Background: an optimization exercise with open tools, aiming at small area. Do not read the settings as production practice. Where RTL was checked, it was by simulation tests only, not by an equivalence proof against the original. The series may have gaps, and a smaller design here may also do less where the tests do not look. No functional check of the RTL was part of run 2. Power figures rest on the tool's default switching activity, not on a simulated workload.

==> run_1/m2.png <==
Cells faint in the background.
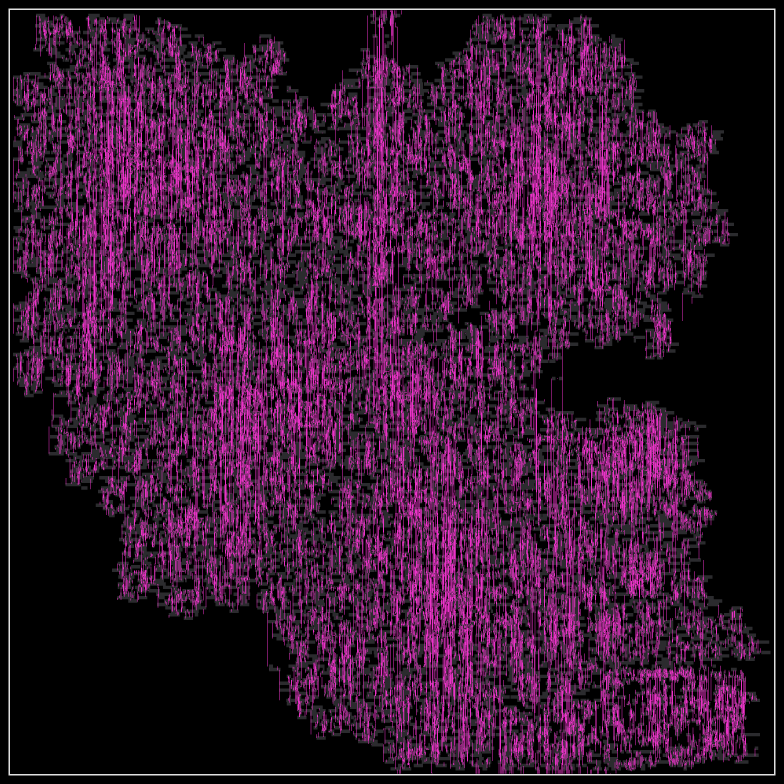
==> run_1/port_trees.png <==
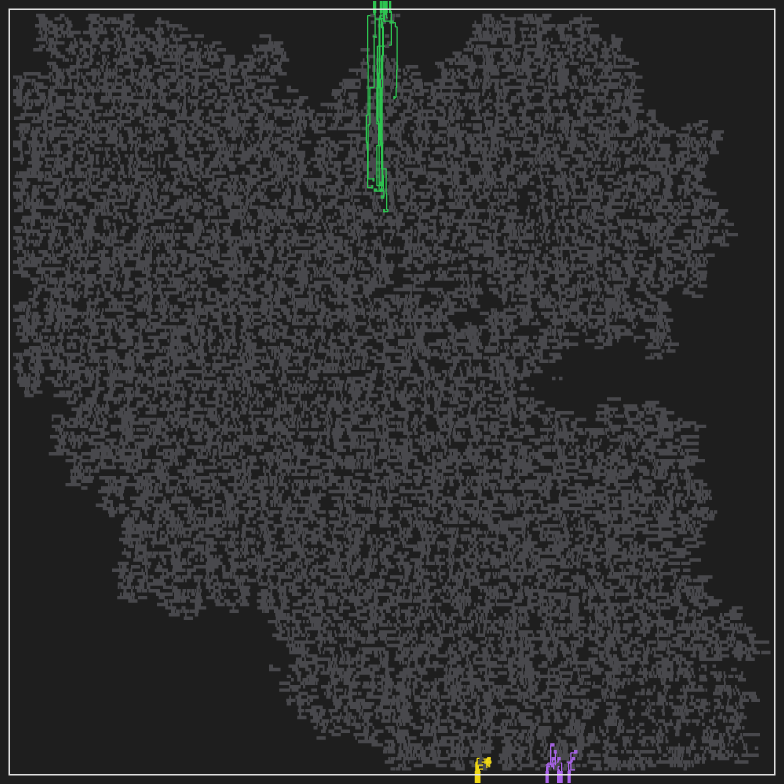
==> run_1/util_map.png <==
The die is cut into 30 by 30 equal tiles; black is low, pale yellow is high, 0 to 100% covered.
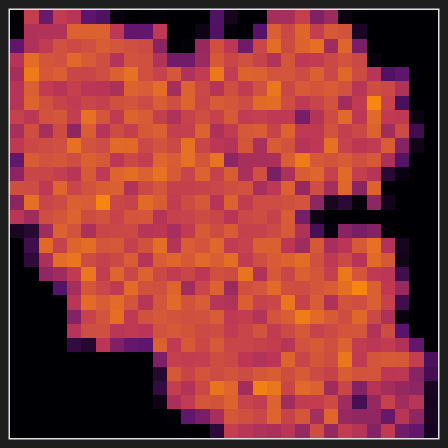
==> run_1/ir_map.png <==
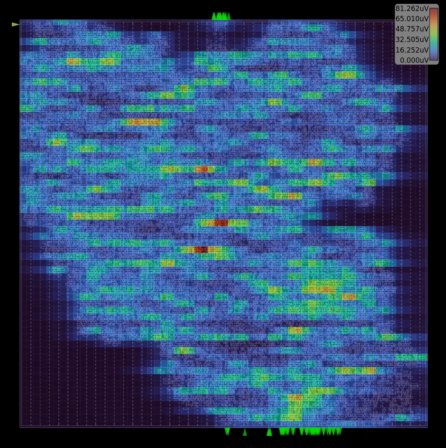
$ cat design/flow/constraint.sdc
create_clock -name core_clock -period 20.0 [get_ports {clk}]
set_input_delay 4.0000 -clock core_clock [delete_from_list [all_inputs] [get_ports {clk}]]
set_output_delay 4.0000 -clock core_clock [all_outputs]
set_load 0.01 [all_outputs]
$ cat design/flow/design.v
module slide_puzzle(
	input clk,
	input resetn,
	input [3: 0] KEY,
	output [7: 0] x,
	output [6: 0] y,
	output [2: 0] colour,
	output [6: 0] HEX0,
	output [6: 0] HEX1,
	output [6: 0] HEX2,
	output [6: 0] HEX3,
	output [6: 0] HEX4,
	output [6: 0] HEX5
);
	wire [2:0] color;
	wire ifInGame, ifGameOver, ifWin;
	wire [5: 0] second;
	wire [3: 0] minute;
	wire [11: 0] count;
	assign colour = color;
	reg [2: 0] go;
	always @(posedge clk) 
	begin
		if (KEY[3] == 1'b0)
			go <= 3'b001;
		else if (KEY[2] == 1'b0)
			go <= 3'b010;
		else if (KEY[1] == 1'b0)
			go <= 3'b011;
		else if (KEY[0] == 1'b0)
			go <= 3'b100;
		else
			go <= 3'b000;
	end
	game g0(
		.clk(clk),
		.resetn(resetn),
		.go(go),
		.xOut(x),
		.yOut(y),
		.colourOut(color),
		.minuteOut(minute),
		.secondOut(second),
		.countOut(count),
		.ifInGame(ifInGame),
		.ifGameOver(ifGameOver),
		.ifWin(ifWin)
	);
	hex_decoder h0(
		.hex_digit(second % 10),
		.segments(HEX0),
		.ifInGame(ifInGame),
		.ifGameOver(ifGameOver),
		.ifWin(ifWin),
		.hexID(3'b000)
	);
	hex_decoder h1(
		.hex_digit(second / 10),
		.segments(HEX1),
		.ifInGame(ifInGame),
		.ifGameOver(ifGameOver),
		.ifWin(ifWin),
		.hexID(3'b001)
	);
	hex_decoder h2(
		.hex_digit(minute),
		.segments(HEX2),
		.ifInGame(ifInGame),
		.ifGameOver(ifGameOver),
		.ifWin(ifWin),
		.hexID(3'b010)
	);
	hex_decoder h3(
		.hex_digit(count % 10),
		.segments(HEX3),
		.ifInGame(ifInGame),
		.ifGameOver(ifGameOver),
		.ifWin(ifWin),
		.hexID(3'b011)
	);
	hex_decoder h4(
		.hex_digit((count / 10) % 10),
		.segments(HEX4),
		.ifInGame(ifInGame),
		.ifGameOver(ifGameOver),
		.ifWin(ifWin),
		.hexID(3'b100)
	);
	hex_decoder h5(
		.hex_digit(count / 100),
		.segments(HEX5),
		.ifInGame(ifInGame),
		.ifGameOver(ifGameOver),
		.ifWin(ifWin),
		.hexID(3'b101)
	);
endmodule
module game(
	input clk,
    input resetn,
	input [2: 0] go,  
	output [7: 0] xOut,
	output [6: 0] yOut,
	output [2: 0] colourOut,
	output [3: 0] minuteOut,
	output [5: 0] secondOut,
	output [11: 0] countOut,
	output ifInGame,
	output ifGameOver,
	output ifWin
);
	wire gameOver, drawGrid, drawEZ, drawHARD, drawNORMAL, drawNum, clear, inGame;
	assign ifInGame = inGame;
	assign ifGameOver = gameOver;
	wire [63: 0] blockState, initialGameBoard;
	wire [6: 0] initialState;
	wire [3: 0] minuteGiven;
	wire [5: 0] secondGiven;
	wire ifLose;
	wire gameBoardReset;
	assign gameBoardReset = ~((resetn == 1'b0) || (inGame == 1'b0));
	assign ifLose = (secondOut == 6'b000000) && (minuteOut == 4'b0000);
	movementCounter m0(
		.clk(clk),
		.resetn(gameBoardReset),
		.go(go),
		.enable(inGame),  
		.countOut(countOut)
	);
	countDown c0(
		.clk(clk),
		.resetn(gameBoardReset),
		.enable(inGame),  
		.minuteIn(minuteGiven),
		.secondIn(secondGiven),
		.minuteOut(minuteOut),
		.secondOut(secondOut)
	);
	gameStateFSM g0(
		.clk(clk),
		.resetn(resetn),
		.go(go),
		.win(ifWin),  
		.lose(ifLose),
		.drawGrid(drawGrid),
		.drawEZ(drawEZ),
		.drawNORMAL(drawNORMAL),
		.drawHARD(drawHARD),
		.inGame(inGame),
		.drawNum(drawNum),
		.gameOver(gameOver),
		.clear(clear)
	);
	gameStateDatapath d0(
		.clk(clk), 
		.resetn(resetn),
		.drawGrid(drawGrid), 
		.drawEZ(drawEZ), 
		.drawNORMAL(drawNORMAL), 
		.drawHARD(drawHARD), 
		.drawNum(drawNum), 
		.clear(clear),
		.numbers(blockState),  
		.colorOut(colourOut),
		.xOut(xOut),
		.yOut(yOut),
		.initialGameBoard(initialGameBoard),
		.initialState(initialState),
		.secondGiven(secondGiven),
		.minuteGiven(minuteGiven)
	);
	gameBoardPart2 g1(
		.clk(clk),
		.resetn(gameBoardReset),
		.initialGameBoard(initialGameBoard),
		.go(go),
		.initialState(initialState),
		.ifWin(ifWin),  
		.blockState(blockState)  
	);
endmodule
module hex_decoder(hex_digit, segments, ifInGame, ifGameOver, ifWin, hexID);
    input [3:0] hex_digit;
	input ifGameOver, ifInGame, ifWin;
	input [2:0] hexID;
    output reg [6:0] segments;
    always @(*)
		if (ifInGame == 1'b1)
		begin
			case (hex_digit)
				4'h0: segments = 7'b100_0000;
				4'h1: segments = 7'b111_1001;
				4'h2: segments = 7'b010_0100;
				4'h3: segments = 7'b011_0000;
				4'h4: segments = 7'b001_1001;
				4'h5: segments = 7'b001_0010;
				4'h6: segments = 7'b000_0010;
				4'h7: segments = 7'b111_1000;
				4'h8: segments = 7'b000_0000;
				4'h9: segments = 7'b001_1000;
				4'hA: segments = 7'b000_1000;
				4'hB: segments = 7'b000_0011;
				4'hC: segments = 7'b100_0110;
				4'hD: segments = 7'b010_0001;
				4'hE: segments = 7'b000_0110;
				4'hF: segments = 7'b000_1110;   
				default: segments = 7'h7f;
			endcase
		end
		else if (ifGameOver == 1'b1)
		begin
			if (ifWin == 1'b1) 
			begin
				case(hexID)
					3'b000: segments = 7'b010_0001;
					3'b001: segments = 7'b010_0011;
					3'b010: segments = 7'b010_0011; 
					3'b011: segments = 7'b001_1000;
					default: segments = 7'h7f;
				endcase
			end
			else
			begin
				case(hexID)
					3'b000: segments = 7'b000_0110;
					3'b001: segments = 7'b001_0010;
					3'b010: segments = 7'b100_0000; 
					3'b011: segments = 7'b100_0111;
					default: segments = 7'h7f;
				endcase
			end
		end
		else
			segments = 7'h7f;
endmodule
module clear(clk, enable, resetn, colorOut, xOut, yOut);
	input clk, enable, resetn;
	output [2: 0] colorOut;
	output [7: 0] xOut;
	output [6: 0] yOut;
	reg [7:0]x;
	reg [6:0]y;
	always @(posedge clk)
	begin
		if (resetn == 0)
			begin
				x <= 0;
				y <= 0;
			end
		else if (enable == 1'b1)
			begin
				if (y == 7'd116 && x != 8'd116)
					begin
						y <= 0;
						x <= x + 1;
					end
				else if (y == 7'd116 && x == 8'd116)
					begin
						x <= 0;
						y <= 0;
					end
				else
					y <= y + 1;
			end
	end
	assign xOut = x;
	assign yOut = y;
	assign colorOut = 3'b000;
endmodule
module countDown(clk, resetn, enable, minuteIn, secondIn, minuteOut, secondOut);
	input resetn, clk, enable;
	input [3: 0] minuteIn;
	input [5: 0] secondIn;
	output reg [3: 0] minuteOut;  
	output reg [5: 0] secondOut;  
	wire secondClk;  
	rateDivider r0(
		.load(26'd999),  
		.enable(enable),
		.clk(clk),
		.resetn(resetn),
		.out(secondClk)
	);
	always @(posedge clk)
	begin
		if (resetn == 1'b0)
			begin
				minuteOut <= minuteIn;
				secondOut <= secondIn;
			end
		else if (enable == 1'b1 && secondClk == 1'b1)
			begin
				if (secondOut > 0)
					secondOut <= secondOut - 1;
				else if (secondOut == 0 && minuteOut > 0)
					begin
						secondOut <= 6'd59;
						minuteOut <= minuteOut - 1;
					end
			end
	end
endmodule
module rateDivider(load, enable, clk, resetn, out);
	input enable, clk, resetn;
	input [25: 0] load;
	output out;
	reg [25: 0] cnt;
	always @(posedge clk)
	begin
		if (resetn == 1'b0)
			cnt <= load;
		else if (enable == 1'b1)
			begin
				if (cnt == 0)
					cnt <= load;
				else
					cnt <= cnt - 1;
			end
	end
	assign out = (cnt == 0)? 1: 0;
endmodule
module gameBoardDatapath(
	input clk,
    input resetn,
	input [4: 0] moveTo,
	input [4: 0] moveFrom,
	input [63: 0] initialGameBoard,
	output ifWin,
	output reg [63: 0] blockState  
);
	wire [15: 0] bitState; 
	assign bitState[1] = (blockState[3: 0] == 4'b0001);
	assign bitState[2] = (blockState[7: 4] == 4'b0010);
	assign bitState[3] = (blockState[11: 8] == 4'b0011);
	assign bitState[4] = (blockState[15: 12] == 4'b0100);
	assign bitState[5] = (blockState[19: 16] == 4'b0101);
	assign bitState[6] = (blockState[23: 20] == 4'b0110);
	assign bitState[7] = (blockState[27: 24] == 4'b0111);
	assign bitState[8] = (blockState[31: 28] == 4'b1000);
	assign bitState[9] = (blockState[35: 32] == 4'b1001);
	assign bitState[10] = (blockState[39: 36] == 4'b1010);
	assign bitState[11] = (blockState[43: 40] == 4'b1011);
	assign bitState[12] = (blockState[47: 44] == 4'b1100);
	assign bitState[13] = (blockState[51: 48] == 4'b1101);
	assign bitState[14] = (blockState[55: 52] == 4'b1110);
	assign bitState[15] = (blockState[59: 56] == 4'b1111);
	wire fromValid = (moveFrom >= 5'd1) && (moveFrom <= 5'd16);
	wire toValid = (moveTo >= 5'd1) && (moveTo <= 5'd16);
	always @(posedge clk)
	begin
		if (resetn == 1'b0)
			begin
				blockState <= initialGameBoard;
			end
		else
			begin
				if (fromValid && blockState[(moveFrom-1)*4 +: 4] != 4'b0000)
				begin
					if (toValid)
						blockState[(moveTo-1)*4 +: 4] <= blockState[(moveFrom-1)*4 +: 4];
					blockState[(moveFrom-1)*4 +: 4] <= 4'b0000;
				end
			end
	end
	assign ifWin = & (bitState[15: 1]);
endmodule
module gameBoardFSM(
    input clk,
    input resetn,
    input [2: 0] go,   
	input [5: 0] initialState,  
    output reg [4: 0] moveTo,
	output reg [4: 0] moveFrom
    );
    reg [5: 0] current_state, next_state, last_state, last_last_state; 
    localparam  S_1        	= 6'd1,
                S_2        	= 6'd2,
				S_3        	= 6'd3,
				S_4        	= 6'd4,
				S_5        	= 6'd5,
				S_6        	= 6'd6,
				S_7        	= 6'd7,
				S_8        	= 6'd8,
				S_9        	= 6'd9,
				S_10        = 6'd10,
				S_11        = 6'd11,
				S_12        = 6'd12,
				S_13        = 6'd13,
				S_14        = 6'd14,
				S_15        = 6'd15,
				S_16        = 6'd16,  
				S_1_WAIT   	= 6'd17,
                S_2_WAIT   	= 6'd18,
                S_3_WAIT   	= 6'd19,
                S_4_WAIT   	= 6'd20,
                S_5_WAIT   	= 6'd21,
				S_6_WAIT   	= 6'd22,
				S_7_WAIT   	= 6'd23,
				S_8_WAIT   	= 6'd24, 
				S_9_WAIT   	= 6'd25, 
				S_10_WAIT   = 6'd26, 
				S_11_WAIT   = 6'd27, 
				S_12_WAIT   = 6'd28, 
				S_13_WAIT   = 6'd29, 
				S_14_WAIT   = 6'd30, 
				S_15_WAIT   = 6'd31, 
				S_16_WAIT   = 6'd32,  
				UP			= 3'b001,
				DOWN		= 3'b010,
				LEFT		= 3'b011,
				RIGHT		= 3'b100;
    always@(posedge clk)
    begin: state_table 
            case (current_state)
                S_1:begin
						if (go == UP)
							next_state <= S_5_WAIT;
						else if (go == DOWN)
							next_state <= S_1_WAIT;
						else if (go == LEFT)
							next_state <= S_2_WAIT;
						else if (go == RIGHT)
							next_state <= S_1_WAIT;
					end
                S_1_WAIT: next_state <= (go != 3'b000) ? S_1_WAIT : S_1; 
                S_2:begin
						if (go == UP)
							next_state <= S_6_WAIT;
						else if (go == DOWN)
							next_state <= S_2_WAIT;
						else if (go == LEFT)
							next_state <= S_3_WAIT;
						else if (go == RIGHT)
							next_state <= S_1_WAIT;
					end
                S_2_WAIT: next_state <= (go != 3'b000) ? S_2_WAIT : S_2; 
                S_3:begin
						if (go == UP)
							next_state <= S_7_WAIT;
						else if (go == DOWN)
							next_state <= S_3_WAIT;
						else if (go == LEFT)
							next_state <= S_4_WAIT;
						else if (go == RIGHT)
							next_state <= S_2_WAIT;
					end
                S_3_WAIT: next_state <= (go != 3'b000) ? S_3_WAIT : S_3; 
                S_4:begin
						if (go == UP)
							next_state <= S_8_WAIT;
						else if (go == DOWN)
							next_state <= S_4_WAIT;
						else if (go == LEFT)
							next_state <= S_4_WAIT;
						else if (go == RIGHT)
							next_state <= S_3_WAIT;
					end
                S_4_WAIT: next_state <= (go != 3'b000) ? S_4_WAIT : S_4; 
				S_5:begin
						if (go == UP)
							next_state <= S_9_WAIT;
						else if (go == DOWN)
							next_state <= S_1_WAIT;
						else if (go == LEFT)
							next_state <= S_6_WAIT;
						else if (go == RIGHT)
							next_state <= S_5_WAIT;
					end
				S_5_WAIT: next_state <= (go != 3'b000) ? S_5_WAIT : S_5; 
				S_6:begin
						if (go == UP)
							next_state <= S_10_WAIT;
						else if (go == DOWN)
							next_state <= S_2_WAIT;
						else if (go == LEFT)
							next_state <= S_7_WAIT;
						else if (go == RIGHT)
							next_state <= S_5_WAIT;
					end
				S_6_WAIT: next_state <= (go != 3'b000) ? S_6_WAIT : S_6; 
				S_7:begin
						if (go == UP)
							next_state <= S_11_WAIT;
						else if (go == DOWN)
							next_state <= S_3_WAIT;
						else if (go == LEFT)
							next_state <= S_8_WAIT;
						else if (go == RIGHT)
							next_state <= S_6_WAIT;
					end
				S_7_WAIT: next_state <= (go != 3'b000) ? S_7_WAIT : S_7; 
				S_8:begin
						if (go == UP)
							next_state <= S_12_WAIT;
						else if (go == DOWN)
							next_state <= S_4_WAIT;
						else if (go == LEFT)
							next_state <= S_8_WAIT;
						else if (go == RIGHT)
							next_state <= S_7_WAIT;
					end
				S_8_WAIT: next_state <= (go != 3'b000) ? S_8_WAIT : S_8; 
				S_9:begin
						if (go == UP)
							next_state <= S_13_WAIT;
						else if (go == DOWN)
							next_state <= S_5_WAIT;
						else if (go == LEFT)
							next_state <= S_10_WAIT;
						else if (go == RIGHT)
							next_state <= S_9_WAIT;
					end
				S_9_WAIT: next_state <= (go != 3'b000) ? S_9_WAIT : S_9; 
				S_10:begin
						if (go == UP)
							next_state <= S_14_WAIT;
						else if (go == DOWN)
							next_state <= S_6_WAIT;
						else if (go == LEFT)
							next_state <= S_11_WAIT;
						else if (go == RIGHT)
							next_state <= S_9_WAIT;
					end
				S_10_WAIT: next_state <= (go != 3'b000) ? S_10_WAIT : S_10; 
				S_11:begin
						if (go == UP)
							next_state <= S_15_WAIT;
						else if (go == DOWN)
							next_state <= S_7_WAIT;
						else if (go == LEFT)
							next_state <= S_12_WAIT;
						else if (go == RIGHT)
							next_state <= S_10_WAIT;
					end
				S_11_WAIT: next_state <= (go != 3'b000) ? S_11_WAIT : S_11; 
				S_12:begin
						if (go == UP)
							next_state <= S_16_WAIT;
						else if (go == DOWN)
							next_state <= S_8_WAIT;
						else if (go == LEFT)
							next_state <= S_12_WAIT;
						else if (go == RIGHT)
							next_state <= S_11_WAIT;
					end
				S_12_WAIT: next_state <= (go != 3'b000) ? S_12_WAIT : S_12;
				S_13:begin
						if (go == UP)
							next_state <= S_13_WAIT;
						else if (go == DOWN)
							next_state <= S_9_WAIT;
						else if (go == LEFT)
							next_state <= S_14_WAIT;
						else if (go == RIGHT)
							next_state <= S_13_WAIT;
					end				
				S_13_WAIT: next_state <= (go != 3'b000) ? S_13_WAIT : S_13; 
				S_14:begin
						if (go == UP)
							next_state <= S_14_WAIT;
						else if (go == DOWN)
							next_state <= S_10_WAIT;
						else if (go == LEFT)
							next_state <= S_15_WAIT;
						else if (go == RIGHT)
							next_state <= S_13_WAIT;
					end
				S_14_WAIT: next_state <= (go != 3'b000) ? S_14_WAIT : S_14; 
				S_15:begin
						if (go == UP)
							next_state <= S_15_WAIT;
						else if (go == DOWN)
							next_state <= S_11_WAIT;
						else if (go == LEFT)
							next_state <= S_16_WAIT;
						else if (go == RIGHT)
							next_state <= S_14_WAIT;
					end
				S_15_WAIT: next_state <= (go != 3'b000) ? S_15_WAIT : S_15; 
				S_16:begin
						if (go == UP)
							next_state <= S_16_WAIT;
						else if (go == DOWN)
							next_state <= S_12_WAIT;
						else if (go == LEFT)
							next_state <= S_16_WAIT;
						else if (go == RIGHT)
							next_state <= S_15_WAIT;
					end
				S_16_WAIT: next_state <= (go != 3'b000) ? S_16_WAIT : S_16; 
				default: next_state <= initialState;
        endcase
    end  
    always @(posedge clk)
    begin: enable_signals
		moveFrom <= current_state[4: 0];		 
		moveTo <= last_last_state[4: 0]; 
    end  
    always @(posedge clk)
    begin: state_FFs
        if(!resetn)
			begin
				current_state <= initialState;
				last_state <= initialState;
				last_last_state <= initialState;
			end
        else
			begin
				if (current_state != next_state)
					begin
						last_state <= current_state;
						last_last_state <= last_state;
					end
				else
					last_state <= last_state;
				current_state <= next_state;
			end
    end  
endmodule
module gameBoardPart2(
	input clk,
    input resetn,
	input [63: 0] initialGameBoard,
	input [2: 0] go,   
	input [5: 0] initialState,  
	output ifWin,
	output [63: 0] blockState
);
	wire [4: 0] moveTo, moveFrom;
	gameBoardFSM f0(
		.clk(clk),
		.resetn(resetn),
		.go(go),
		.initialState(initialState),
		.moveTo(moveTo),
		.moveFrom(moveFrom)
	);
	gameBoardDatapath d0(
		.clk(clk),
		.resetn(resetn),
		.moveTo(moveTo),
		.moveFrom(moveFrom),
		.initialGameBoard(initialGameBoard),
		.ifWin(ifWin),
		.blockState(blockState)
	);
endmodule
module gameStateFSM(
    input clk,
    input resetn,
    input [2: 0] go,
	input win, lose,
	output reg drawGrid, drawEZ, drawNORMAL, drawHARD, inGame, drawNum, gameOver, clear
);
	reg [3: 0] current_state, next_state;
	reg [7:0] counter;
	reg [3:0] slc;  
	reg [2:0] stc;  
	reg [6:0] flag;
    localparam DRAW_GRID_WAIT = 4'd0,
					DRAW_GRID = 4'd1,
					SELECT = 4'd2,
					DRAW_EZ_WAIT = 4'd3,
					DRAW_EZ = 4'd4,
					DRAW_NORMAL_WAIT = 4'd5,
					DRAW_NORMAL = 4'd6,
					DRAW_HARD_WAIT = 4'd7,
					DRAW_HARD = 4'd8,
					GAME_START = 4'd9,
					IN_GAME = 4'd10,
					DRAW_NUM_WAIT = 4'd11,
					DRAW_NUM = 4'd12,
					GAME_OVER = 4'd13,
					CLEAR_WAIT = 4'd14,
					CLEAR = 4'd15;
	always @(posedge clk)
	begin
		if (resetn == 0 || flag != {drawGrid, drawEZ, drawNORMAL, drawHARD, inGame, drawNum, clear})
			begin
				counter <= 0;
				slc <= 0;
				stc <= 0;
				flag <= {drawGrid, drawEZ, drawNORMAL, drawHARD, inGame, drawNum, clear};
			end
		else
			begin
				if (counter == 8'd200 && slc != 4'd15)
					begin
						counter <= 0;
						slc <= slc + 1;
					end
				else if (counter == 8'd200 && slc == 4'd15)
					begin
						counter <= 0;
						slc <= 0;
						stc <= stc + 1;
					end
				else
					begin
						counter <= counter + 1;
					end
			end
	end
	always@(posedge clk)
   begin
		case (current_state)
			DRAW_GRID_WAIT: next_state <= DRAW_GRID;
			DRAW_GRID:
				begin
					if (stc == 3'd1 && inGame == 0)
						next_state <= SELECT;
					else if (stc == 3'd1 && inGame == 1)
						next_state <= DRAW_NUM_WAIT;
					else
						next_state <= DRAW_GRID;
				end
			SELECT:
				begin
					if (go == 3'b001)
						begin
							next_state <= DRAW_EZ_WAIT;
						end
					else if (go == 3'b010)
						begin
							next_state <= DRAW_NORMAL_WAIT;
						end
					else if (go == 3'b100)
						begin
							next_state <= DRAW_HARD_WAIT;
						end
					else
						next_state <= SELECT;						
				end
			DRAW_EZ_WAIT: next_state <= DRAW_EZ;
			DRAW_EZ:
				begin
					if (stc == 3'd1)
						next_state <= GAME_START;
					else
						next_state <= DRAW_EZ;
				end
			DRAW_NORMAL_WAIT: next_state <= DRAW_NORMAL;
			DRAW_NORMAL:
				begin
					if (stc == 3'd1)
						next_state <= GAME_START;
					else
						next_state <= DRAW_NORMAL;
				end
			DRAW_HARD_WAIT: next_state <= DRAW_HARD;
			DRAW_HARD:
				begin
					if (stc == 3'd1)
						next_state <= GAME_START;
					else
						next_state <= DRAW_HARD;
				end
			GAME_START:
				begin
					if (go == 3'b000)
						next_state <= IN_GAME;
					else
						next_state <= GAME_START;
				end
			IN_GAME: 
				begin
					if (win == 1 || lose == 1)
						next_state <= GAME_OVER;
					else if (go != 3'b000)
						next_state <= CLEAR_WAIT;
					else
						next_state <= IN_GAME;
				end
			DRAW_NUM_WAIT: next_state <= DRAW_NUM;
			DRAW_NUM:
				begin
					if (stc == 3'd1 && go == 3'b000)
						next_state <= IN_GAME;
					else
						next_state <= DRAW_NUM;
				end
			GAME_OVER:
				begin
					if (go != 3'b000)
						begin
							next_state <= CLEAR_WAIT;
						end
					else
						next_state <= GAME_OVER;
				end
			CLEAR_WAIT: next_state <= (go != 3'b000) ? CLEAR_WAIT : CLEAR; 
			CLEAR:
				begin
					if (stc == 3'd5)
						begin
							next_state <= DRAW_GRID_WAIT;
						end
					else
						next_state <= CLEAR;
				end
		endcase
	end
	always@(posedge clk)
		begin
			if(!resetn)
				current_state <= CLEAR;
			else
				current_state <= next_state;
		end
	always @(posedge clk)
		begin
			if (resetn == 0)
				begin
					drawGrid <= 1'b0;
					drawEZ <= 1'b0;
					drawNORMAL <= 1'b0;
					drawHARD <= 1'b0;
					inGame <= 1'b0;
					drawNum <= 1'b0;
					gameOver <= 1'b0;
					clear <= 1'b0;
				end
			else
				begin
					case (current_state)
						DRAW_GRID_WAIT:
							begin
								clear <= 1'b0;
								drawGrid <= 1'b1;
							end
						SELECT:
							begin
								drawGrid <= 1'b0;
							end
						DRAW_EZ_WAIT:
							begin
								drawEZ <= 1'b1;
							end
						DRAW_NORMAL_WAIT:
							begin
								drawNORMAL <= 1'b1;
							end
						DRAW_HARD_WAIT:
							begin
								drawHARD <= 1'b1;
							end
						GAME_START:
							begin
								drawEZ <= 1'b0;
								drawNORMAL <= 1'b0;
								drawHARD <= 1'b0;
							end
						IN_GAME:
							begin
								inGame <= 1'b1;
								drawNum <= 1'b0;
							end
						DRAW_NUM_WAIT:
							begin
								drawGrid <= 1'b0;
								drawNum <= 1'b1;
							end
						GAME_OVER:
							begin
								inGame <= 1'b0;
								gameOver <= 1'b1;
							end
						CLEAR:
							begin
								drawNum <= 1'b0;
								gameOver <= 1'b0;
								clear <= 1'b1;
							end
				endcase
			end
		end
endmodule
module gameStateDatapath(
	input clk, resetn,
	input drawGrid, drawEZ, drawNORMAL, drawHARD, drawNum, clear,
	input [63:0] numbers,
	output reg [2:0] colorOut,
	output reg [7:0] xOut,
	output reg [6:0] yOut,
	output reg [63: 0] initialGameBoard,
	output reg [5: 0] initialState,
	output reg [3: 0] minuteGiven,
	output reg [5: 0] secondGiven
	);
	wire [2:0] gridColor, ezColor, normalColor, hardColor, numColor, clearColor;
	wire [7: 0] gridXOut, ezXOut, normalXOut, hardXOut, numXOut, clearXOut;
	wire [6: 0] gridYOut, ezYOut, normalYOut, hardYOut, numYOut, clearYOut;
	gridDrawer g0(
		.clk(clk),
		.enable(drawGrid),
		.resetn(resetn),
		.colorOut(gridColor),
		.xOut(gridXOut),
		.yOut(gridYOut)
	);
	numberDrawer d0(
		.numbers(64'b0000_1011_1110_1101_1111_1100_1010_1001_1000_0111_0110_0101_0100_0011_0010_0001),
		.clk(clk),
		.enable(drawEZ),
		.resetn(resetn),
		.colorOut(ezColor),
		.xOut(ezXOut),
		.yOut(ezYOut)
	);
	numberDrawer d1(
		.numbers(64'b0000_1011_1110_1101_1111_0111_1010_1001_1100_0110_0101_0001_1000_0100_0011_0010),
		.clk(clk),
		.enable(drawNORMAL),
		.resetn(resetn),
		.colorOut(normalColor),
		.xOut(normalXOut),
		.yOut(normalYOut)
	);
	numberDrawer d2(
		.numbers(64'b0000_0101_1010_1110_1111_0010_0011_1101_0100_1100_1000_0110_1001_0111_1011_0001),
		.clk(clk),
		.enable(drawHARD),
		.resetn(resetn),
		.colorOut(hardColor),
		.xOut(hardXOut),
		.yOut(hardYOut)
	);
	numberDrawer d3(
		.numbers(numbers),
		.clk(clk),
		.enable(drawNum),
		.resetn(resetn),
		.colorOut(numColor),
		.xOut(numXOut),
		.yOut(numYOut)
	);
	clear c0(
		.clk(clk),
		.enable(clear),
		.resetn(resetn),
		.colorOut(clearColor),
		.xOut(clearXOut),
		.yOut(clearYOut)
	);
	always@(*)
	begin
		if (resetn == 0)
			begin
				xOut = 8'd0;
				yOut = 7'd0;
				colorOut = 3'd0;
			end
		else if (drawGrid == 1'b1)
			begin
				xOut = gridXOut;
				yOut = gridYOut;
				colorOut = gridColor;
			end
		else if (drawEZ == 1'b1)
			begin
				xOut = ezXOut;
				yOut = ezYOut;
				colorOut = ezColor;
			end
		else if (drawNORMAL == 1'b1)
			begin
				xOut = normalXOut;
				yOut = normalYOut;
				colorOut = normalColor;
			end
		else if (drawHARD == 1'b1)
			begin
				xOut = hardXOut;
				yOut = hardYOut;
				colorOut = hardColor;
			end
		else if (drawNum == 1'b1)
			begin
				xOut = numXOut;
				yOut = numYOut;
				colorOut = numColor;
			end
		else if (clear == 1'b1)
			begin
				xOut = clearXOut;
				yOut = clearYOut;
				colorOut = clearColor;
			end
		else
			begin
				xOut = 8'd0;
				yOut = 7'd0;
				colorOut = 3'b111;
			end
	end
	always@(posedge clk)
	begin
		if (resetn == 0)
			begin
				initialGameBoard <= 64'd0;
				initialState <= 6'd0;
				secondGiven <= 6'd0;
				minuteGiven <= 4'd0;
			end
		else if (drawGrid == 1'b1)
			begin
			end
		else if (drawEZ == 1'b1)
			begin
				initialGameBoard <= 64'b0000_1011_1110_1101_1111_1100_1010_1001_1000_0111_0110_0101_0100_0011_0010_0001;
				initialState <= 6'b010000;
				secondGiven <= 6'b111011;
				minuteGiven <= 4'b1001;
			end
		else if (drawNORMAL == 1'b1)
			begin
				initialGameBoard <= 64'b0000_1011_1110_1101_1111_0111_1010_1001_1100_0110_0101_0001_1000_0100_0011_0010;
				initialState <= 6'b010000;
				secondGiven <= 6'b111011;
				minuteGiven <= 4'b0101;
			end
		else if (drawHARD == 1'b1)
			begin
				initialGameBoard <= 64'b0000_0101_1010_1110_1111_0010_0011_1101_0100_1100_1000_0110_1001_0111_1011_0001;
				initialState <= 6'b010000;
				secondGiven <= 6'b111011;
				minuteGiven <= 4'b0010;
			end
	end
endmodule
module gridDrawer(clk, enable, resetn, colorOut, xOut, yOut);
	input clk, enable, resetn;
	output [2: 0] colorOut;
	output [7: 0] xOut;
	output [6: 0] yOut;
	wire [7: 0] horizontalXOut, verticalXOut;
	wire [6: 0] horizontalYOut, verticalYOut;
	wire [6: 0] pixelCount;
	reg slowerClk;
	horizontalGridDrawer d0(
		.clk(clk),
		.enable(enable),
		.resetn(resetn),
		.xOut(horizontalXOut),
		.yOut(horizontalYOut)
	);
	verticalGridDrawer d1(
		.clk(clk),
		.enable(enable),
		.resetn(resetn),
		.xOut(verticalXOut),
		.yOut(verticalYOut)
	);
	linePixelCounter c0(
		.clk(clk),
		.enable(enable),
		.resetn(resetn),
		.load(7'b1111111),  
		.out(pixelCount)
	);
	always @(posedge clk)
	begin
		if (resetn == 1'b0)
			slowerClk <= 1'b0;
		else if (pixelCount == 0)
			slowerClk <= ~slowerClk;
	end
	assign xOut = (slowerClk == 0)? horizontalXOut : verticalXOut;
	assign yOut = (slowerClk == 0)? horizontalYOut : verticalYOut;	
	assign colorOut = 3'b111;
endmodule
module horizontalGridDrawer(clk, enable, resetn, xOut, yOut);
	input clk, enable, resetn;
	output [7: 0] xOut;
	output [6: 0] yOut;
	wire [6: 0] x;
	reg [6: 0] y;
	always @(posedge clk)
	begin
		if (resetn == 0)
				y <= 0;
		else if (enable == 1'b1)
			begin
				if (y == 7'd116)
					y <= 0;
				else 
					y <= y + 5'd29;
			end
	end
	linePixelCounter c0(
		.clk(clk),
		.enable(enable),
		.resetn(resetn),
		.load(7'b1110100),  
		.out(x)
	);
	assign xOut = {1'b0, x};
	assign yOut = y;
endmodule
module verticalGridDrawer(clk, enable, resetn, xOut, yOut);
	input clk, enable, resetn;
	output [7: 0] xOut;
	output [6: 0] yOut;
	reg [7: 0] x;
	wire [6: 0] y;
	always @(posedge clk)
	begin
		if (resetn == 0)
			begin
				x <= 0;
			end	
		else if (enable == 1'b1)
			begin
				if (x == 7'd116)
					x <= 0;
				else 
					x <= x + 5'd29;
			end
	end
	linePixelCounter c0(
		.clk(clk),
		.enable(enable),
		.resetn(resetn),
		.load(7'b1110100),  
		.out(y)
	);
	assign xOut = x;
	assign yOut = y;
endmodule
module linePixelCounter(clk, enable, resetn, load, out);
	input clk, enable, resetn;
	input [6: 0] load;
	reg [6: 0] cnt;
	output [6: 0] out;
	always @(posedge clk)
	begin 
		if (resetn == 0 || cnt >= load) 
			cnt <= 0;
		else if (enable == 1'b1)
			cnt <= cnt + 1;
	end
	assign out = cnt;
endmodule
module horizontalLine(x, y, distance, clk, enable, resetn, xOut, yOut);
	input [4:0] x, y, distance;
	input clk, enable, resetn;
	output [4:0] xOut, yOut;
	reg ycounter;
	reg [4:0] xcounter;
	always @(posedge clk)
	begin
		if (resetn == 0)
			begin
				xcounter <= 0;
				ycounter <= 0;
			end	
		else if (enable == 1'b1)
			begin
				if (xcounter == distance)
					begin
						xcounter <= 0;
						ycounter <= ycounter + 1;
					end
				else 
					xcounter <= xcounter + 1;
			end
	end
	assign xOut = x + xcounter;
	assign yOut = y + ycounter;
endmodule 
module movementCounter(clk, resetn, go, enable, countOut);
	input clk, resetn, enable;
	input [2: 0] go;
	output reg [11: 0] countOut;
	reg pressed;  
	always @(posedge clk)
	begin
		pressed <= (go != 3'b000);
		if (go != 3'b000 && !pressed)
		begin
			if (resetn == 1'b0 || countOut == 12'b111111111111)
				countOut <= 0;
			else if (enable == 1)
				countOut <= countOut + 1;
		end
	end
endmodule
module number1(xIn, yIn, clk, enable, resetn, xOut, yOut);
	input [7: 0] xIn;
	input [6: 0] yIn;
	input clk, enable, resetn;
	output [7: 0] xOut;
	output [6: 0] yOut;
	wire [4:0]x, y;
	verticalLine v0(
		.x(5'd14),
		.y(5'd7),
		.distance(5'd15),
		.clk(clk),
		.enable(enable),
		.resetn(resetn),
		.xOut(x),
		.yOut(y)
	);
	assign xOut = xIn + x;
	assign yOut = yIn + y;
endmodule
module number10(xIn, yIn, clk, enable, resetn, xOut, yOut);
	input [7: 0] xIn;
	input [6: 0] yIn;
	input clk, enable, resetn;
	output [7: 0] xOut;
	output [6: 0] yOut;
	wire [4:0]x0, y0, x1, y1, x2, y2, x3, y3, x4, y4;
	reg [7:0]counter;
	reg [2:0]ld;
	reg [4:0]x,y;
	always @(posedge clk)
	begin
		if (resetn == 0)
			begin
				counter <= 0;
				ld <= 0;
			end				
		else if (enable == 1'b1)
			begin
				if (counter == 8'd140)
					begin
						counter <= 0;
						ld <= 3'd0;
					end
				else if (counter == 8'd20)
					begin
						ld <= 3'd1;
						counter <= counter + 1;
					end
				else if (counter == 8'd40)
					begin
						ld <= 3'd2;
						counter <= counter + 1;
					end
				else if (counter == 8'd80)
					begin
						ld <= 3'd3;
						counter <= counter + 1;
					end
				else if (counter == 8'd110)
					begin
						ld <= 3'd4;
						counter <= counter + 1;
					end
				else 
					counter <= counter + 1;
			end
	end
	horizontalLine h0(
		.x(5'd17),
		.y(5'd7),
		.distance(5'd7),
		.clk(clk),
		.enable(enable),
		.resetn(resetn),
		.xOut(x0),
		.yOut(y0)
	);
	horizontalLine h1(
		.x(5'd17),
		.y(5'd21),
		.distance(5'd7),
		.clk(clk),
		.enable(enable),
		.resetn(resetn),
		.xOut(x1),
		.yOut(y1)
	);
	verticalLine v0(
		.x(5'd8),
		.y(5'd7),
		.distance(5'd15),
		.clk(clk),
		.enable(enable),
		.resetn(resetn),
		.xOut(x2),
		.yOut(y2)
	);
	verticalLine v1(
		.x(5'd17),
		.y(5'd9),
		.distance(5'd11),
		.clk(clk),
		.enable(enable),
		.resetn(resetn),
		.xOut(x3),
		.yOut(y3)
	);
	verticalLine v2(
		.x(5'd23),
		.y(5'd9),
		.distance(5'd11),
		.clk(clk),
		.enable(enable),
		.resetn(resetn),
		.xOut(x4),
		.yOut(y4)
	);
	always @(*)
	begin
		case (ld)
			3'd0: begin
						x = x0;
						y = y0;
					end
			3'd1: begin
						x = x1;
						y = y1;
					end
			3'd2: begin
						x = x2;
						y = y2;
					end
			3'd3: begin
						x = x3;
						y = y3;
					end
			3'd4: begin
						x = x4;
						y = y4;
					end
			default: begin
					x = x0;
					y = y0;
				end
		endcase
	end
	assign xOut = xIn + x;
	assign yOut = yIn + y;
endmodule
module number11(xIn, yIn, clk, enable, resetn, xOut, yOut);
	input [7: 0] xIn;
	input [6: 0] yIn;
	input clk, enable, resetn;
	output [7: 0] xOut;
	output [6: 0] yOut;
	wire [4:0]x0, y0, x1, y1;
	reg [6:0]counter;
	reg [2:0]ld;
	reg [4:0]x,y;
	always @(posedge clk)
	begin
		if (resetn == 0)
			begin
				counter <= 0;
				ld <= 0;
			end				
		else if (enable == 1'b1)
			begin
				if (counter == 7'd80)
					begin
						counter <= 0;
						ld <= 3'd0;
					end
				else if (counter == 7'd40)
					begin
						ld <= 3'd1;
						counter <= counter + 1;
					end
				else 
					counter <= counter + 1;
			end
	end
	verticalLine v0(
		.x(5'd8),
		.y(5'd7),
		.distance(5'd15),
		.clk(clk),
		.enable(enable),
		.resetn(resetn),
		.xOut(x0),
		.yOut(y0)
	);
	verticalLine v1(
		.x(5'd20),
		.y(5'd7),
		.distance(5'd15),
		.clk(clk),
		.enable(enable),
		.resetn(resetn),
		.xOut(x1),
		.yOut(y1)
	);
	always @(*)
	begin
		case (ld)
			3'd0: begin
						x = x0;
						y = y0;
					end
			3'd1: begin
						x = x1;
						y = y1;
					end
			default: begin
					x = x0;
					y = y0;
				end
		endcase
	end
	assign xOut = xIn + x;
	assign yOut = yIn + y;
endmodule
module number12(xIn, yIn, clk, enable, resetn, xOut, yOut);
	input [7: 0] xIn;
	input [6: 0] yIn;
	input clk, enable, resetn;
	output [7: 0] xOut;
	output [6: 0] yOut;
	wire [4:0]x0, y0, x1, y1, x2, y2, x3, y3, x4, y4, x5, y5;
	reg [7:0]counter;
	reg [2:0]ld;
	reg [4:0]x,y;
	always @(posedge clk)
	begin
		if (resetn == 0)
			begin
				counter <= 0;
				ld <= 0;
			end				
		else if (enable == 1'b1)
			begin
				if (counter == 8'd140)
					begin
						counter <= 0;
						ld <= 3'd0;
					end
				else if (counter == 8'd20)
					begin
						ld <= 3'd1;
						counter <= counter + 1;
					end
				else if (counter == 8'd40)
					begin
						ld <= 3'd2;
						counter <= counter + 1;
					end
				else if (counter == 8'd60)
					begin
						ld <= 3'd3;
						counter <= counter + 1;
					end
				else if (counter == 8'd100)
					begin
						ld <= 3'd4;
						counter <= counter + 1;
					end
				else if (counter == 8'd120)
					begin
						ld <= 3'd5;
						counter <= counter + 1;
					end
				else 
					counter <= counter + 1;
			end
	end
	horizontalLine h0(
		.x(5'd17),
		.y(5'd7),
		.distance(5'd7),
		.clk(clk),
		.enable(enable),
		.resetn(resetn),
		.xOut(x0),
		.yOut(y0)
	);
	horizontalLine h1(
		.x(5'd17),
		.y(5'd14),
		.distance(5'd7),
		.clk(clk),
		.enable(enable),
		.resetn(resetn),
		.xOut(x1),
		.yOut(y1)
	);
	horizontalLine h2(
		.x(5'd17),
		.y(5'd21),
		.distance(5'd7),
		.clk(clk),
		.enable(enable),
		.resetn(resetn),
		.xOut(x2),
		.yOut(y2)
	);
	verticalLine v0(
		.x(5'd8),
		.y(5'd7),
		.distance(5'd15),
		.clk(clk),
		.enable(enable),
		.resetn(resetn),
		.xOut(x3),
		.yOut(y3)
	);
	verticalLine v1(
		.x(5'd23),
		.y(5'd9),
		.distance(5'd4),
		.clk(clk),
		.enable(enable),
		.resetn(resetn),
		.xOut(x4),
		.yOut(y4)
	);
	verticalLine v2(
		.x(5'd17),
		.y(5'd16),
		.distance(5'd4),
		.clk(clk),
		.enable(enable),
		.resetn(resetn),
		.xOut(x5),
		.yOut(y5)
	);
	always @(*)
	begin
		case (ld)
			3'd0: begin
						x = x0;
						y = y0;
					end
			3'd1: begin
						x = x1;
						y = y1;
					end
			3'd2: begin
						x = x2;
						y = y2;
					end
			3'd3: begin
						x = x3;
						y = y3;
					end
			3'd4: begin
						x = x4;
						y = y4;
					end
			3'd5: begin
						x = x5;
						y = y5;
					end
			default: begin
					x = x0;
					y = y0;
				end
		endcase
	end
	assign xOut = xIn + x;
	assign yOut = yIn + y;
endmodule
module number13(xIn, yIn, clk, enable, resetn, xOut, yOut);
	input [7: 0] xIn;
	input [6: 0] yIn;
	input clk, enable, resetn;
	output [7: 0] xOut;
	output [6: 0] yOut;
	wire [4:0]x0, y0, x1, y1, x2, y2, x3, y3, x4, y4;
	reg [7:0]counter;
	reg [2:0]ld;
	reg [4:0]x,y;
	always @(posedge clk)
	begin
		if (resetn == 0)
			begin
				counter <= 0;
				ld <= 0;
			end				
		else if (enable == 1'b1)
			begin
				if (counter == 8'd130)
					begin
						counter <= 0;
						ld <= 3'd0;
					end
				else if (counter == 8'd20)
					begin
						ld <= 3'd1;
						counter <= counter + 1;
					end
				else if (counter == 8'd40)
					begin
						ld <= 3'd2;
						counter <= counter + 1;
					end
				else if (counter == 8'd60)
					begin
						ld <= 3'd3;
						counter <= counter + 1;
					end
				else if (counter == 8'd100)
					begin
						ld <= 3'd4;
						counter <= counter + 1;
					end
				else 
					counter <= counter + 1;
			end
	end
	horizontalLine h0(
		.x(5'd17),
		.y(5'd7),
		.distance(5'd7),
		.clk(clk),
		.enable(enable),
		.resetn(resetn),
		.xOut(x0),
		.yOut(y0)
	);
	horizontalLine h1(
		.x(5'd17),
		.y(5'd14),
		.distance(5'd7),
		.clk(clk),
		.enable(enable),
		.resetn(resetn),
		.xOut(x1),
		.yOut(y1)
	);
	horizontalLine h2(
		.x(5'd17),
		.y(5'd21),
		.distance(5'd7),
		.clk(clk),
		.enable(enable),
		.resetn(resetn),
		.xOut(x2),
		.yOut(y2)
	);
	verticalLine v0(
		.x(5'd8),
		.y(5'd7),
		.distance(5'd15),
		.clk(clk),
		.enable(enable),
		.resetn(resetn),
		.xOut(x3),
		.yOut(y3)
	);
	verticalLine v1(
		.x(5'd23),
		.y(5'd9),
		.distance(5'd11),
		.clk(clk),
		.enable(enable),
		.resetn(resetn),
		.xOut(x4),
		.yOut(y4)
	);
	always @(*)
	begin
		case (ld)
			3'd0: begin
						x = x0;
						y = y0;
					end
			3'd1: begin
						x = x1;
						y = y1;
					end
			3'd2: begin
						x = x2;
						y = y2;
					end
			3'd3: begin
						x = x3;
						y = y3;
					end
			3'd4: begin
						x = x4;
						y = y4;
					end
			default: begin
					x = x0;
					y = y0;
				end
		endcase
	end
	assign xOut = xIn + x;
	assign yOut = yIn + y;
endmodule
module number14(xIn, yIn, clk, enable, resetn, xOut, yOut);
	input [7: 0] xIn;
	input [6: 0] yIn;
	input clk, enable, resetn;
	output [7: 0] xOut;
	output [6: 0] yOut;
	wire [4:0]x0, y0, x1, y1, x2, y2, x3, y3;
	reg [7:0]counter;
	reg [2:0]ld;
	reg [4:0]x,y;
	always @(posedge clk)
	begin
		if (resetn == 0)
			begin
				counter <= 0;
				ld <= 0;
			end				
		else if (enable == 1'b1)
			begin
				if (counter == 8'd120)
					begin
						counter <= 0;
						ld <= 3'd0;
					end
				else if (counter == 8'd20)
					begin
						ld <= 3'd1;
						counter <= counter + 1;
					end
				else if (counter == 8'd60)
					begin
						ld <= 3'd2;
						counter <= counter + 1;
					end
				else if (counter == 8'd80)
					begin
						ld <= 3'd3;
						counter <= counter + 1;
					end
				else 
					counter <= counter + 1;
			end
	end
	horizontalLine h0(
		.x(5'd17),
		.y(5'd14),
		.distance(5'd5),
		.clk(clk),
		.enable(enable),
		.resetn(resetn),
		.xOut(x0),
		.yOut(y0)
	);
	verticalLine v0(
		.x(5'd8),
		.y(5'd7),
		.distance(5'd15),
		.clk(clk),
		.enable(enable),
		.resetn(resetn),
		.xOut(x1),
		.yOut(y1)
	);
	verticalLine v1(
		.x(5'd17),
		.y(5'd7),
		.distance(5'd6),
		.clk(clk),
		.enable(enable),
		.resetn(resetn),
		.xOut(x2),
		.yOut(y2)
	);
	verticalLine v2(
		.x(5'd23),
		.y(5'd7),
		.distance(5'd15),
		.clk(clk),
		.enable(enable),
		.resetn(resetn),
		.xOut(x3),
		.yOut(y3)
	);
	always @(*)
	begin
		case (ld)
			3'd0: begin
						x = x0;
						y = y0;
					end
			3'd1: begin
						x = x1;
						y = y1;
					end
			3'd2: begin
						x = x2;
						y = y2;
					end
			3'd3: begin
						x = x3;
						y = y3;
					end
			default: begin
					x = x0;
					y = y0;
				end
		endcase
	end
	assign xOut = xIn + x;
	assign yOut = yIn + y;
endmodule
module number15(xIn, yIn, clk, enable, resetn, xOut, yOut);
	input [7: 0] xIn;
	input [6: 0] yIn;
	input clk, enable, resetn;
	output [7: 0] xOut;
	output [6: 0] yOut;
	wire [4:0]x0, y0, x1, y1, x2, y2, x3, y3, x4, y4, x5, y5;
	reg [7:0]counter;
	reg [2:0]ld;
	reg [4:0]x,y;
	always @(posedge clk)
	begin
		if (resetn == 0)
			begin
				counter <= 0;
				ld <= 0;
			end				
		else if (enable == 1'b1)
			begin
				if (counter == 8'd140)
					begin
						counter <= 0;
						ld <= 3'd0;
					end
				else if (counter == 8'd20)
					begin
						ld <= 3'd1;
						counter <= counter + 1;
					end
				else if (counter == 8'd40)
					begin
						ld <= 3'd2;
						counter <= counter + 1;
					end
				else if (counter == 8'd60)
					begin
						ld <= 3'd3;
						counter <= counter + 1;
					end
				else if (counter == 8'd100)
					begin
						ld <= 3'd4;
						counter <= counter + 1;
					end
				else if (counter == 8'd120)
					begin
						ld <= 3'd5;
						counter <= counter + 1;
					end
				else 
					counter <= counter + 1;
			end
	end
	horizontalLine h0(
		.x(5'd17),
		.y(5'd7),
		.distance(5'd7),
		.clk(clk),
		.enable(enable),
		.resetn(resetn),
		.xOut(x0),
		.yOut(y0)
	);
	horizontalLine h1(
		.x(5'd17),
		.y(5'd14),
		.distance(5'd7),
		.clk(clk),
		.enable(enable),
		.resetn(resetn),
		.xOut(x1),
		.yOut(y1)
	);
	horizontalLine h2(
		.x(5'd17),
		.y(5'd21),
		.distance(5'd7),
		.clk(clk),
		.enable(enable),
		.resetn(resetn),
		.xOut(x2),
		.yOut(y2)
	);
	verticalLine v0(
		.x(5'd8),
		.y(5'd7),
		.distance(5'd15),
		.clk(clk),
		.enable(enable),
		.resetn(resetn),
		.xOut(x3),
		.yOut(y3)
	);
	verticalLine v1(
		.x(5'd17),
		.y(5'd9),
		.distance(5'd4),
		.clk(clk),
		.enable(enable),
		.resetn(resetn),
		.xOut(x4),
		.yOut(y4)
	);
	verticalLine v2(
		.x(5'd23),
		.y(5'd16),
		.distance(5'd4),
		.clk(clk),
		.enable(enable),
		.resetn(resetn),
		.xOut(x5),
		.yOut(y5)
	);
	always @(*)
	begin
		case (ld)
			3'd0: begin
						x = x0;
						y = y0;
					end
			3'd1: begin
						x = x1;
						y = y1;
					end
			3'd2: begin
						x = x2;
						y = y2;
					end
			3'd3: begin
						x = x3;
						y = y3;
					end
			3'd4: begin
						x = x4;
						y = y4;
					end
			3'd5: begin
						x = x5;
						y = y5;
					end
			default: begin
					x = x0;
					y = y0;
				end
		endcase
	end
	assign xOut = xIn + x;
	assign yOut = yIn + y;
endmodule
module number2(xIn, yIn, clk, enable, resetn, xOut, yOut);
	input [7: 0] xIn;
	input [6: 0] yIn;
	input clk, enable, resetn;
	output [7: 0] xOut;
	output [6: 0] yOut;
	wire [4:0]x0, y0, x1, y1, x2, y2, x3, y3, x4, y4;
	reg [6:0]counter;
	reg [2:0]ld;
	reg [4:0]x,y;
	always @(posedge clk)
	begin
		if (resetn == 0)
			begin
				counter <= 0;
				ld <= 0;
			end				
		else if (enable == 1'b1)
			begin
				if (counter == 7'd100)
					begin
						counter <= 0;
						ld <= 3'd0;
					end
				else if (counter == 7'd20)
					begin
						ld <= 3'd1;
						counter <= counter + 1;
					end
				else if (counter == 7'd40)
					begin
						ld <= 3'd2;
						counter <= counter + 1;
					end
				else if (counter == 7'd60)
					begin
						ld <= 3'd3;
						counter <= counter + 1;
					end
				else if (counter == 7'd80)
					begin
						ld <= 3'd4;
						counter <= counter + 1;
					end
				else 
					counter <= counter + 1;
			end
	end
	horizontalLine h0(
		.x(5'd11),
		.y(5'd7),
		.distance(5'd7),
		.clk(clk),
		.enable(enable),
		.resetn(resetn),
		.xOut(x0),
		.yOut(y0)
	);
	horizontalLine h1(
		.x(5'd11),
		.y(5'd14),
		.distance(5'd7),
		.clk(clk),
		.enable(enable),
		.resetn(resetn),
		.xOut(x1),
		.yOut(y1)
	);
	horizontalLine h2(
		.x(5'd11),
		.y(5'd21),
		.distance(5'd7),
		.clk(clk),
		.enable(enable),
		.resetn(resetn),
		.xOut(x2),
		.yOut(y2)
	);
	verticalLine v0(
		.x(5'd17),
		.y(5'd9),
		.distance(5'd4),
		.clk(clk),
		.enable(enable),
		.resetn(resetn),
		.xOut(x3),
		.yOut(y3)
	);
	verticalLine v1(
		.x(5'd11),
		.y(5'd16),
		.distance(5'd4),
		.clk(clk),
		.enable(enable),
		.resetn(resetn),
		.xOut(x4),
		.yOut(y4)
	);
	always @(*)
	begin
		case (ld)
			3'd0: begin
						x = x0;
						y = y0;
					end
			3'd1: begin
						x = x1;
						y = y1;
					end
			3'd2: begin
						x = x2;
						y = y2;
					end
			3'd3: begin
						x = x3;
						y = y3;
					end
			3'd4: begin
						x = x4;
						y = y4;
					end
			default: begin
					x = x0;
					y = y0;
				end
		endcase
	end
	assign xOut = xIn + x;
	assign yOut = yIn + y;
endmodule
module number3(xIn, yIn, clk, enable, resetn, xOut, yOut);
	input [7: 0] xIn;
	input [6: 0] yIn;
	input clk, enable, resetn;
	output [7: 0] xOut;
	output [6: 0] yOut;
	wire [4:0]x0, y0, x1, y1, x2, y2, x3, y3;
	reg [6:0]counter;
	reg [2:0]ld;
	reg [4:0]x,y;
	always @(posedge clk)
	begin
		if (resetn == 0)
			begin
				counter <= 0;
				ld <= 0;
			end				
		else if (enable == 1'b1)
			begin
				if (counter == 7'd100)
					begin
						counter <= 0;
						ld <= 3'd0;
					end
				else if (counter == 7'd20)
					begin
						ld <= 3'd1;
						counter <= counter + 1;
					end
				else if (counter == 7'd40)
					begin
						ld <= 3'd2;
						counter <= counter + 1;
					end
				else if (counter == 7'd60)
					begin
						ld <= 3'd3;
						counter <= counter + 1;
					end
				else 
					counter <= counter + 1;
			end
	end
	horizontalLine h0(
		.x(5'd11),
		.y(5'd7),
		.distance(5'd5),
		.clk(clk),
		.enable(enable),
		.resetn(resetn),
		.xOut(x0),
		.yOut(y0)
	);
	horizontalLine h1(
		.x(5'd11),
		.y(5'd14),
		.distance(5'd5),
		.clk(clk),
		.enable(enable),
		.resetn(resetn),
		.xOut(x1),
		.yOut(y1)
	);
	horizontalLine h2(
		.x(5'd11),
		.y(5'd21),
		.distance(5'd5),
		.clk(clk),
		.enable(enable),
		.resetn(resetn),
		.xOut(x2),
		.yOut(y2)
	);
	verticalLine v0(
		.x(5'd17),
		.y(5'd7),
		.distance(5'd15),
		.clk(clk),
		.enable(enable),
		.resetn(resetn),
		.xOut(x3),
		.yOut(y3)
	);
	always @(*)
	begin
		case (ld)
			3'd0: begin
						x = x0;
						y = y0;
					end
			3'd1: begin
						x = x1;
						y = y1;
					end
			3'd2: begin
						x = x2;
						y = y2;
					end
			3'd3: begin
						x = x3;
						y = y3;
					end
			default: begin
					x = x0;
					y = y0;
				end
		endcase
	end
	assign xOut = xIn + x;
	assign yOut = yIn + y;
endmodule
module number4(xIn, yIn, clk, enable, resetn, xOut, yOut);
	input [7: 0] xIn;
	input [6: 0] yIn;
	input clk, enable, resetn;
	output [7: 0] xOut;
	output [6: 0] yOut;
	wire [4:0]x0, y0, x1, y1, x2, y2;
	reg [6:0]counter;
	reg [2:0]ld;
	reg [4:0]x,y;
	always @(posedge clk)
	begin
		if (resetn == 0)
			begin
				counter <= 0;
				ld <= 0;
			end				
		else if (enable == 1'b1)
			begin
				if (counter == 7'd80)
					begin
						counter <= 0;
						ld <= 3'd0;
					end
				else if (counter == 7'd20)
					begin
						ld <= 3'd1;
						counter <= counter + 1;
					end
				else if (counter == 7'd40)
					begin
						ld <= 3'd2;
						counter <= counter + 1;
					end
				else 
					counter <= counter + 1;
			end
	end
	horizontalLine h0(
		.x(5'd11),
		.y(5'd14),
		.distance(5'd5),
		.clk(clk),
		.enable(enable),
		.resetn(resetn),
		.xOut(x0),
		.yOut(y0)
	);
	verticalLine v0(
		.x(5'd11),
		.y(5'd7),
		.distance(5'd6),
		.clk(clk),
		.enable(enable),
		.resetn(resetn),
		.xOut(x1),
		.yOut(y1)
	);
	verticalLine v1(
		.x(5'd17),
		.y(5'd7),
		.distance(5'd15),
		.clk(clk),
		.enable(enable),
		.resetn(resetn),
		.xOut(x2),
		.yOut(y2)
	);
	always @(*)
	begin
		case (ld)
			3'd0: begin
						x = x0;
						y = y0;
					end
			3'd1: begin
						x = x1;
						y = y1;
					end
			3'd2: begin
						x = x2;
						y = y2;
					end
			default: begin
					x = x0;
					y = y0;
				end
		endcase
	end
	assign xOut = xIn + x;
	assign yOut = yIn + y;
endmodule
module number5(xIn, yIn, clk, enable, resetn, xOut, yOut);
	input [7: 0] xIn;
	input [6: 0] yIn;
	input clk, enable, resetn;
	output [7: 0] xOut;
	output [6: 0] yOut;
	wire [4:0]x0, y0, x1, y1, x2, y2, x3, y3, x4, y4;
	reg [6:0]counter;
	reg [2:0]ld;
	reg [4:0]x,y;
	always @(posedge clk)
	begin
		if (resetn == 0)
			begin
				counter <= 0;
				ld <= 0;
			end				
		else if (enable == 1'b1)
			begin
				if (counter == 7'd100)
					begin
						counter <= 0;
						ld <= 3'd0;
					end
				else if (counter == 7'd20)
					begin
						ld <= 3'd1;
						counter <= counter + 1;
					end
				else if (counter == 7'd40)
					begin
						ld <= 3'd2;
						counter <= counter + 1;
					end
				else if (counter == 7'd60)
					begin
						ld <= 3'd3;
						counter <= counter + 1;
					end
				else if (counter == 7'd80)
					begin
						ld <= 3'd4;
						counter <= counter + 1;
					end
				else 
					counter <= counter + 1;
			end
	end
	horizontalLine h0(
		.x(5'd11),
		.y(5'd7),
		.distance(5'd7),
		.clk(clk),
		.enable(enable),
		.resetn(resetn),
		.xOut(x0),
		.yOut(y0)
	);
	horizontalLine h1(
		.x(5'd11),
		.y(5'd14),
		.distance(5'd7),
		.clk(clk),
		.enable(enable),
		.resetn(resetn),
		.xOut(x1),
		.yOut(y1)
	);
	horizontalLine h2(
		.x(5'd11),
		.y(5'd21),
		.distance(5'd7),
		.clk(clk),
		.enable(enable),
		.resetn(resetn),
		.xOut(x2),
		.yOut(y2)
	);
	verticalLine v0(
		.x(5'd11),
		.y(5'd9),
		.distance(5'd4),
		.clk(clk),
		.enable(enable),
		.resetn(resetn),
		.xOut(x3),
		.yOut(y3)
	);
	verticalLine v1(
		.x(5'd17),
		.y(5'd16),
		.distance(5'd4),
		.clk(clk),
		.enable(enable),
		.resetn(resetn),
		.xOut(x4),
		.yOut(y4)
	);
	always @(*)
	begin
		case (ld)
			3'd0: begin
						x = x0;
						y = y0;
					end
			3'd1: begin
						x = x1;
						y = y1;
					end
			3'd2: begin
						x = x2;
						y = y2;
					end
			3'd3: begin
						x = x3;
						y = y3;
					end
			3'd4: begin
						x = x4;
						y = y4;
					end
			default: begin
					x = x0;
					y = y0;
				end
		endcase
	end
	assign xOut = xIn + x;
	assign yOut = yIn + y;
endmodule
module number6(xIn, yIn, clk, enable, resetn, xOut, yOut);
	input [7: 0] xIn;
	input [6: 0] yIn;
	input clk, enable, resetn;
	output [7: 0] xOut;
	output [6: 0] yOut;
	wire [4:0]x0, y0, x1, y1, x2, y2, x3, y3, x4, y4;
	reg [6:0]counter;
	reg [2:0]ld;
	reg [4:0]x,y;
	always @(posedge clk)
	begin
		if (resetn == 0)
			begin
				counter <= 0;
				ld <= 0;
			end				
		else if (enable == 1'b1)
			begin
				if (counter == 7'd110)
					begin
						counter <= 0;
						ld <= 3'd0;
					end
				else if (counter == 7'd20)
					begin
						ld <= 3'd1;
						counter <= counter + 1;
					end
				else if (counter == 7'd40)
					begin
						ld <= 3'd2;
						counter <= counter + 1;
					end
				else if (counter == 7'd60)
					begin
						ld <= 3'd3;
						counter <= counter + 1;
					end
				else if (counter == 7'd90)
					begin
						ld <= 3'd4;
						counter <= counter + 1;
					end
				else 
					counter <= counter + 1;
			end
	end
	horizontalLine h0(
		.x(5'd11),
		.y(5'd7),
		.distance(5'd7),
		.clk(clk),
		.enable(enable),
		.resetn(resetn),
		.xOut(x0),
		.yOut(y0)
	);
	horizontalLine h1(
		.x(5'd11),
		.y(5'd14),
		.distance(5'd7),
		.clk(clk),
		.enable(enable),
		.resetn(resetn),
		.xOut(x1),
		.yOut(y1)
	);
	horizontalLine h2(
		.x(5'd11),
		.y(5'd21),
		.distance(5'd7),
		.clk(clk),
		.enable(enable),
		.resetn(resetn),
		.xOut(x2),
		.yOut(y2)
	);
	verticalLine v0(
		.x(5'd11),
		.y(5'd9),
		.distance(5'd11),
		.clk(clk),
		.enable(enable),
		.resetn(resetn),
		.xOut(x3),
		.yOut(y3)
	);
	verticalLine v1(
		.x(5'd17),
		.y(5'd16),
		.distance(5'd4),
		.clk(clk),
		.enable(enable),
		.resetn(resetn),
		.xOut(x4),
		.yOut(y4)
	);
	always @(*)
	begin
		case (ld)
			3'd0: begin
						x = x0;
						y = y0;
					end
			3'd1: begin
						x = x1;
						y = y1;
					end
			3'd2: begin
						x = x2;
						y = y2;
					end
			3'd3: begin
						x = x3;
						y = y3;
					end
			3'd4: begin
						x = x4;
						y = y4;
					end
			default: begin
					x = x0;
					y = y0;
				end
		endcase
	end
	assign xOut = xIn + x;
	assign yOut = yIn + y;
endmodule
module number7(xIn, yIn, clk, enable, resetn, xOut, yOut);
	input [7: 0] xIn;
	input [6: 0] yIn;
	input clk, enable, resetn;
	output [7: 0] xOut;
	output [6: 0] yOut;
	wire [4:0]x0, y0, x1, y1;
	reg [6:0]counter;
	reg [2:0]ld;
	reg [4:0]x,y;
	always @(posedge clk)
	begin
		if (resetn == 0)
			begin
				counter <= 0;
				ld <= 0;
			end				
		else if (enable == 1'b1)
			begin
				if (counter == 7'd50)
					begin
						counter <= 0;
						ld <= 3'd0;
					end
				else if (counter == 7'd20)
					begin
						ld <= 3'd1;
						counter <= counter + 1;
					end
				else 
					counter <= counter + 1;
			end
	end
	horizontalLine h0(
		.x(5'd11),
		.y(5'd7),
		.distance(5'd7),
		.clk(clk),
		.enable(enable),
		.resetn(resetn),
		.xOut(x0),
		.yOut(y0)
	);
	verticalLine v0(
		.x(5'd17),
		.y(5'd9),
		.distance(5'd13),
		.clk(clk),
		.enable(enable),
		.resetn(resetn),
		.xOut(x1),
		.yOut(y1)
	);
	always @(*)
	begin
		case (ld)
			3'd0: begin
						x = x0;
						y = y0;
					end
			3'd1: begin
						x = x1;
						y = y1;
					end
			default: begin
					x = x0;
					y = y0;
				end
		endcase
	end
	assign xOut = xIn + x;
	assign yOut = yIn + y;
endmodule
module number8(xIn, yIn, clk, enable, resetn, xOut, yOut);
	input [7: 0] xIn;
	input [6: 0] yIn;
	input clk, enable, resetn;
	output [7: 0] xOut;
	output [6: 0] yOut;
	wire [4:0]x0, y0, x1, y1, x2, y2, x3, y3, x4, y4;
	reg [6:0]counter;
	reg [2:0]ld;
	reg [4:0]x,y;
	always @(posedge clk)
	begin
		if (resetn == 0)
			begin
				counter <= 0;
				ld <= 0;
			end				
		else if (enable == 1'b1)
			begin
				if (counter == 7'd120)
					begin
						counter <= 0;
						ld <= 3'd0;
					end
				else if (counter == 7'd20)
					begin
						ld <= 3'd1;
						counter <= counter + 1;
					end
				else if (counter == 7'd40)
					begin
						ld <= 3'd2;
						counter <= counter + 1;
					end
				else if (counter == 7'd60)
					begin
						ld <= 3'd3;
						counter <= counter + 1;
					end
				else if (counter == 7'd90)
					begin
						ld <= 3'd4;
						counter <= counter + 1;
					end
				else 
					counter <= counter + 1;
			end
	end
	horizontalLine h0(
		.x(5'd11),
		.y(5'd7),
		.distance(5'd7),
		.clk(clk),
		.enable(enable),
		.resetn(resetn),
		.xOut(x0),
		.yOut(y0)
	);
	horizontalLine h1(
		.x(5'd11),
		.y(5'd14),
		.distance(5'd7),
		.clk(clk),
		.enable(enable),
		.resetn(resetn),
		.xOut(x1),
		.yOut(y1)
	);
	horizontalLine h2(
		.x(5'd11),
		.y(5'd21),
		.distance(5'd7),
		.clk(clk),
		.enable(enable),
		.resetn(resetn),
		.xOut(x2),
		.yOut(y2)
	);
	verticalLine v0(
		.x(5'd11),
		.y(5'd9),
		.distance(5'd11),
		.clk(clk),
		.enable(enable),
		.resetn(resetn),
		.xOut(x3),
		.yOut(y3)
	);
	verticalLine v1(
		.x(5'd17),
		.y(5'd9),
		.distance(5'd11),
		.clk(clk),
		.enable(enable),
		.resetn(resetn),
		.xOut(x4),
		.yOut(y4)
	);
	always @(*)
	begin
		case (ld)
			3'd0: begin
						x = x0;
						y = y0;
					end
			3'd1: begin
						x = x1;
						y = y1;
					end
			3'd2: begin
						x = x2;
						y = y2;
					end
			3'd3: begin
						x = x3;
						y = y3;
					end
			3'd4: begin
						x = x4;
						y = y4;
					end
			default: begin
					x = x0;
					y = y0;
				end
		endcase
	end
	assign xOut = xIn + x;
	assign yOut = yIn + y;
endmodule
module number9(xIn, yIn, clk, enable, resetn, xOut, yOut);
	input [7: 0] xIn;
	input [6: 0] yIn;
	input clk, enable, resetn;
	output [7: 0] xOut;
	output [6: 0] yOut;
	wire [4:0]x0, y0, x1, y1, x2, y2, x3, y3, x4, y4;
	reg [6:0]counter;
	reg [2:0]ld;
	reg [4:0]x,y;
	always @(posedge clk)
	begin
		if (resetn == 0)
			begin
				counter <= 0;
				ld <= 0;
			end				
		else if (enable == 1'b1)
			begin
				if (counter == 7'd110)
					begin
						counter <= 0;
						ld <= 3'd0;
					end
				else if (counter == 7'd20)
					begin
						ld <= 3'd1;
						counter <= counter + 1;
					end
				else if (counter == 7'd40)
					begin
						ld <= 3'd2;
						counter <= counter + 1;
					end
				else if (counter == 7'd60)
					begin
						ld <= 3'd3;
						counter <= counter + 1;
					end
				else if (counter == 7'd80)
					begin
						ld <= 3'd4;
						counter <= counter + 1;
					end
				else 
					counter <= counter + 1;
			end
	end
	horizontalLine h0(
		.x(5'd11),
		.y(5'd7),
		.distance(5'd7),
		.clk(clk),
		.enable(enable),
		.resetn(resetn),
		.xOut(x0),
		.yOut(y0)
	);
	horizontalLine h1(
		.x(5'd11),
		.y(5'd14),
		.distance(5'd7),
		.clk(clk),
		.enable(enable),
		.resetn(resetn),
		.xOut(x1),
		.yOut(y1)
	);
	horizontalLine h2(
		.x(5'd11),
		.y(5'd21),
		.distance(5'd7),
		.clk(clk),
		.enable(enable),
		.resetn(resetn),
		.xOut(x2),
		.yOut(y2)
	);
	verticalLine v0(
		.x(5'd11),
		.y(5'd9),
		.distance(5'd4),
		.clk(clk),
		.enable(enable),
		.resetn(resetn),
		.xOut(x3),
		.yOut(y3)
	);
	verticalLine v1(
		.x(5'd17),
		.y(5'd9),
		.distance(5'd11),
		.clk(clk),
		.enable(enable),
		.resetn(resetn),
		.xOut(x4),
		.yOut(y4)
	);
	always @(*)
	begin
		case (ld)
			3'd0: begin
						x = x0;
						y = y0;
					end
			3'd1: begin
						x = x1;
						y = y1;
					end
			3'd2: begin
						x = x2;
						y = y2;
					end
			3'd3: begin
						x = x3;
						y = y3;
					end
			3'd4: begin
						x = x4;
						y = y4;
					end
			default: begin
					x = x0;
					y = y0;
				end
		endcase
	end
	assign xOut = xIn + x;
	assign yOut = yIn + y;
endmodule
module numberDrawer(numbers, clk, enable, resetn, colorOut, xOut, yOut);
	input [63:0] numbers;
	input clk, enable, resetn;
	output [2: 0] colorOut;
	output [7: 0] xOut;
	output [6: 0] yOut;
	reg [3:0]number;
	reg [7:0]counter;
	reg [3:0]block;
	reg [7:0]x;
	reg [6:0]y;
	wire [7:0]x1, x2, x3, x4, x5, x6, x7, x8, x9, x10, x11, x12, x13, x14, x15;
	wire [6:0]y1, y2, y3, y4, y5, y6, y7, y8, y9, y10, y11, y12, y13, y14, y15;
	reg [7:0]xout;
	reg [6:0]yout;
	always @(posedge clk)
	begin
		if (resetn == 0)
			begin
				counter <= 0;
				block <= 0;
				x <= 0;
				y <= 0;
				number <= 4'b0000;
			end				
		else if (enable == 1'b1)
			begin
				if (counter == 8'd199 && block == 4'd15)
					begin
						counter <= 0;
						block <= 4'd0;
						x <= 0;
						y <= 0;
						number <= numbers[3:0];
					end						
				else if (counter == 8'd199 && block == 4'd0)
					begin
						counter <= 0;
						block <= 4'd1;
						x <= 8'd29;
						y <= 0;
						number <= numbers[7:4];
					end
				else if (counter == 8'd199 && block == 4'd1)
					begin
						counter <= 0;
						block <= 4'd2;
						x <= 8'd58;
						y <= 0;
						number <= numbers[11:8];
					end
				else if (counter == 8'd199 && block == 4'd2)
					begin
						counter <= 0;
						block <= 4'd3;
						x <= 8'd87;
						y <= 0;
						number <= numbers[15:12];
					end
				else if (counter == 8'd199 && block == 4'd3)
					begin
						counter <= 0;
						block <= 4'd4;
						x <= 8'd0;
						y <= 7'd29;
						number <= numbers[19:16];
					end
				else if (counter == 8'd199 && block == 4'd4)
					begin
						counter <= 0;
						block <= 4'd5;
						x <= 8'd29;
						number <= numbers[23:20];
					end
				else if (counter == 8'd199 && block == 4'd5)
					begin
						counter <= 0;
						block <= 4'd6;
						x <= 8'd58;
						number <= numbers[27:24];
					end
				else if (counter == 8'd199 && block == 4'd6)
					begin
						counter <= 0;
						block <= 4'd7;
						x <= 8'd87;
						number <= numbers[31:28];
					end
				else if (counter == 8'd199 && block == 4'd7)
					begin
						counter <= 0;
						block <= 4'd8;
						x <= 0;
						y <= 7'd58;
						number <= numbers[35:32];
					end
				else if (counter == 8'd199 && block == 4'd8)
					begin
						counter <= 0;
						block <= 4'd9;
						x <= 8'd29;
						number <= numbers[39:36];
					end
				else if (counter == 8'd199 && block == 4'd9)
					begin
						counter <= 0;
						block <= 4'd10;
						x <= 8'd58;
						number <= numbers[43:40];
					end
				else if (counter == 8'd199 && block == 4'd10)
					begin
						counter <= 0;
						block <= 4'd11;
						x <= 8'd87;
						number <= numbers[47:44];
					end
				else if (counter == 8'd199 && block == 4'd11)
					begin
						counter <= 0;
						block <= 4'd12;
						x <= 0;
						y <= 7'd87;
						number <= numbers[51:48];
					end
				else if (counter == 8'd199 && block == 4'd12)
					begin
						counter <= 0;
						block <= 4'd13;
						x <= 8'd29;
						number <= numbers[55:52];
					end
				else if (counter == 8'd199 && block == 4'd13)
					begin
						counter <= 0;
						block <= 4'd14;
						x <= 8'd58;
						number <= numbers[59:56];
					end
				else if (counter == 8'd199 && block == 4'd14)
					begin
						counter <= 0;
						block <= 4'd15;
						x <= 8'd87;
						number <= numbers[63:60];
					end
				else
					counter <= counter + 1;
			end
	end
	number1 n1(
		.xIn(x),
		.yIn(y),
		.clk(clk),
		.enable(enable),
		.resetn(resetn),
		.xOut(x1),
		.yOut(y1)
	);
	number2 n2(
		.xIn(x),
		.yIn(y),
		.clk(clk),
		.enable(enable),
		.resetn(resetn),
		.xOut(x2),
		.yOut(y2)
	);
	number3 n3(
		.xIn(x),
		.yIn(y),
		.clk(clk),
		.enable(enable),
		.resetn(resetn),
		.xOut(x3),
		.yOut(y3)
	);
	number4 n4(
		.xIn(x),
		.yIn(y),
		.clk(clk),
		.enable(enable),
		.resetn(resetn),
		.xOut(x4),
		.yOut(y4)
	);
	number5 n5(
		.xIn(x),
		.yIn(y),
		.clk(clk),
		.enable(enable),
		.resetn(resetn),
		.xOut(x5),
		.yOut(y5)
	);
	number6 n6(
		.xIn(x),
		.yIn(y),
		.clk(clk),
		.enable(enable),
		.resetn(resetn),
		.xOut(x6),
		.yOut(y6)
	);
	number7 n7(
		.xIn(x),
		.yIn(y),
		.clk(clk),
		.enable(enable),
		.resetn(resetn),
		.xOut(x7),
		.yOut(y7)
	);
	number8 n8(
		.xIn(x),
		.yIn(y),
		.clk(clk),
		.enable(enable),
		.resetn(resetn),
		.xOut(x8),
		.yOut(y8)
	);
	number9 n9(
		.xIn(x),
		.yIn(y),
		.clk(clk),
		.enable(enable),
		.resetn(resetn),
		.xOut(x9),
		.yOut(y9)
	);
	number10 n10(
		.xIn(x),
		.yIn(y),
		.clk(clk),
		.enable(enable),
		.resetn(resetn),
		.xOut(x10),
		.yOut(y10)
	);
	number11 n11(
		.xIn(x),
		.yIn(y),
		.clk(clk),
		.enable(enable),
		.resetn(resetn),
		.xOut(x11),
		.yOut(y11)
	);
	number12 n12(
		.xIn(x),
		.yIn(y),
		.clk(clk),
		.enable(enable),
		.resetn(resetn),
		.xOut(x12),
		.yOut(y12)
	);
	number13 n13(
		.xIn(x),
		.yIn(y),
		.clk(clk),
		.enable(enable),
		.resetn(resetn),
		.xOut(x13),
		.yOut(y13)
	);
	number14 n14(
		.xIn(x),
		.yIn(y),
		.clk(clk),
		.enable(enable),
		.resetn(resetn),
		.xOut(x14),
		.yOut(y14)
	);
	number15 n15(
		.xIn(x),
		.yIn(y),
		.clk(clk),
		.enable(enable),
		.resetn(resetn),
		.xOut(x15),
		.yOut(y15)
	);
	always @(*)
	begin
		case (number)
			4'd1: begin
						xout = x1;
						yout = y1;
					end
			4'd2: begin
						xout = x2;
						yout = y2;
					end
			4'd3: begin
						xout = x3;
						yout = y3;
					end
			4'd4: begin
						xout = x4;
						yout = y4;
					end
			4'd5: begin
						xout = x5;
						yout = y5;
					end
			4'd6: begin
						xout = x6;
						yout = y6;
					end
			4'd7: begin
						xout = x7;
						yout = y7;
					end
			4'd8: begin
						xout = x8;
						yout = y8;
					end
			4'd9: begin
						xout = x9;
						yout = y9;
					end
			4'd10: begin
						xout = x10;
						yout = y10;
					end
			4'd11: begin
						xout = x11;
						yout = y11;
					end
			4'd12: begin
						xout = x12;
						yout = y12;
					end
			4'd13: begin
						xout = x13;
						yout = y13;
					end
			4'd14: begin
						xout = x14;
						yout = y14;
					end
			4'd15: begin
						xout = x15;
						yout = y15;
					end
			default: begin
						xout = 0;
						yout = 0;
					end
		endcase
	end
	assign xOut = xout;
	assign yOut = yout;
	assign colorOut = 3'b111;
endmodule
module verticalLine(x, y, distance, clk, enable, resetn, xOut, yOut);
	input [4:0] x, y, distance;
	input clk, enable, resetn;
	output [4:0] xOut, yOut;
	reg xcounter;
	reg [4:0] ycounter;
	always @(posedge clk)
	begin
		if (resetn == 0)
			begin
				xcounter <= 0;
				ycounter <= 0;
			end	
		else if (enable == 1'b1)
			begin
				if (ycounter == distance)
					begin
						ycounter <= 0;
						xcounter <= xcounter + 1;
					end
				else 
					ycounter <= ycounter + 1;
			end
	end
	assign xOut = x + xcounter;
	assign yOut = y + ycounter;
endmodule 
$ cat design/flow/run.sh
#!/bin/bash
# synth_recipe.tcl (not shown) runs the flow's synth.tcl, then flattens the netlist and writes it again
# the make line also repeats each setting of config.mk as NAME=value (left out here)
make -C /OpenROAD-flow-scripts/flow DESIGN_CONFIG=/design/flow/config.mk WORK_HOME=/design/flow/orfs CLKGATE_MAP_FILE= SYNTH_SCRIPT=/design/flow/synth_recipe.tcl finish
$ cat design/flow/config.mk
export PLATFORM = sky130hd
export DESIGN_NAME = slide_puzzle
export DESIGN_NICKNAME = slide_puzzle
export VERILOG_FILES = /design/flow/design.v
export SDC_FILE = /design/flow/constraint.sdc
export NUM_CORES = 8
export LEC_CHECK = 0
export CAP_MARGIN = 20
export CORE_MARGIN = 2
export CORE_UTILIZATION = 40
export SLEW_MARGIN = 20
==> results.txt, run 1 <==
- Of the available clock period, the critical path in the final layout requires 0.743.
- When the netlist entered floorplanning its net count stood at 19,099.
- DP Area: about 150,000 um2
* Global routing usage on met2: 0.319
- In the global route stage, met3 resource usage came out at 0.0245.
* Number of placed cells counting well taps: around 22,000
- STA classifies the critical path endpoint as an output pin.
- The first detailed-routing pass took 9 iterations.
- The clock net in this run drives a total of 2,420 sinks.
* Number of H-tree levels: 5
- Once routing completed, OpenROAD measured the worst setup slack at approximately 5000 ps.
- Largest power group: sequential cells
- Signal routing reaches up to met5.
- Global-route track usage on met1: 0.282
- WHS Path Cells: 0
- The final-report max-slew violation count is 0.
- The clock period could shrink to roughly 15,000 ps.
* Chip width: 607 um
- Post-CTS resize count: 0
* Hold Vio Cnt, Final: 0
- Compound-cell area share of the yosys netlist: 0.152
- Clock tree buffer count of the final layout: approximately 440
* Clock distribution area overhead in the final layout: 0.0599
- For this design the total switching power over the nets is 4.30 mW.
* Post-route non-filler standard cell count: 22,821
* GRT Max-Usage Layer: met2
- Flip-flop count of the largest register, all copies and words added: 64
- Number of endpoints failing setup at the final stage: 0
- The worst hold path terminates at g0.g1.f0.moveTo[0].
- Number of max-cap violations: 0
* Summed instance area of the synthesized netlist: around 150,000 um2
- The worst setup path is launched from a register.
* Mux contribution to synthesized area: 0.0414
- WP buf/inv: 5
- For this block, the initial DRC count from the detailed router was just under 10,000.
- Antenna Cells: 3
* Num tapcells: 4,794
* Skew-Pair Late Insertion Delay: 930 ps
- The layout contains a multi-input combinational cell count of approximately 14,000.
- Clock tree synthesis inserted a total of ~300 buffers.
- Summed over all nets, wire length on met3 after detailed routing comes to ~19 mm.
- Timing would allow up to between 60 and 70 MHz.
- Synthesis produced ~18,000 cells.
* First-pass GRT wire length: between 600 and 700 mm
- The number of global-route vias before repair is around 110k.
- Of the total power, combinational logic draws 0.202.
* Most frequent standard cell in the layout excluding fill and tap cells: nor2_1
- Die ar.: around 370,000 um2
- Most flops, register: g0.g1.d0.blockState
* Asr flop ratio synth: 0
* Max-slew headroom: 0.278
* All-layer global routing usage: 0.201
- The setup path with the least slack is of type register to output pin.
* Register cell area after layout: between 40,000 and 50,000 um2
- The run finished with no timing, DRC or antenna violations.
- Among all flip-flop cells after synthesis, the most frequent one is dfxtp_1.
- Of the total synthesized cell area, the portion taken by AND, OR, NAND and NOR gates is 0.234.
- In this run the post-CTS setup repair buffer count came out at 0.
- The congestion estimate from routability-driven global placement came to between 0.9 and 1.
- Maximum number of pins on one net before global-route repair: about 160
* Most repeated cell in the gate-level netlist after synthesis: nor2_1
- Number of sequential storage elements: between 2,000 and 2,500
* Avg Inst Size Synth: 7.92 um2
- Share of the synthesized area in the top cell type: 0.318
- After detailed routing, the number of remaining DRC violations is 0.
- Total number of vias: ~130k
- Startpoint of the worst setup timing path: g0.m0.countOut[10]
* Hold Startpoint: g0.g1.f0.last_last_state[0]
- Of all the cell area in the finished design, non-clock buffers hold 0.0104.
- Commonest non-fill, non-tap cells in the layout: 3,020 x nor2_1, 2,305 x dfxtp_1, 1,769 x nand2_1
- Final layout net count: 18,545
-- m2.png (at the start) --
nets with wire on the layer: 14,374
wire length on this layer: 169 mm
longest straight run: 174 um

-- port_trees.png (at the start) --
[`KEY`] yellow | direction: input | end cells: 4 | buffers: 4 | wire: 75.4 um
[`HEX3`] purple | direction: output | end cells: 7 | buffers: 7 | wire: 123 um
[`x`] green | direction: output | end cells: 8 | buffers: 8 | wire: 1,170 um
port bufs: 65
top-level port count: 66

-- util_map.png (at the start) --
nearly empty tiles: 19%
densest ninth of the die: center
fullest tile: 74%
mean over tiles: 42%
placeable core region: 362,000 um2
initial core utilization: 0.402

-- ir_map.png (at the start) --
Pint: 9.44 mW
overall power consumption: 13.7 mW

## Run 2: large edit since run 1, in outline
design/flow/design.v: 3260 -> 2932 lines; modules unchanged: 5
  slide_puzzle: edited, 97 -> 55 lines
  game: edited, 84 -> 85 lines
  hex_decoder: edited, 54 -> 54 lines
  countDown: edited, 33 -> 41 lines
  gameStateDatapath: edited, 153 -> 114 lines
  gridDrawer: edited, 41 -> 33 lines
  movementCounter: edited, 17 -> 34 lines
  drawerCnt: new, 49 lines
  glyph: new, 1877 lines
  removed: rateDivider, horizontalGridDrawer, verticalGridDrawer, linePixelCounter, horizontalLine, number1, number10, number11, number12, number13, number14, number15, number2, number3, number4, number5, number6, number7, number8, number9, numberDrawer, verticalLine
==> module slide_puzzle as of run 2 <==
module slide_puzzle(
	input clk,
	input resetn,
	input [3: 0] KEY,
	output [7: 0] x,
	output [6: 0] y,
	output [2: 0] colour,
	output [6: 0] HEX0,
	output [6: 0] HEX1,
	output [6: 0] HEX2,
	output [6: 0] HEX3,
	output [6: 0] HEX4,
	output [6: 0] HEX5
);
	wire ifInGame, ifGameOver, ifWin;
	wire [3: 0] minute, sec1, sec0, cnt1, cnt0;
	wire [5: 0] cnt2;
	reg [2: 0] go;
	always @(posedge clk)
	begin
		if (KEY[3] == 1'b0)
			go <= 3'b001;
		else if (KEY[2] == 1'b0)
			go <= 3'b010;
		else if (KEY[1] == 1'b0)
			go <= 3'b011;
		else if (KEY[0] == 1'b0)
			go <= 3'b100;
		else
			go <= 3'b000;
	end
	game g0(
		.clk(clk),
		.resetn(resetn),
		.go(go),
		.xOut(x),
		.yOut(y),
		.colourOut(colour),
		.minuteOut(minute),
		.sec1(sec1),
		.sec0(sec0),
		.cnt2(cnt2),
		.cnt1(cnt1),
		.cnt0(cnt0),
		.ifInGame(ifInGame),
		.ifGameOver(ifGameOver),
		.ifWin(ifWin)
	);
	hex_decoder h0(.hex_digit(sec0), .segments(HEX0), .ifInGame(ifInGame), .ifGameOver(ifGameOver), .ifWin(ifWin), .hexID(3'b000));
	hex_decoder h1(.hex_digit(sec1), .segments(HEX1), .ifInGame(ifInGame), .ifGameOver(ifGameOver), .ifWin(ifWin), .hexID(3'b001));
	hex_decoder h2(.hex_digit(minute), .segments(HEX2), .ifInGame(ifInGame), .ifGameOver(ifGameOver), .ifWin(ifWin), .hexID(3'b010));
	hex_decoder h3(.hex_digit(cnt0), .segments(HEX3), .ifInGame(ifInGame), .ifGameOver(ifGameOver), .ifWin(ifWin), .hexID(3'b011));
	hex_decoder h4(.hex_digit(cnt1), .segments(HEX4), .ifInGame(ifInGame), .ifGameOver(ifGameOver), .ifWin(ifWin), .hexID(3'b100));
	hex_decoder h5(.hex_digit(cnt2[3:0]), .segments(HEX5), .ifInGame(ifInGame), .ifGameOver(ifGameOver), .ifWin(ifWin), .hexID(3'b101));
endmodule
==> module game as of run 2 <==
module game(
	input clk,
	input resetn,
	input [2: 0] go,
	output [7: 0] xOut,
	output [6: 0] yOut,
	output [2: 0] colourOut,
	output [3: 0] minuteOut,
	output [3: 0] sec1,
	output [3: 0] sec0,
	output [5: 0] cnt2,
	output [3: 0] cnt1,
	output [3: 0] cnt0,
	output ifInGame,
	output ifGameOver,
	output ifWin
);
	wire gameOver, drawGrid, drawEZ, drawHARD, drawNORMAL, drawNum, clear, inGame;
	assign ifInGame = inGame;
	assign ifGameOver = gameOver;
	wire [63: 0] blockState;
	wire [1: 0] lvl;
	wire gameBoardReset = resetn & inGame;
	wire ifLose = (sec1 == 4'd0) && (sec0 == 4'd0) && (minuteOut == 4'd0);
	movementCounter m0(
		.clk(clk),
		.resetn(gameBoardReset),
		.go(go),
		.c2(cnt2),
		.c1(cnt1),
		.c0(cnt0)
	);
	countDown c0(
		.clk(clk),
		.resetn(gameBoardReset),
		.lvl(lvl),
		.minuteOut(minuteOut),
		.s1(sec1),
		.s0(sec0)
	);
	gameStateFSM g0(
		.clk(clk),
		.resetn(resetn),
		.go(go),
		.win(ifWin),
		.lose(ifLose),
		.drawGrid(drawGrid),
		.drawEZ(drawEZ),
		.drawNORMAL(drawNORMAL),
		.drawHARD(drawHARD),
		.inGame(inGame),
		.drawNum(drawNum),
		.gameOver(gameOver),
		.clear(clear)
	);
	gameStateDatapath d0(
		.clk(clk),
		.resetn(resetn),
		.drawGrid(drawGrid),
		.drawEZ(drawEZ),
		.drawNORMAL(drawNORMAL),
		.drawHARD(drawHARD),
		.drawNum(drawNum),
		.clear(clear),
		.numbers(blockState),
		.colorOut(colourOut),
		.xOut(xOut),
		.yOut(yOut),
		.lvl(lvl)
	);
	wire [63: 0] initialGameBoard =
		(lvl == 2'd1) ? 64'b0000_1011_1110_1101_1111_1100_1010_1001_1000_0111_0110_0101_0100_0011_0010_0001 :
		(lvl == 2'd2) ? 64'b0000_1011_1110_1101_1111_0111_1010_1001_1100_0110_0101_0001_1000_0100_0011_0010 :
		(lvl == 2'd3) ? 64'b0000_0101_1010_1110_1111_0010_0011_1101_0100_1100_1000_0110_1001_0111_1011_0001 :
		64'd0;
	gameBoardPart2 g1(
		.clk(clk),
		.resetn(gameBoardReset),
		.initialGameBoard(initialGameBoard),
		.go(go),
		.initialState({1'b0, (lvl != 2'd0), 4'b0000}),
		.ifWin(ifWin),
		.blockState(blockState)
	);
endmodule
==> module gameStateDatapath as of run 2 <==
module gameStateDatapath(
	input clk, resetn,
	input drawGrid, drawEZ, drawNORMAL, drawHARD, drawNum, clear,
	input [63:0] numbers,
	output reg [2:0] colorOut,
	output reg [7:0] xOut,
	output reg [6:0] yOut,
	output reg [1:0] lvl  
	);
	wire [7: 0] gridXOut, clearXOut, numXOut;
	wire [6: 0] gridYOut, clearYOut, numYOut;
	wire [2: 0] gridColor, clearColor;
	gridDrawer g0(
		.clk(clk),
		.enable(drawGrid),
		.resetn(resetn),
		.colorOut(gridColor),
		.xOut(gridXOut),
		.yOut(gridYOut)
	);
	clear c0(
		.clk(clk),
		.enable(clear),
		.resetn(resetn),
		.colorOut(clearColor),
		.xOut(clearXOut),
		.yOut(clearYOut)
	);
	wire [64: 0] sEZ, sNORMAL, sHARD, sNum;
	drawerCnt d0(.clk(clk), .resetn(resetn), .enable(drawEZ), .state(sEZ));
	drawerCnt d1(.clk(clk), .resetn(resetn), .enable(drawNORMAL), .state(sNORMAL));
	drawerCnt d2(.clk(clk), .resetn(resetn), .enable(drawHARD), .state(sHARD));
	drawerCnt d3(.clk(clk), .resetn(resetn), .enable(drawNum), .state(sNum));
	reg fEZ, fNORMAL, fHARD;
	reg [3: 0] numNum;
	wire [3: 0] bNext = sNum[11:8] + 1'b1;
	always @(posedge clk)
	begin
		if (resetn == 1'b0)
			begin
				fEZ <= 1'b0;
				fNORMAL <= 1'b0;
				fHARD <= 1'b0;
				numNum <= 4'd0;
			end
		else
			begin
				if (drawEZ && sEZ[7:0] == 8'd199)
					fEZ <= 1'b1;
				if (drawNORMAL && sNORMAL[7:0] == 8'd199)
					fNORMAL <= 1'b1;
				if (drawHARD && sHARD[7:0] == 8'd199)
					fHARD <= 1'b1;
				if (drawNum && sNum[7:0] == 8'd199)
					numNum <= numbers[bNext*4 +: 4];
			end
	end
	localparam [63: 0] EZ = 64'b0000_1011_1110_1101_1111_1100_1010_1001_1000_0111_0110_0101_0100_0011_0010_0001;
	localparam [63: 0] NORMAL = 64'b0000_1011_1110_1101_1111_0111_1010_1001_1100_0110_0101_0001_1000_0100_0011_0010;
	localparam [63: 0] HARD = 64'b0000_0101_1010_1110_1111_0010_0011_1101_0100_1100_1000_0110_1001_0111_1011_0001;
	wire [64: 0] sSel = drawEZ ? sEZ : drawNORMAL ? sNORMAL : drawHARD ? sHARD : sNum;
	wire [3: 0] bSel = sSel[11:8];
	wire [3: 0] numSel = drawEZ ? (fEZ ? EZ[bSel*4 +: 4] : 4'd0) :
		drawNORMAL ? (fNORMAL ? NORMAL[bSel*4 +: 4] : 4'd0) :
		drawHARD ? (fHARD ? HARD[bSel*4 +: 4] : 4'd0) : numNum;
	glyph u0(.s(sSel), .number(numSel), .xOut(numXOut), .yOut(numYOut));
	always@(*)
	begin
		if (resetn == 0)
			begin
				xOut = 8'd0;
				yOut = 7'd0;
				colorOut = 3'd0;
			end
		else if (drawGrid == 1'b1)
			begin
				xOut = gridXOut;
				yOut = gridYOut;
				colorOut = gridColor;
			end
		else if (drawEZ | drawNORMAL | drawHARD | drawNum)
			begin
				xOut = numXOut;
				yOut = numYOut;
				colorOut = 3'b111;
			end
		else if (clear == 1'b1)
			begin
				xOut = clearXOut;
				yOut = clearYOut;
				colorOut = clearColor;
			end
		else
			begin
				xOut = 8'd0;
				yOut = 7'd0;
				colorOut = 3'b111;
			end
	end
	always@(posedge clk)
	begin
		if (resetn == 0)
			lvl <= 2'd0;
		else if (drawGrid == 1'b1)
			begin
			end
		else if (drawEZ == 1'b1)
			lvl <= 2'd1;
		else if (drawNORMAL == 1'b1)
			lvl <= 2'd2;
		else if (drawHARD == 1'b1)
			lvl <= 2'd3;
	end
endmodule
==> module countDown as of run 2 <==
module countDown(clk, resetn, lvl, minuteOut, s1, s0);
	input clk, resetn;
	input [1: 0] lvl;
	output reg [3: 0] minuteOut;
	output reg [3: 0] s1;  
	output reg [3: 0] s0;  
	reg [9: 0] cnt;  
	always @(posedge clk)
	begin
		if (resetn == 1'b0)
			begin
				cnt <= 10'd999;
				minuteOut <= (lvl == 2'd1) ? 4'd9 : (lvl == 2'd2) ? 4'd5 : (lvl == 2'd3) ? 4'd2 : 4'd0;
				s1 <= (lvl != 2'd0) ? 4'd5 : 4'd0;
				s0 <= (lvl != 2'd0) ? 4'd9 : 4'd0;
			end
		else
			begin
				cnt <= (cnt == 10'd0) ? 10'd999 : cnt - 1'b1;
				if (cnt == 10'd0)
					begin
						if (s1 != 4'd0 || s0 != 4'd0)
							begin
								if (s0 == 4'd0)
									begin
										s0 <= 4'd9;
										s1 <= s1 - 1'b1;
									end
								else
									s0 <= s0 - 1'b1;
							end
						else if (minuteOut != 4'd0)
							begin
								s1 <= 4'd5;
								s0 <= 4'd9;
								minuteOut <= minuteOut - 1'b1;
							end
					end
			end
	end
endmodule
==> module drawerCnt as of run 2 <==
module drawerCnt(clk, resetn, enable, state);
	input clk, resetn, enable;
	output [64: 0] state;
	reg [7: 0] c;
	reg [3: 0] b;
	reg [2: 0] k7;
	reg [5: 0] k51;
	reg [6: 0] k111;
	reg [7: 0] k141;
	reg [6: 0] k81;
	reg [6: 0] k101;
	reg [6: 0] k121;
	reg [7: 0] k131;
	always @(posedge clk)
	begin
		if (resetn == 1'b0)
			begin
				c <= 8'd0;
				b <= 4'd0;
				k7 <= 3'd0;
				k51 <= 6'd0;
				k111 <= 7'd0;
				k141 <= 8'd0;
				k81 <= 7'd0;
				k101 <= 7'd0;
				k121 <= 7'd0;
				k131 <= 8'd0;
			end
		else if (enable == 1'b1)
			begin
				if (c == 8'd199)
					begin
						c <= 8'd0;
						b <= b + 1'b1;
					end
				else
					c <= c + 1'b1;
				k7 <= (k7 == 3'd6) ? 3'd0 : k7 + 1'b1;
				k51 <= (k51 == 6'd50) ? 6'd0 : k51 + 1'b1;
				k111 <= (k111 == 7'd110) ? 7'd0 : k111 + 1'b1;
				k141 <= (k141 == 8'd140) ? 8'd0 : k141 + 1'b1;
				k81 <= (k81 == 7'd80) ? 7'd0 : k81 + 1'b1;
				k101 <= (k101 == 7'd100) ? 7'd0 : k101 + 1'b1;
				k121 <= (k121 == 7'd120) ? 7'd0 : k121 + 1'b1;
				k131 <= (k131 == 8'd130) ? 8'd0 : k131 + 1'b1;
			end
	end
	assign state = {k131, k121, k101, k81, k141, k111, k51, k7, b, c};
endmodule
==> module hex_decoder as of run 2 <==
module hex_decoder(hex_digit, segments, ifInGame, ifGameOver, ifWin, hexID);
	input [3:0] hex_digit;
	input ifGameOver, ifInGame, ifWin;
	input [2:0] hexID;
	output reg [6:0] segments;
	always @(*)
		if (ifInGame == 1'b1)
		begin
			case (hex_digit)
				4'h0: segments = 7'b100_0000;
				4'h1: segments = 7'b111_1001;
				4'h2: segments = 7'b010_0100;
				4'h3: segments = 7'b011_0000;
				4'h4: segments = 7'b001_1001;
				4'h5: segments = 7'b001_0010;
				4'h6: segments = 7'b000_0010;
				4'h7: segments = 7'b111_1000;
				4'h8: segments = 7'b000_0000;
				4'h9: segments = 7'b001_1000;
				4'hA: segments = 7'b000_1000;
				4'hB: segments = 7'b000_0011;
				4'hC: segments = 7'b100_0110;
				4'hD: segments = 7'b010_0001;
				4'hE: segments = 7'b000_0110;
				4'hF: segments = 7'b000_1110;
				default: segments = 7'h7f;
			endcase
		end
		else if (ifGameOver == 1'b1)
		begin
			if (ifWin == 1'b1)
			begin
				case(hexID)
					3'b000: segments = 7'b010_0001;
					3'b001: segments = 7'b010_0011;
					3'b010: segments = 7'b010_0011;
					3'b011: segments = 7'b001_1000;
					default: segments = 7'h7f;
				endcase
			end
			else
			begin
				case(hexID)
					3'b000: segments = 7'b000_0110;
					3'b001: segments = 7'b001_0010;
					3'b010: segments = 7'b100_0000;
					3'b011: segments = 7'b100_0111;
					default: segments = 7'h7f;
				endcase
			end
		end
		else
			segments = 7'h7f;
endmodule
--- a/design/flow/config.mk
+++ b/design/flow/config.mk
@@ -6,4 +6,5 @@
 export NUM_CORES = 8
 export LEC_CHECK = 0
+export ABC_AREA = 1
 export CAP_MARGIN = 20
 export CORE_MARGIN = 2
==> run_2/ir_map.png <==
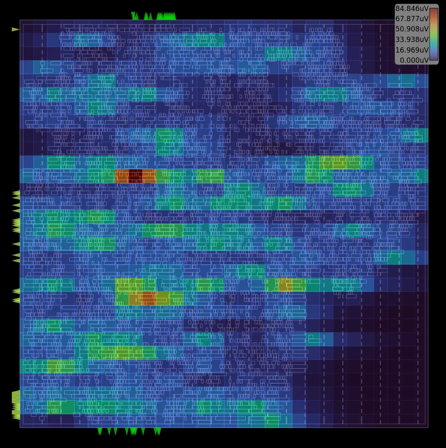
overall power consumption: 3.51 mW
Pint: 2.21 mW
switching power total: 1.30 mW

==> run_2/pinout.png <==
Scale bar: 100 um. Pins as bars across the die edge, other pins in gray.
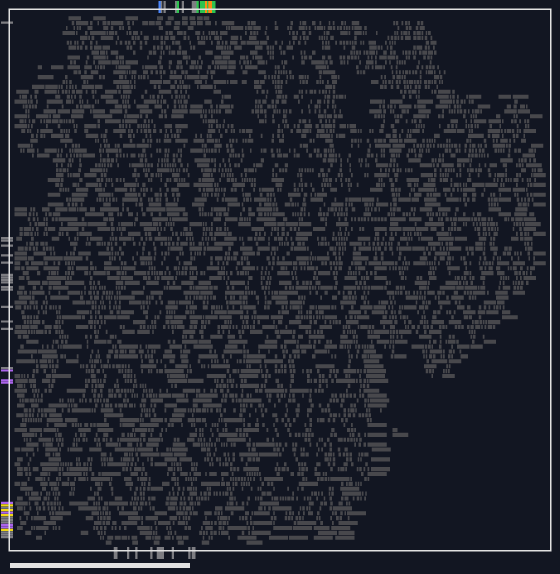
[`KEY`] yellow | pins: 4 | direction: input | edge: left
[`HEX3`] purple | pins: 7 | direction: output | edge: left
[`colour`] orange | pins: 3 | direction: output | edge: top
[`resetn`] blue | pins: 1 | direction: input | edge: top
[`x`] green | pins: 8 | direction: output | edge: top
all pins by edge: 34 left, 19 top, 13 bottom
Die Height: 300 um
chip width: 300 um

==> run 2 against run 1 <==
Utilization grew 0.86 points. Critical path depth grew 25. Global-route usage grew 2.7 points. Setup slack gained 38 ps. Non-clock buffer count shrank 81. Critical endpoint is now x[6]. Largest cell class unchanged. Largest power group unchanged.
==> results.txt, run 2 <==
* Run status: no timing/DRC/antenna violations
- The number of hold buffers added after CTS was 0.
- Endpoint kind of the worst setup timing path: output pin
- Asr flop ratio synth: 0 (unchanged)
- Avg Inst Size Synth: 6.73 um2 (-15%)
* Min-Delay Path Class: register to register
- The count of final hold-check violations is 0 (unchanged).
- FF-to-FF Start: g0.g1.f0.moveFrom[0]
- Top-level port count: 66 (unchanged)
* Reported combinational group power: between 1 and 1.5 mW
- Counting buffers and inverters, the worst setup path is 54 cells deep.
- For this run, the slowest stage of the critical path takes 790 ps.
- Clock distribution area overhead in the final layout: 0.0541 (-0.00580)
* Master of the slowest instance on the critical path: nor2_2
- The total area of sequential cells is 11,300 um2 (-77%).
- The area fraction of the dominant cell type after synthesis was 0.232 (-0.0859).
- Largest power group: sequential cells
* Number of synthesized flops with an enable pin: between 100 and 150
- Global-route track usage on met1: 0.317 (+0.0347)
- Counting stages on the worst path, the most repeated cell is nand2_1.
* GRT met3 Usage: 0.0251 (+0.000579)
- The die area is 89,800 um2 (-76%).
- Max-slew headroom: 0.246 (-0.0316)
* Flip-flop count of the largest register, all copies and words added: 64 (unchanged)
- Most flops, register: g0.g1.d0.blockState
* Worst Setup Path Type: register to output pin
- The number of global-route vias before repair is 31,761 (-72%).
* Total nets after synthesis: 5,418 (-72%)
* Number of endpoints failing setup at the final stage: 0 (unchanged)
- Among all flip-flop cells after synthesis, the most frequent one is dfxtp_1.
- The post-cts sizing count was 0 (unchanged).
- Flip-flop and latch count after synthesis: between 500 and 600
- The clock buffer count from CTS was 60 (-80%).
* GRT Max-Usage Layer: met2
* WP buf/inv: 10 (+5)
* Total clock sinks: 511 (-79%)
* All-layer global routing usage: 0.228 (+0.0268)
* Signal buffers share of area: 0.0229 (+0.0125)
- First-pass GRT wire length: 168 mm (-73%)
* Post-route non-filler standard cell count: 6,407 (-72%)
- Clock tree buffer count of the final layout: 83 (-81%)
* Number of H-tree levels: 2 (-3)
- Antenna Cells: 0 (-3)
- The worst hold path terminates at g0.g1.f0.moveTo[2].
* Number of multi-input logic gates: 3,798 (-73%)
- Number of iterations in the first detailed-routing pass: 6 (-3)
* Skew-Pair Late Insertion Delay: 670 ps (-260 ps)
- In this run the critical register-to-register path is captured at g0.g1.d0.blockState[44].
* Cells taking the most area after synthesis: dfxtp_1 23%, nand2_1 11%, edfxtp_1 9.0%, inv_1 7.7%, ha_1 7.3%
- Simple-gate share of the synthesized area: 0.297 (+0.0629)
- Most frequent standard cell in the layout excluding fill and tap cells: nand2_1
* Final layout net count: 5,423 (-71%)
- Switching Share: 0.371
- Summing all non-filler instances in the final layout gives an area of roughly 39,000 um2.
- For the final database, setup skew stands at 76.8 ps.
- The detailed-routed wire length on met3 came to 6.27 mm (-67%).
- The share of power burned in combinational logic was 0.312 (+0.110).
* Weighted congestion reported at the end of routability-driven placement: 0.977 (+5.5%)
- The number of design rule violations left after detail routing is 0 (unchanged).
- The worst hold path begins at g0.g1.f0.last_last_state[2].
- The portion of netlist area occupied by mux cells is 0.00147 (-0.0399).
- The highest clock frequency the design can meet was 67.5 MHz (+0.26%).
- The total standard cell area after synthesis was 35,000 um2 (-76%).
- The final critical delay including setup and external delays came to 14,820 ps (-38.1 ps).
- Count of final max-slew check failures: 0 (unchanged)
- After detailed routing, the number of vias per cell comes to roughly 5.4.
- For this block, wires on met1 add up to between 40 and 50 mm.
- IR analysis of the VDD net gives a maximum drop of about 0.076 mV.
- At the worst endpoint, the required time is between 15,000 and 20,000 ps.
- nand2_1 is the most common cell in the netlist.
- The pin count of the biggest net entering global routing came to 66 (-60%).
- Post-layout worst setup margin: 5180 ps (+38.1 ps)
* Number of sequential storage elements: 511 (-79%)
- The fraction of the cycle the final worst path needs came to 0.741 (-0.00190).
- Port bufs: 65 (unchanged)
- The number of placed instances with taps included was 6,296 (-72%).
- STA classifies the critical path startpoint as a register.
- In this run the worst setup path begins at g0.g0.drawEZ.
- The count of max-cap constraint violations was 0 (unchanged).
* WHS Path Cells: 0 (unchanged)
* Top routing layer in use: met4
- The top cell types in the final layout, fill and taps aside, are 1,033 x nand2_1, 712 x inv_1, 597 x nor2_1.
- Num tapcells: 1,155 (-76%)
* Compound-cell area share of the yosys netlist: 0.183 (+0.0307)
* Setup Fix Bufs, Post-CTS: 0 (unchanged)
- The number of instances in the synthesized netlist is 5,198 (-72%).
- Clock-pin slew was measured on the worst setup and hold paths at about 60 ps.
- The number of violations reported at the end of detailed-routing iteration 0 was 3,085 (-68%).
* DP Area: 36,700 um2 (-75%)
==> run_2/util_map.png <==
The die is cut into 30 by 30 equal tiles; black is low, pale yellow is high, 0 to 100% covered.
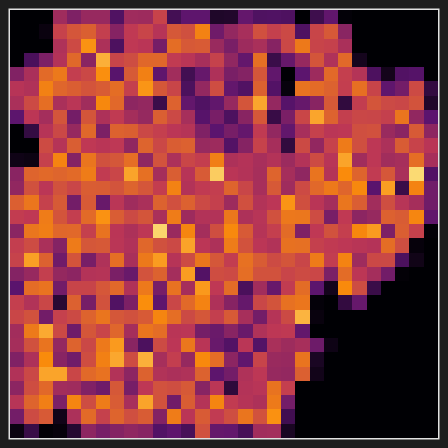
initial core utilization: 0.403
post-route core utilization: 0.447
placeable core region: 86,800 um2

==> run_2/m2.png <==
Cells faint in the background.
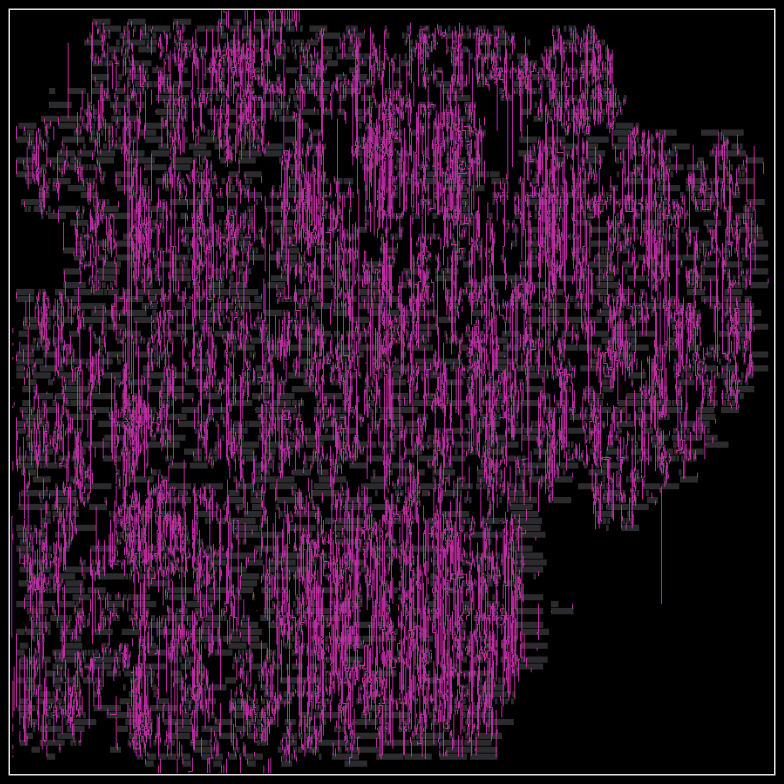
share of all routed wire: 44%
nets with wire on the layer: 4,183
longest straight run: 89.2 um
total number of vias: 34,440
global routing usage on met2: 0.372
wire length reported by the detailed router: 105 mm

==> port drivers added, routing unchanged <==
Ports are ideal in the flow. The routed layouts listed here were re-timed in OpenROAD.
Step 1 (the two cells are an assumption about what drives the block):
set clk [get_ports {clk}]
set_driving_cell -lib_cell sky130_fd_sc_hd__clkbuf_16 $clk
set_driving_cell -lib_cell sky130_fd_sc_hd__buf_2 [delete_from_list [all_inputs] $clk]
Step 2 moves the port delays by t, midway between the first and last clock arrival at a register: inputs arrive t later, outputs are due t later. That takes back most of the time a late clock gives input paths.
a / b / c = ideal / step 1 / step 2; a / b = the first two.
| run | t, ns | setup WS [ns] | latest minus earliest clock arrival (ns) | worst data-port slew with drivers (ns) |
|---|---|---|---|---|
| run 1 | 1.000 | 5.139 / 5.030 / 6.029 | 0.081 / 0.081 | 0.05 |
| run 2 | 0.697 | 5.177 / 5.111 / 5.808 | 0.076 / 0.076 | 0.04 |
After both steps setup and hold are still met in every run listed.
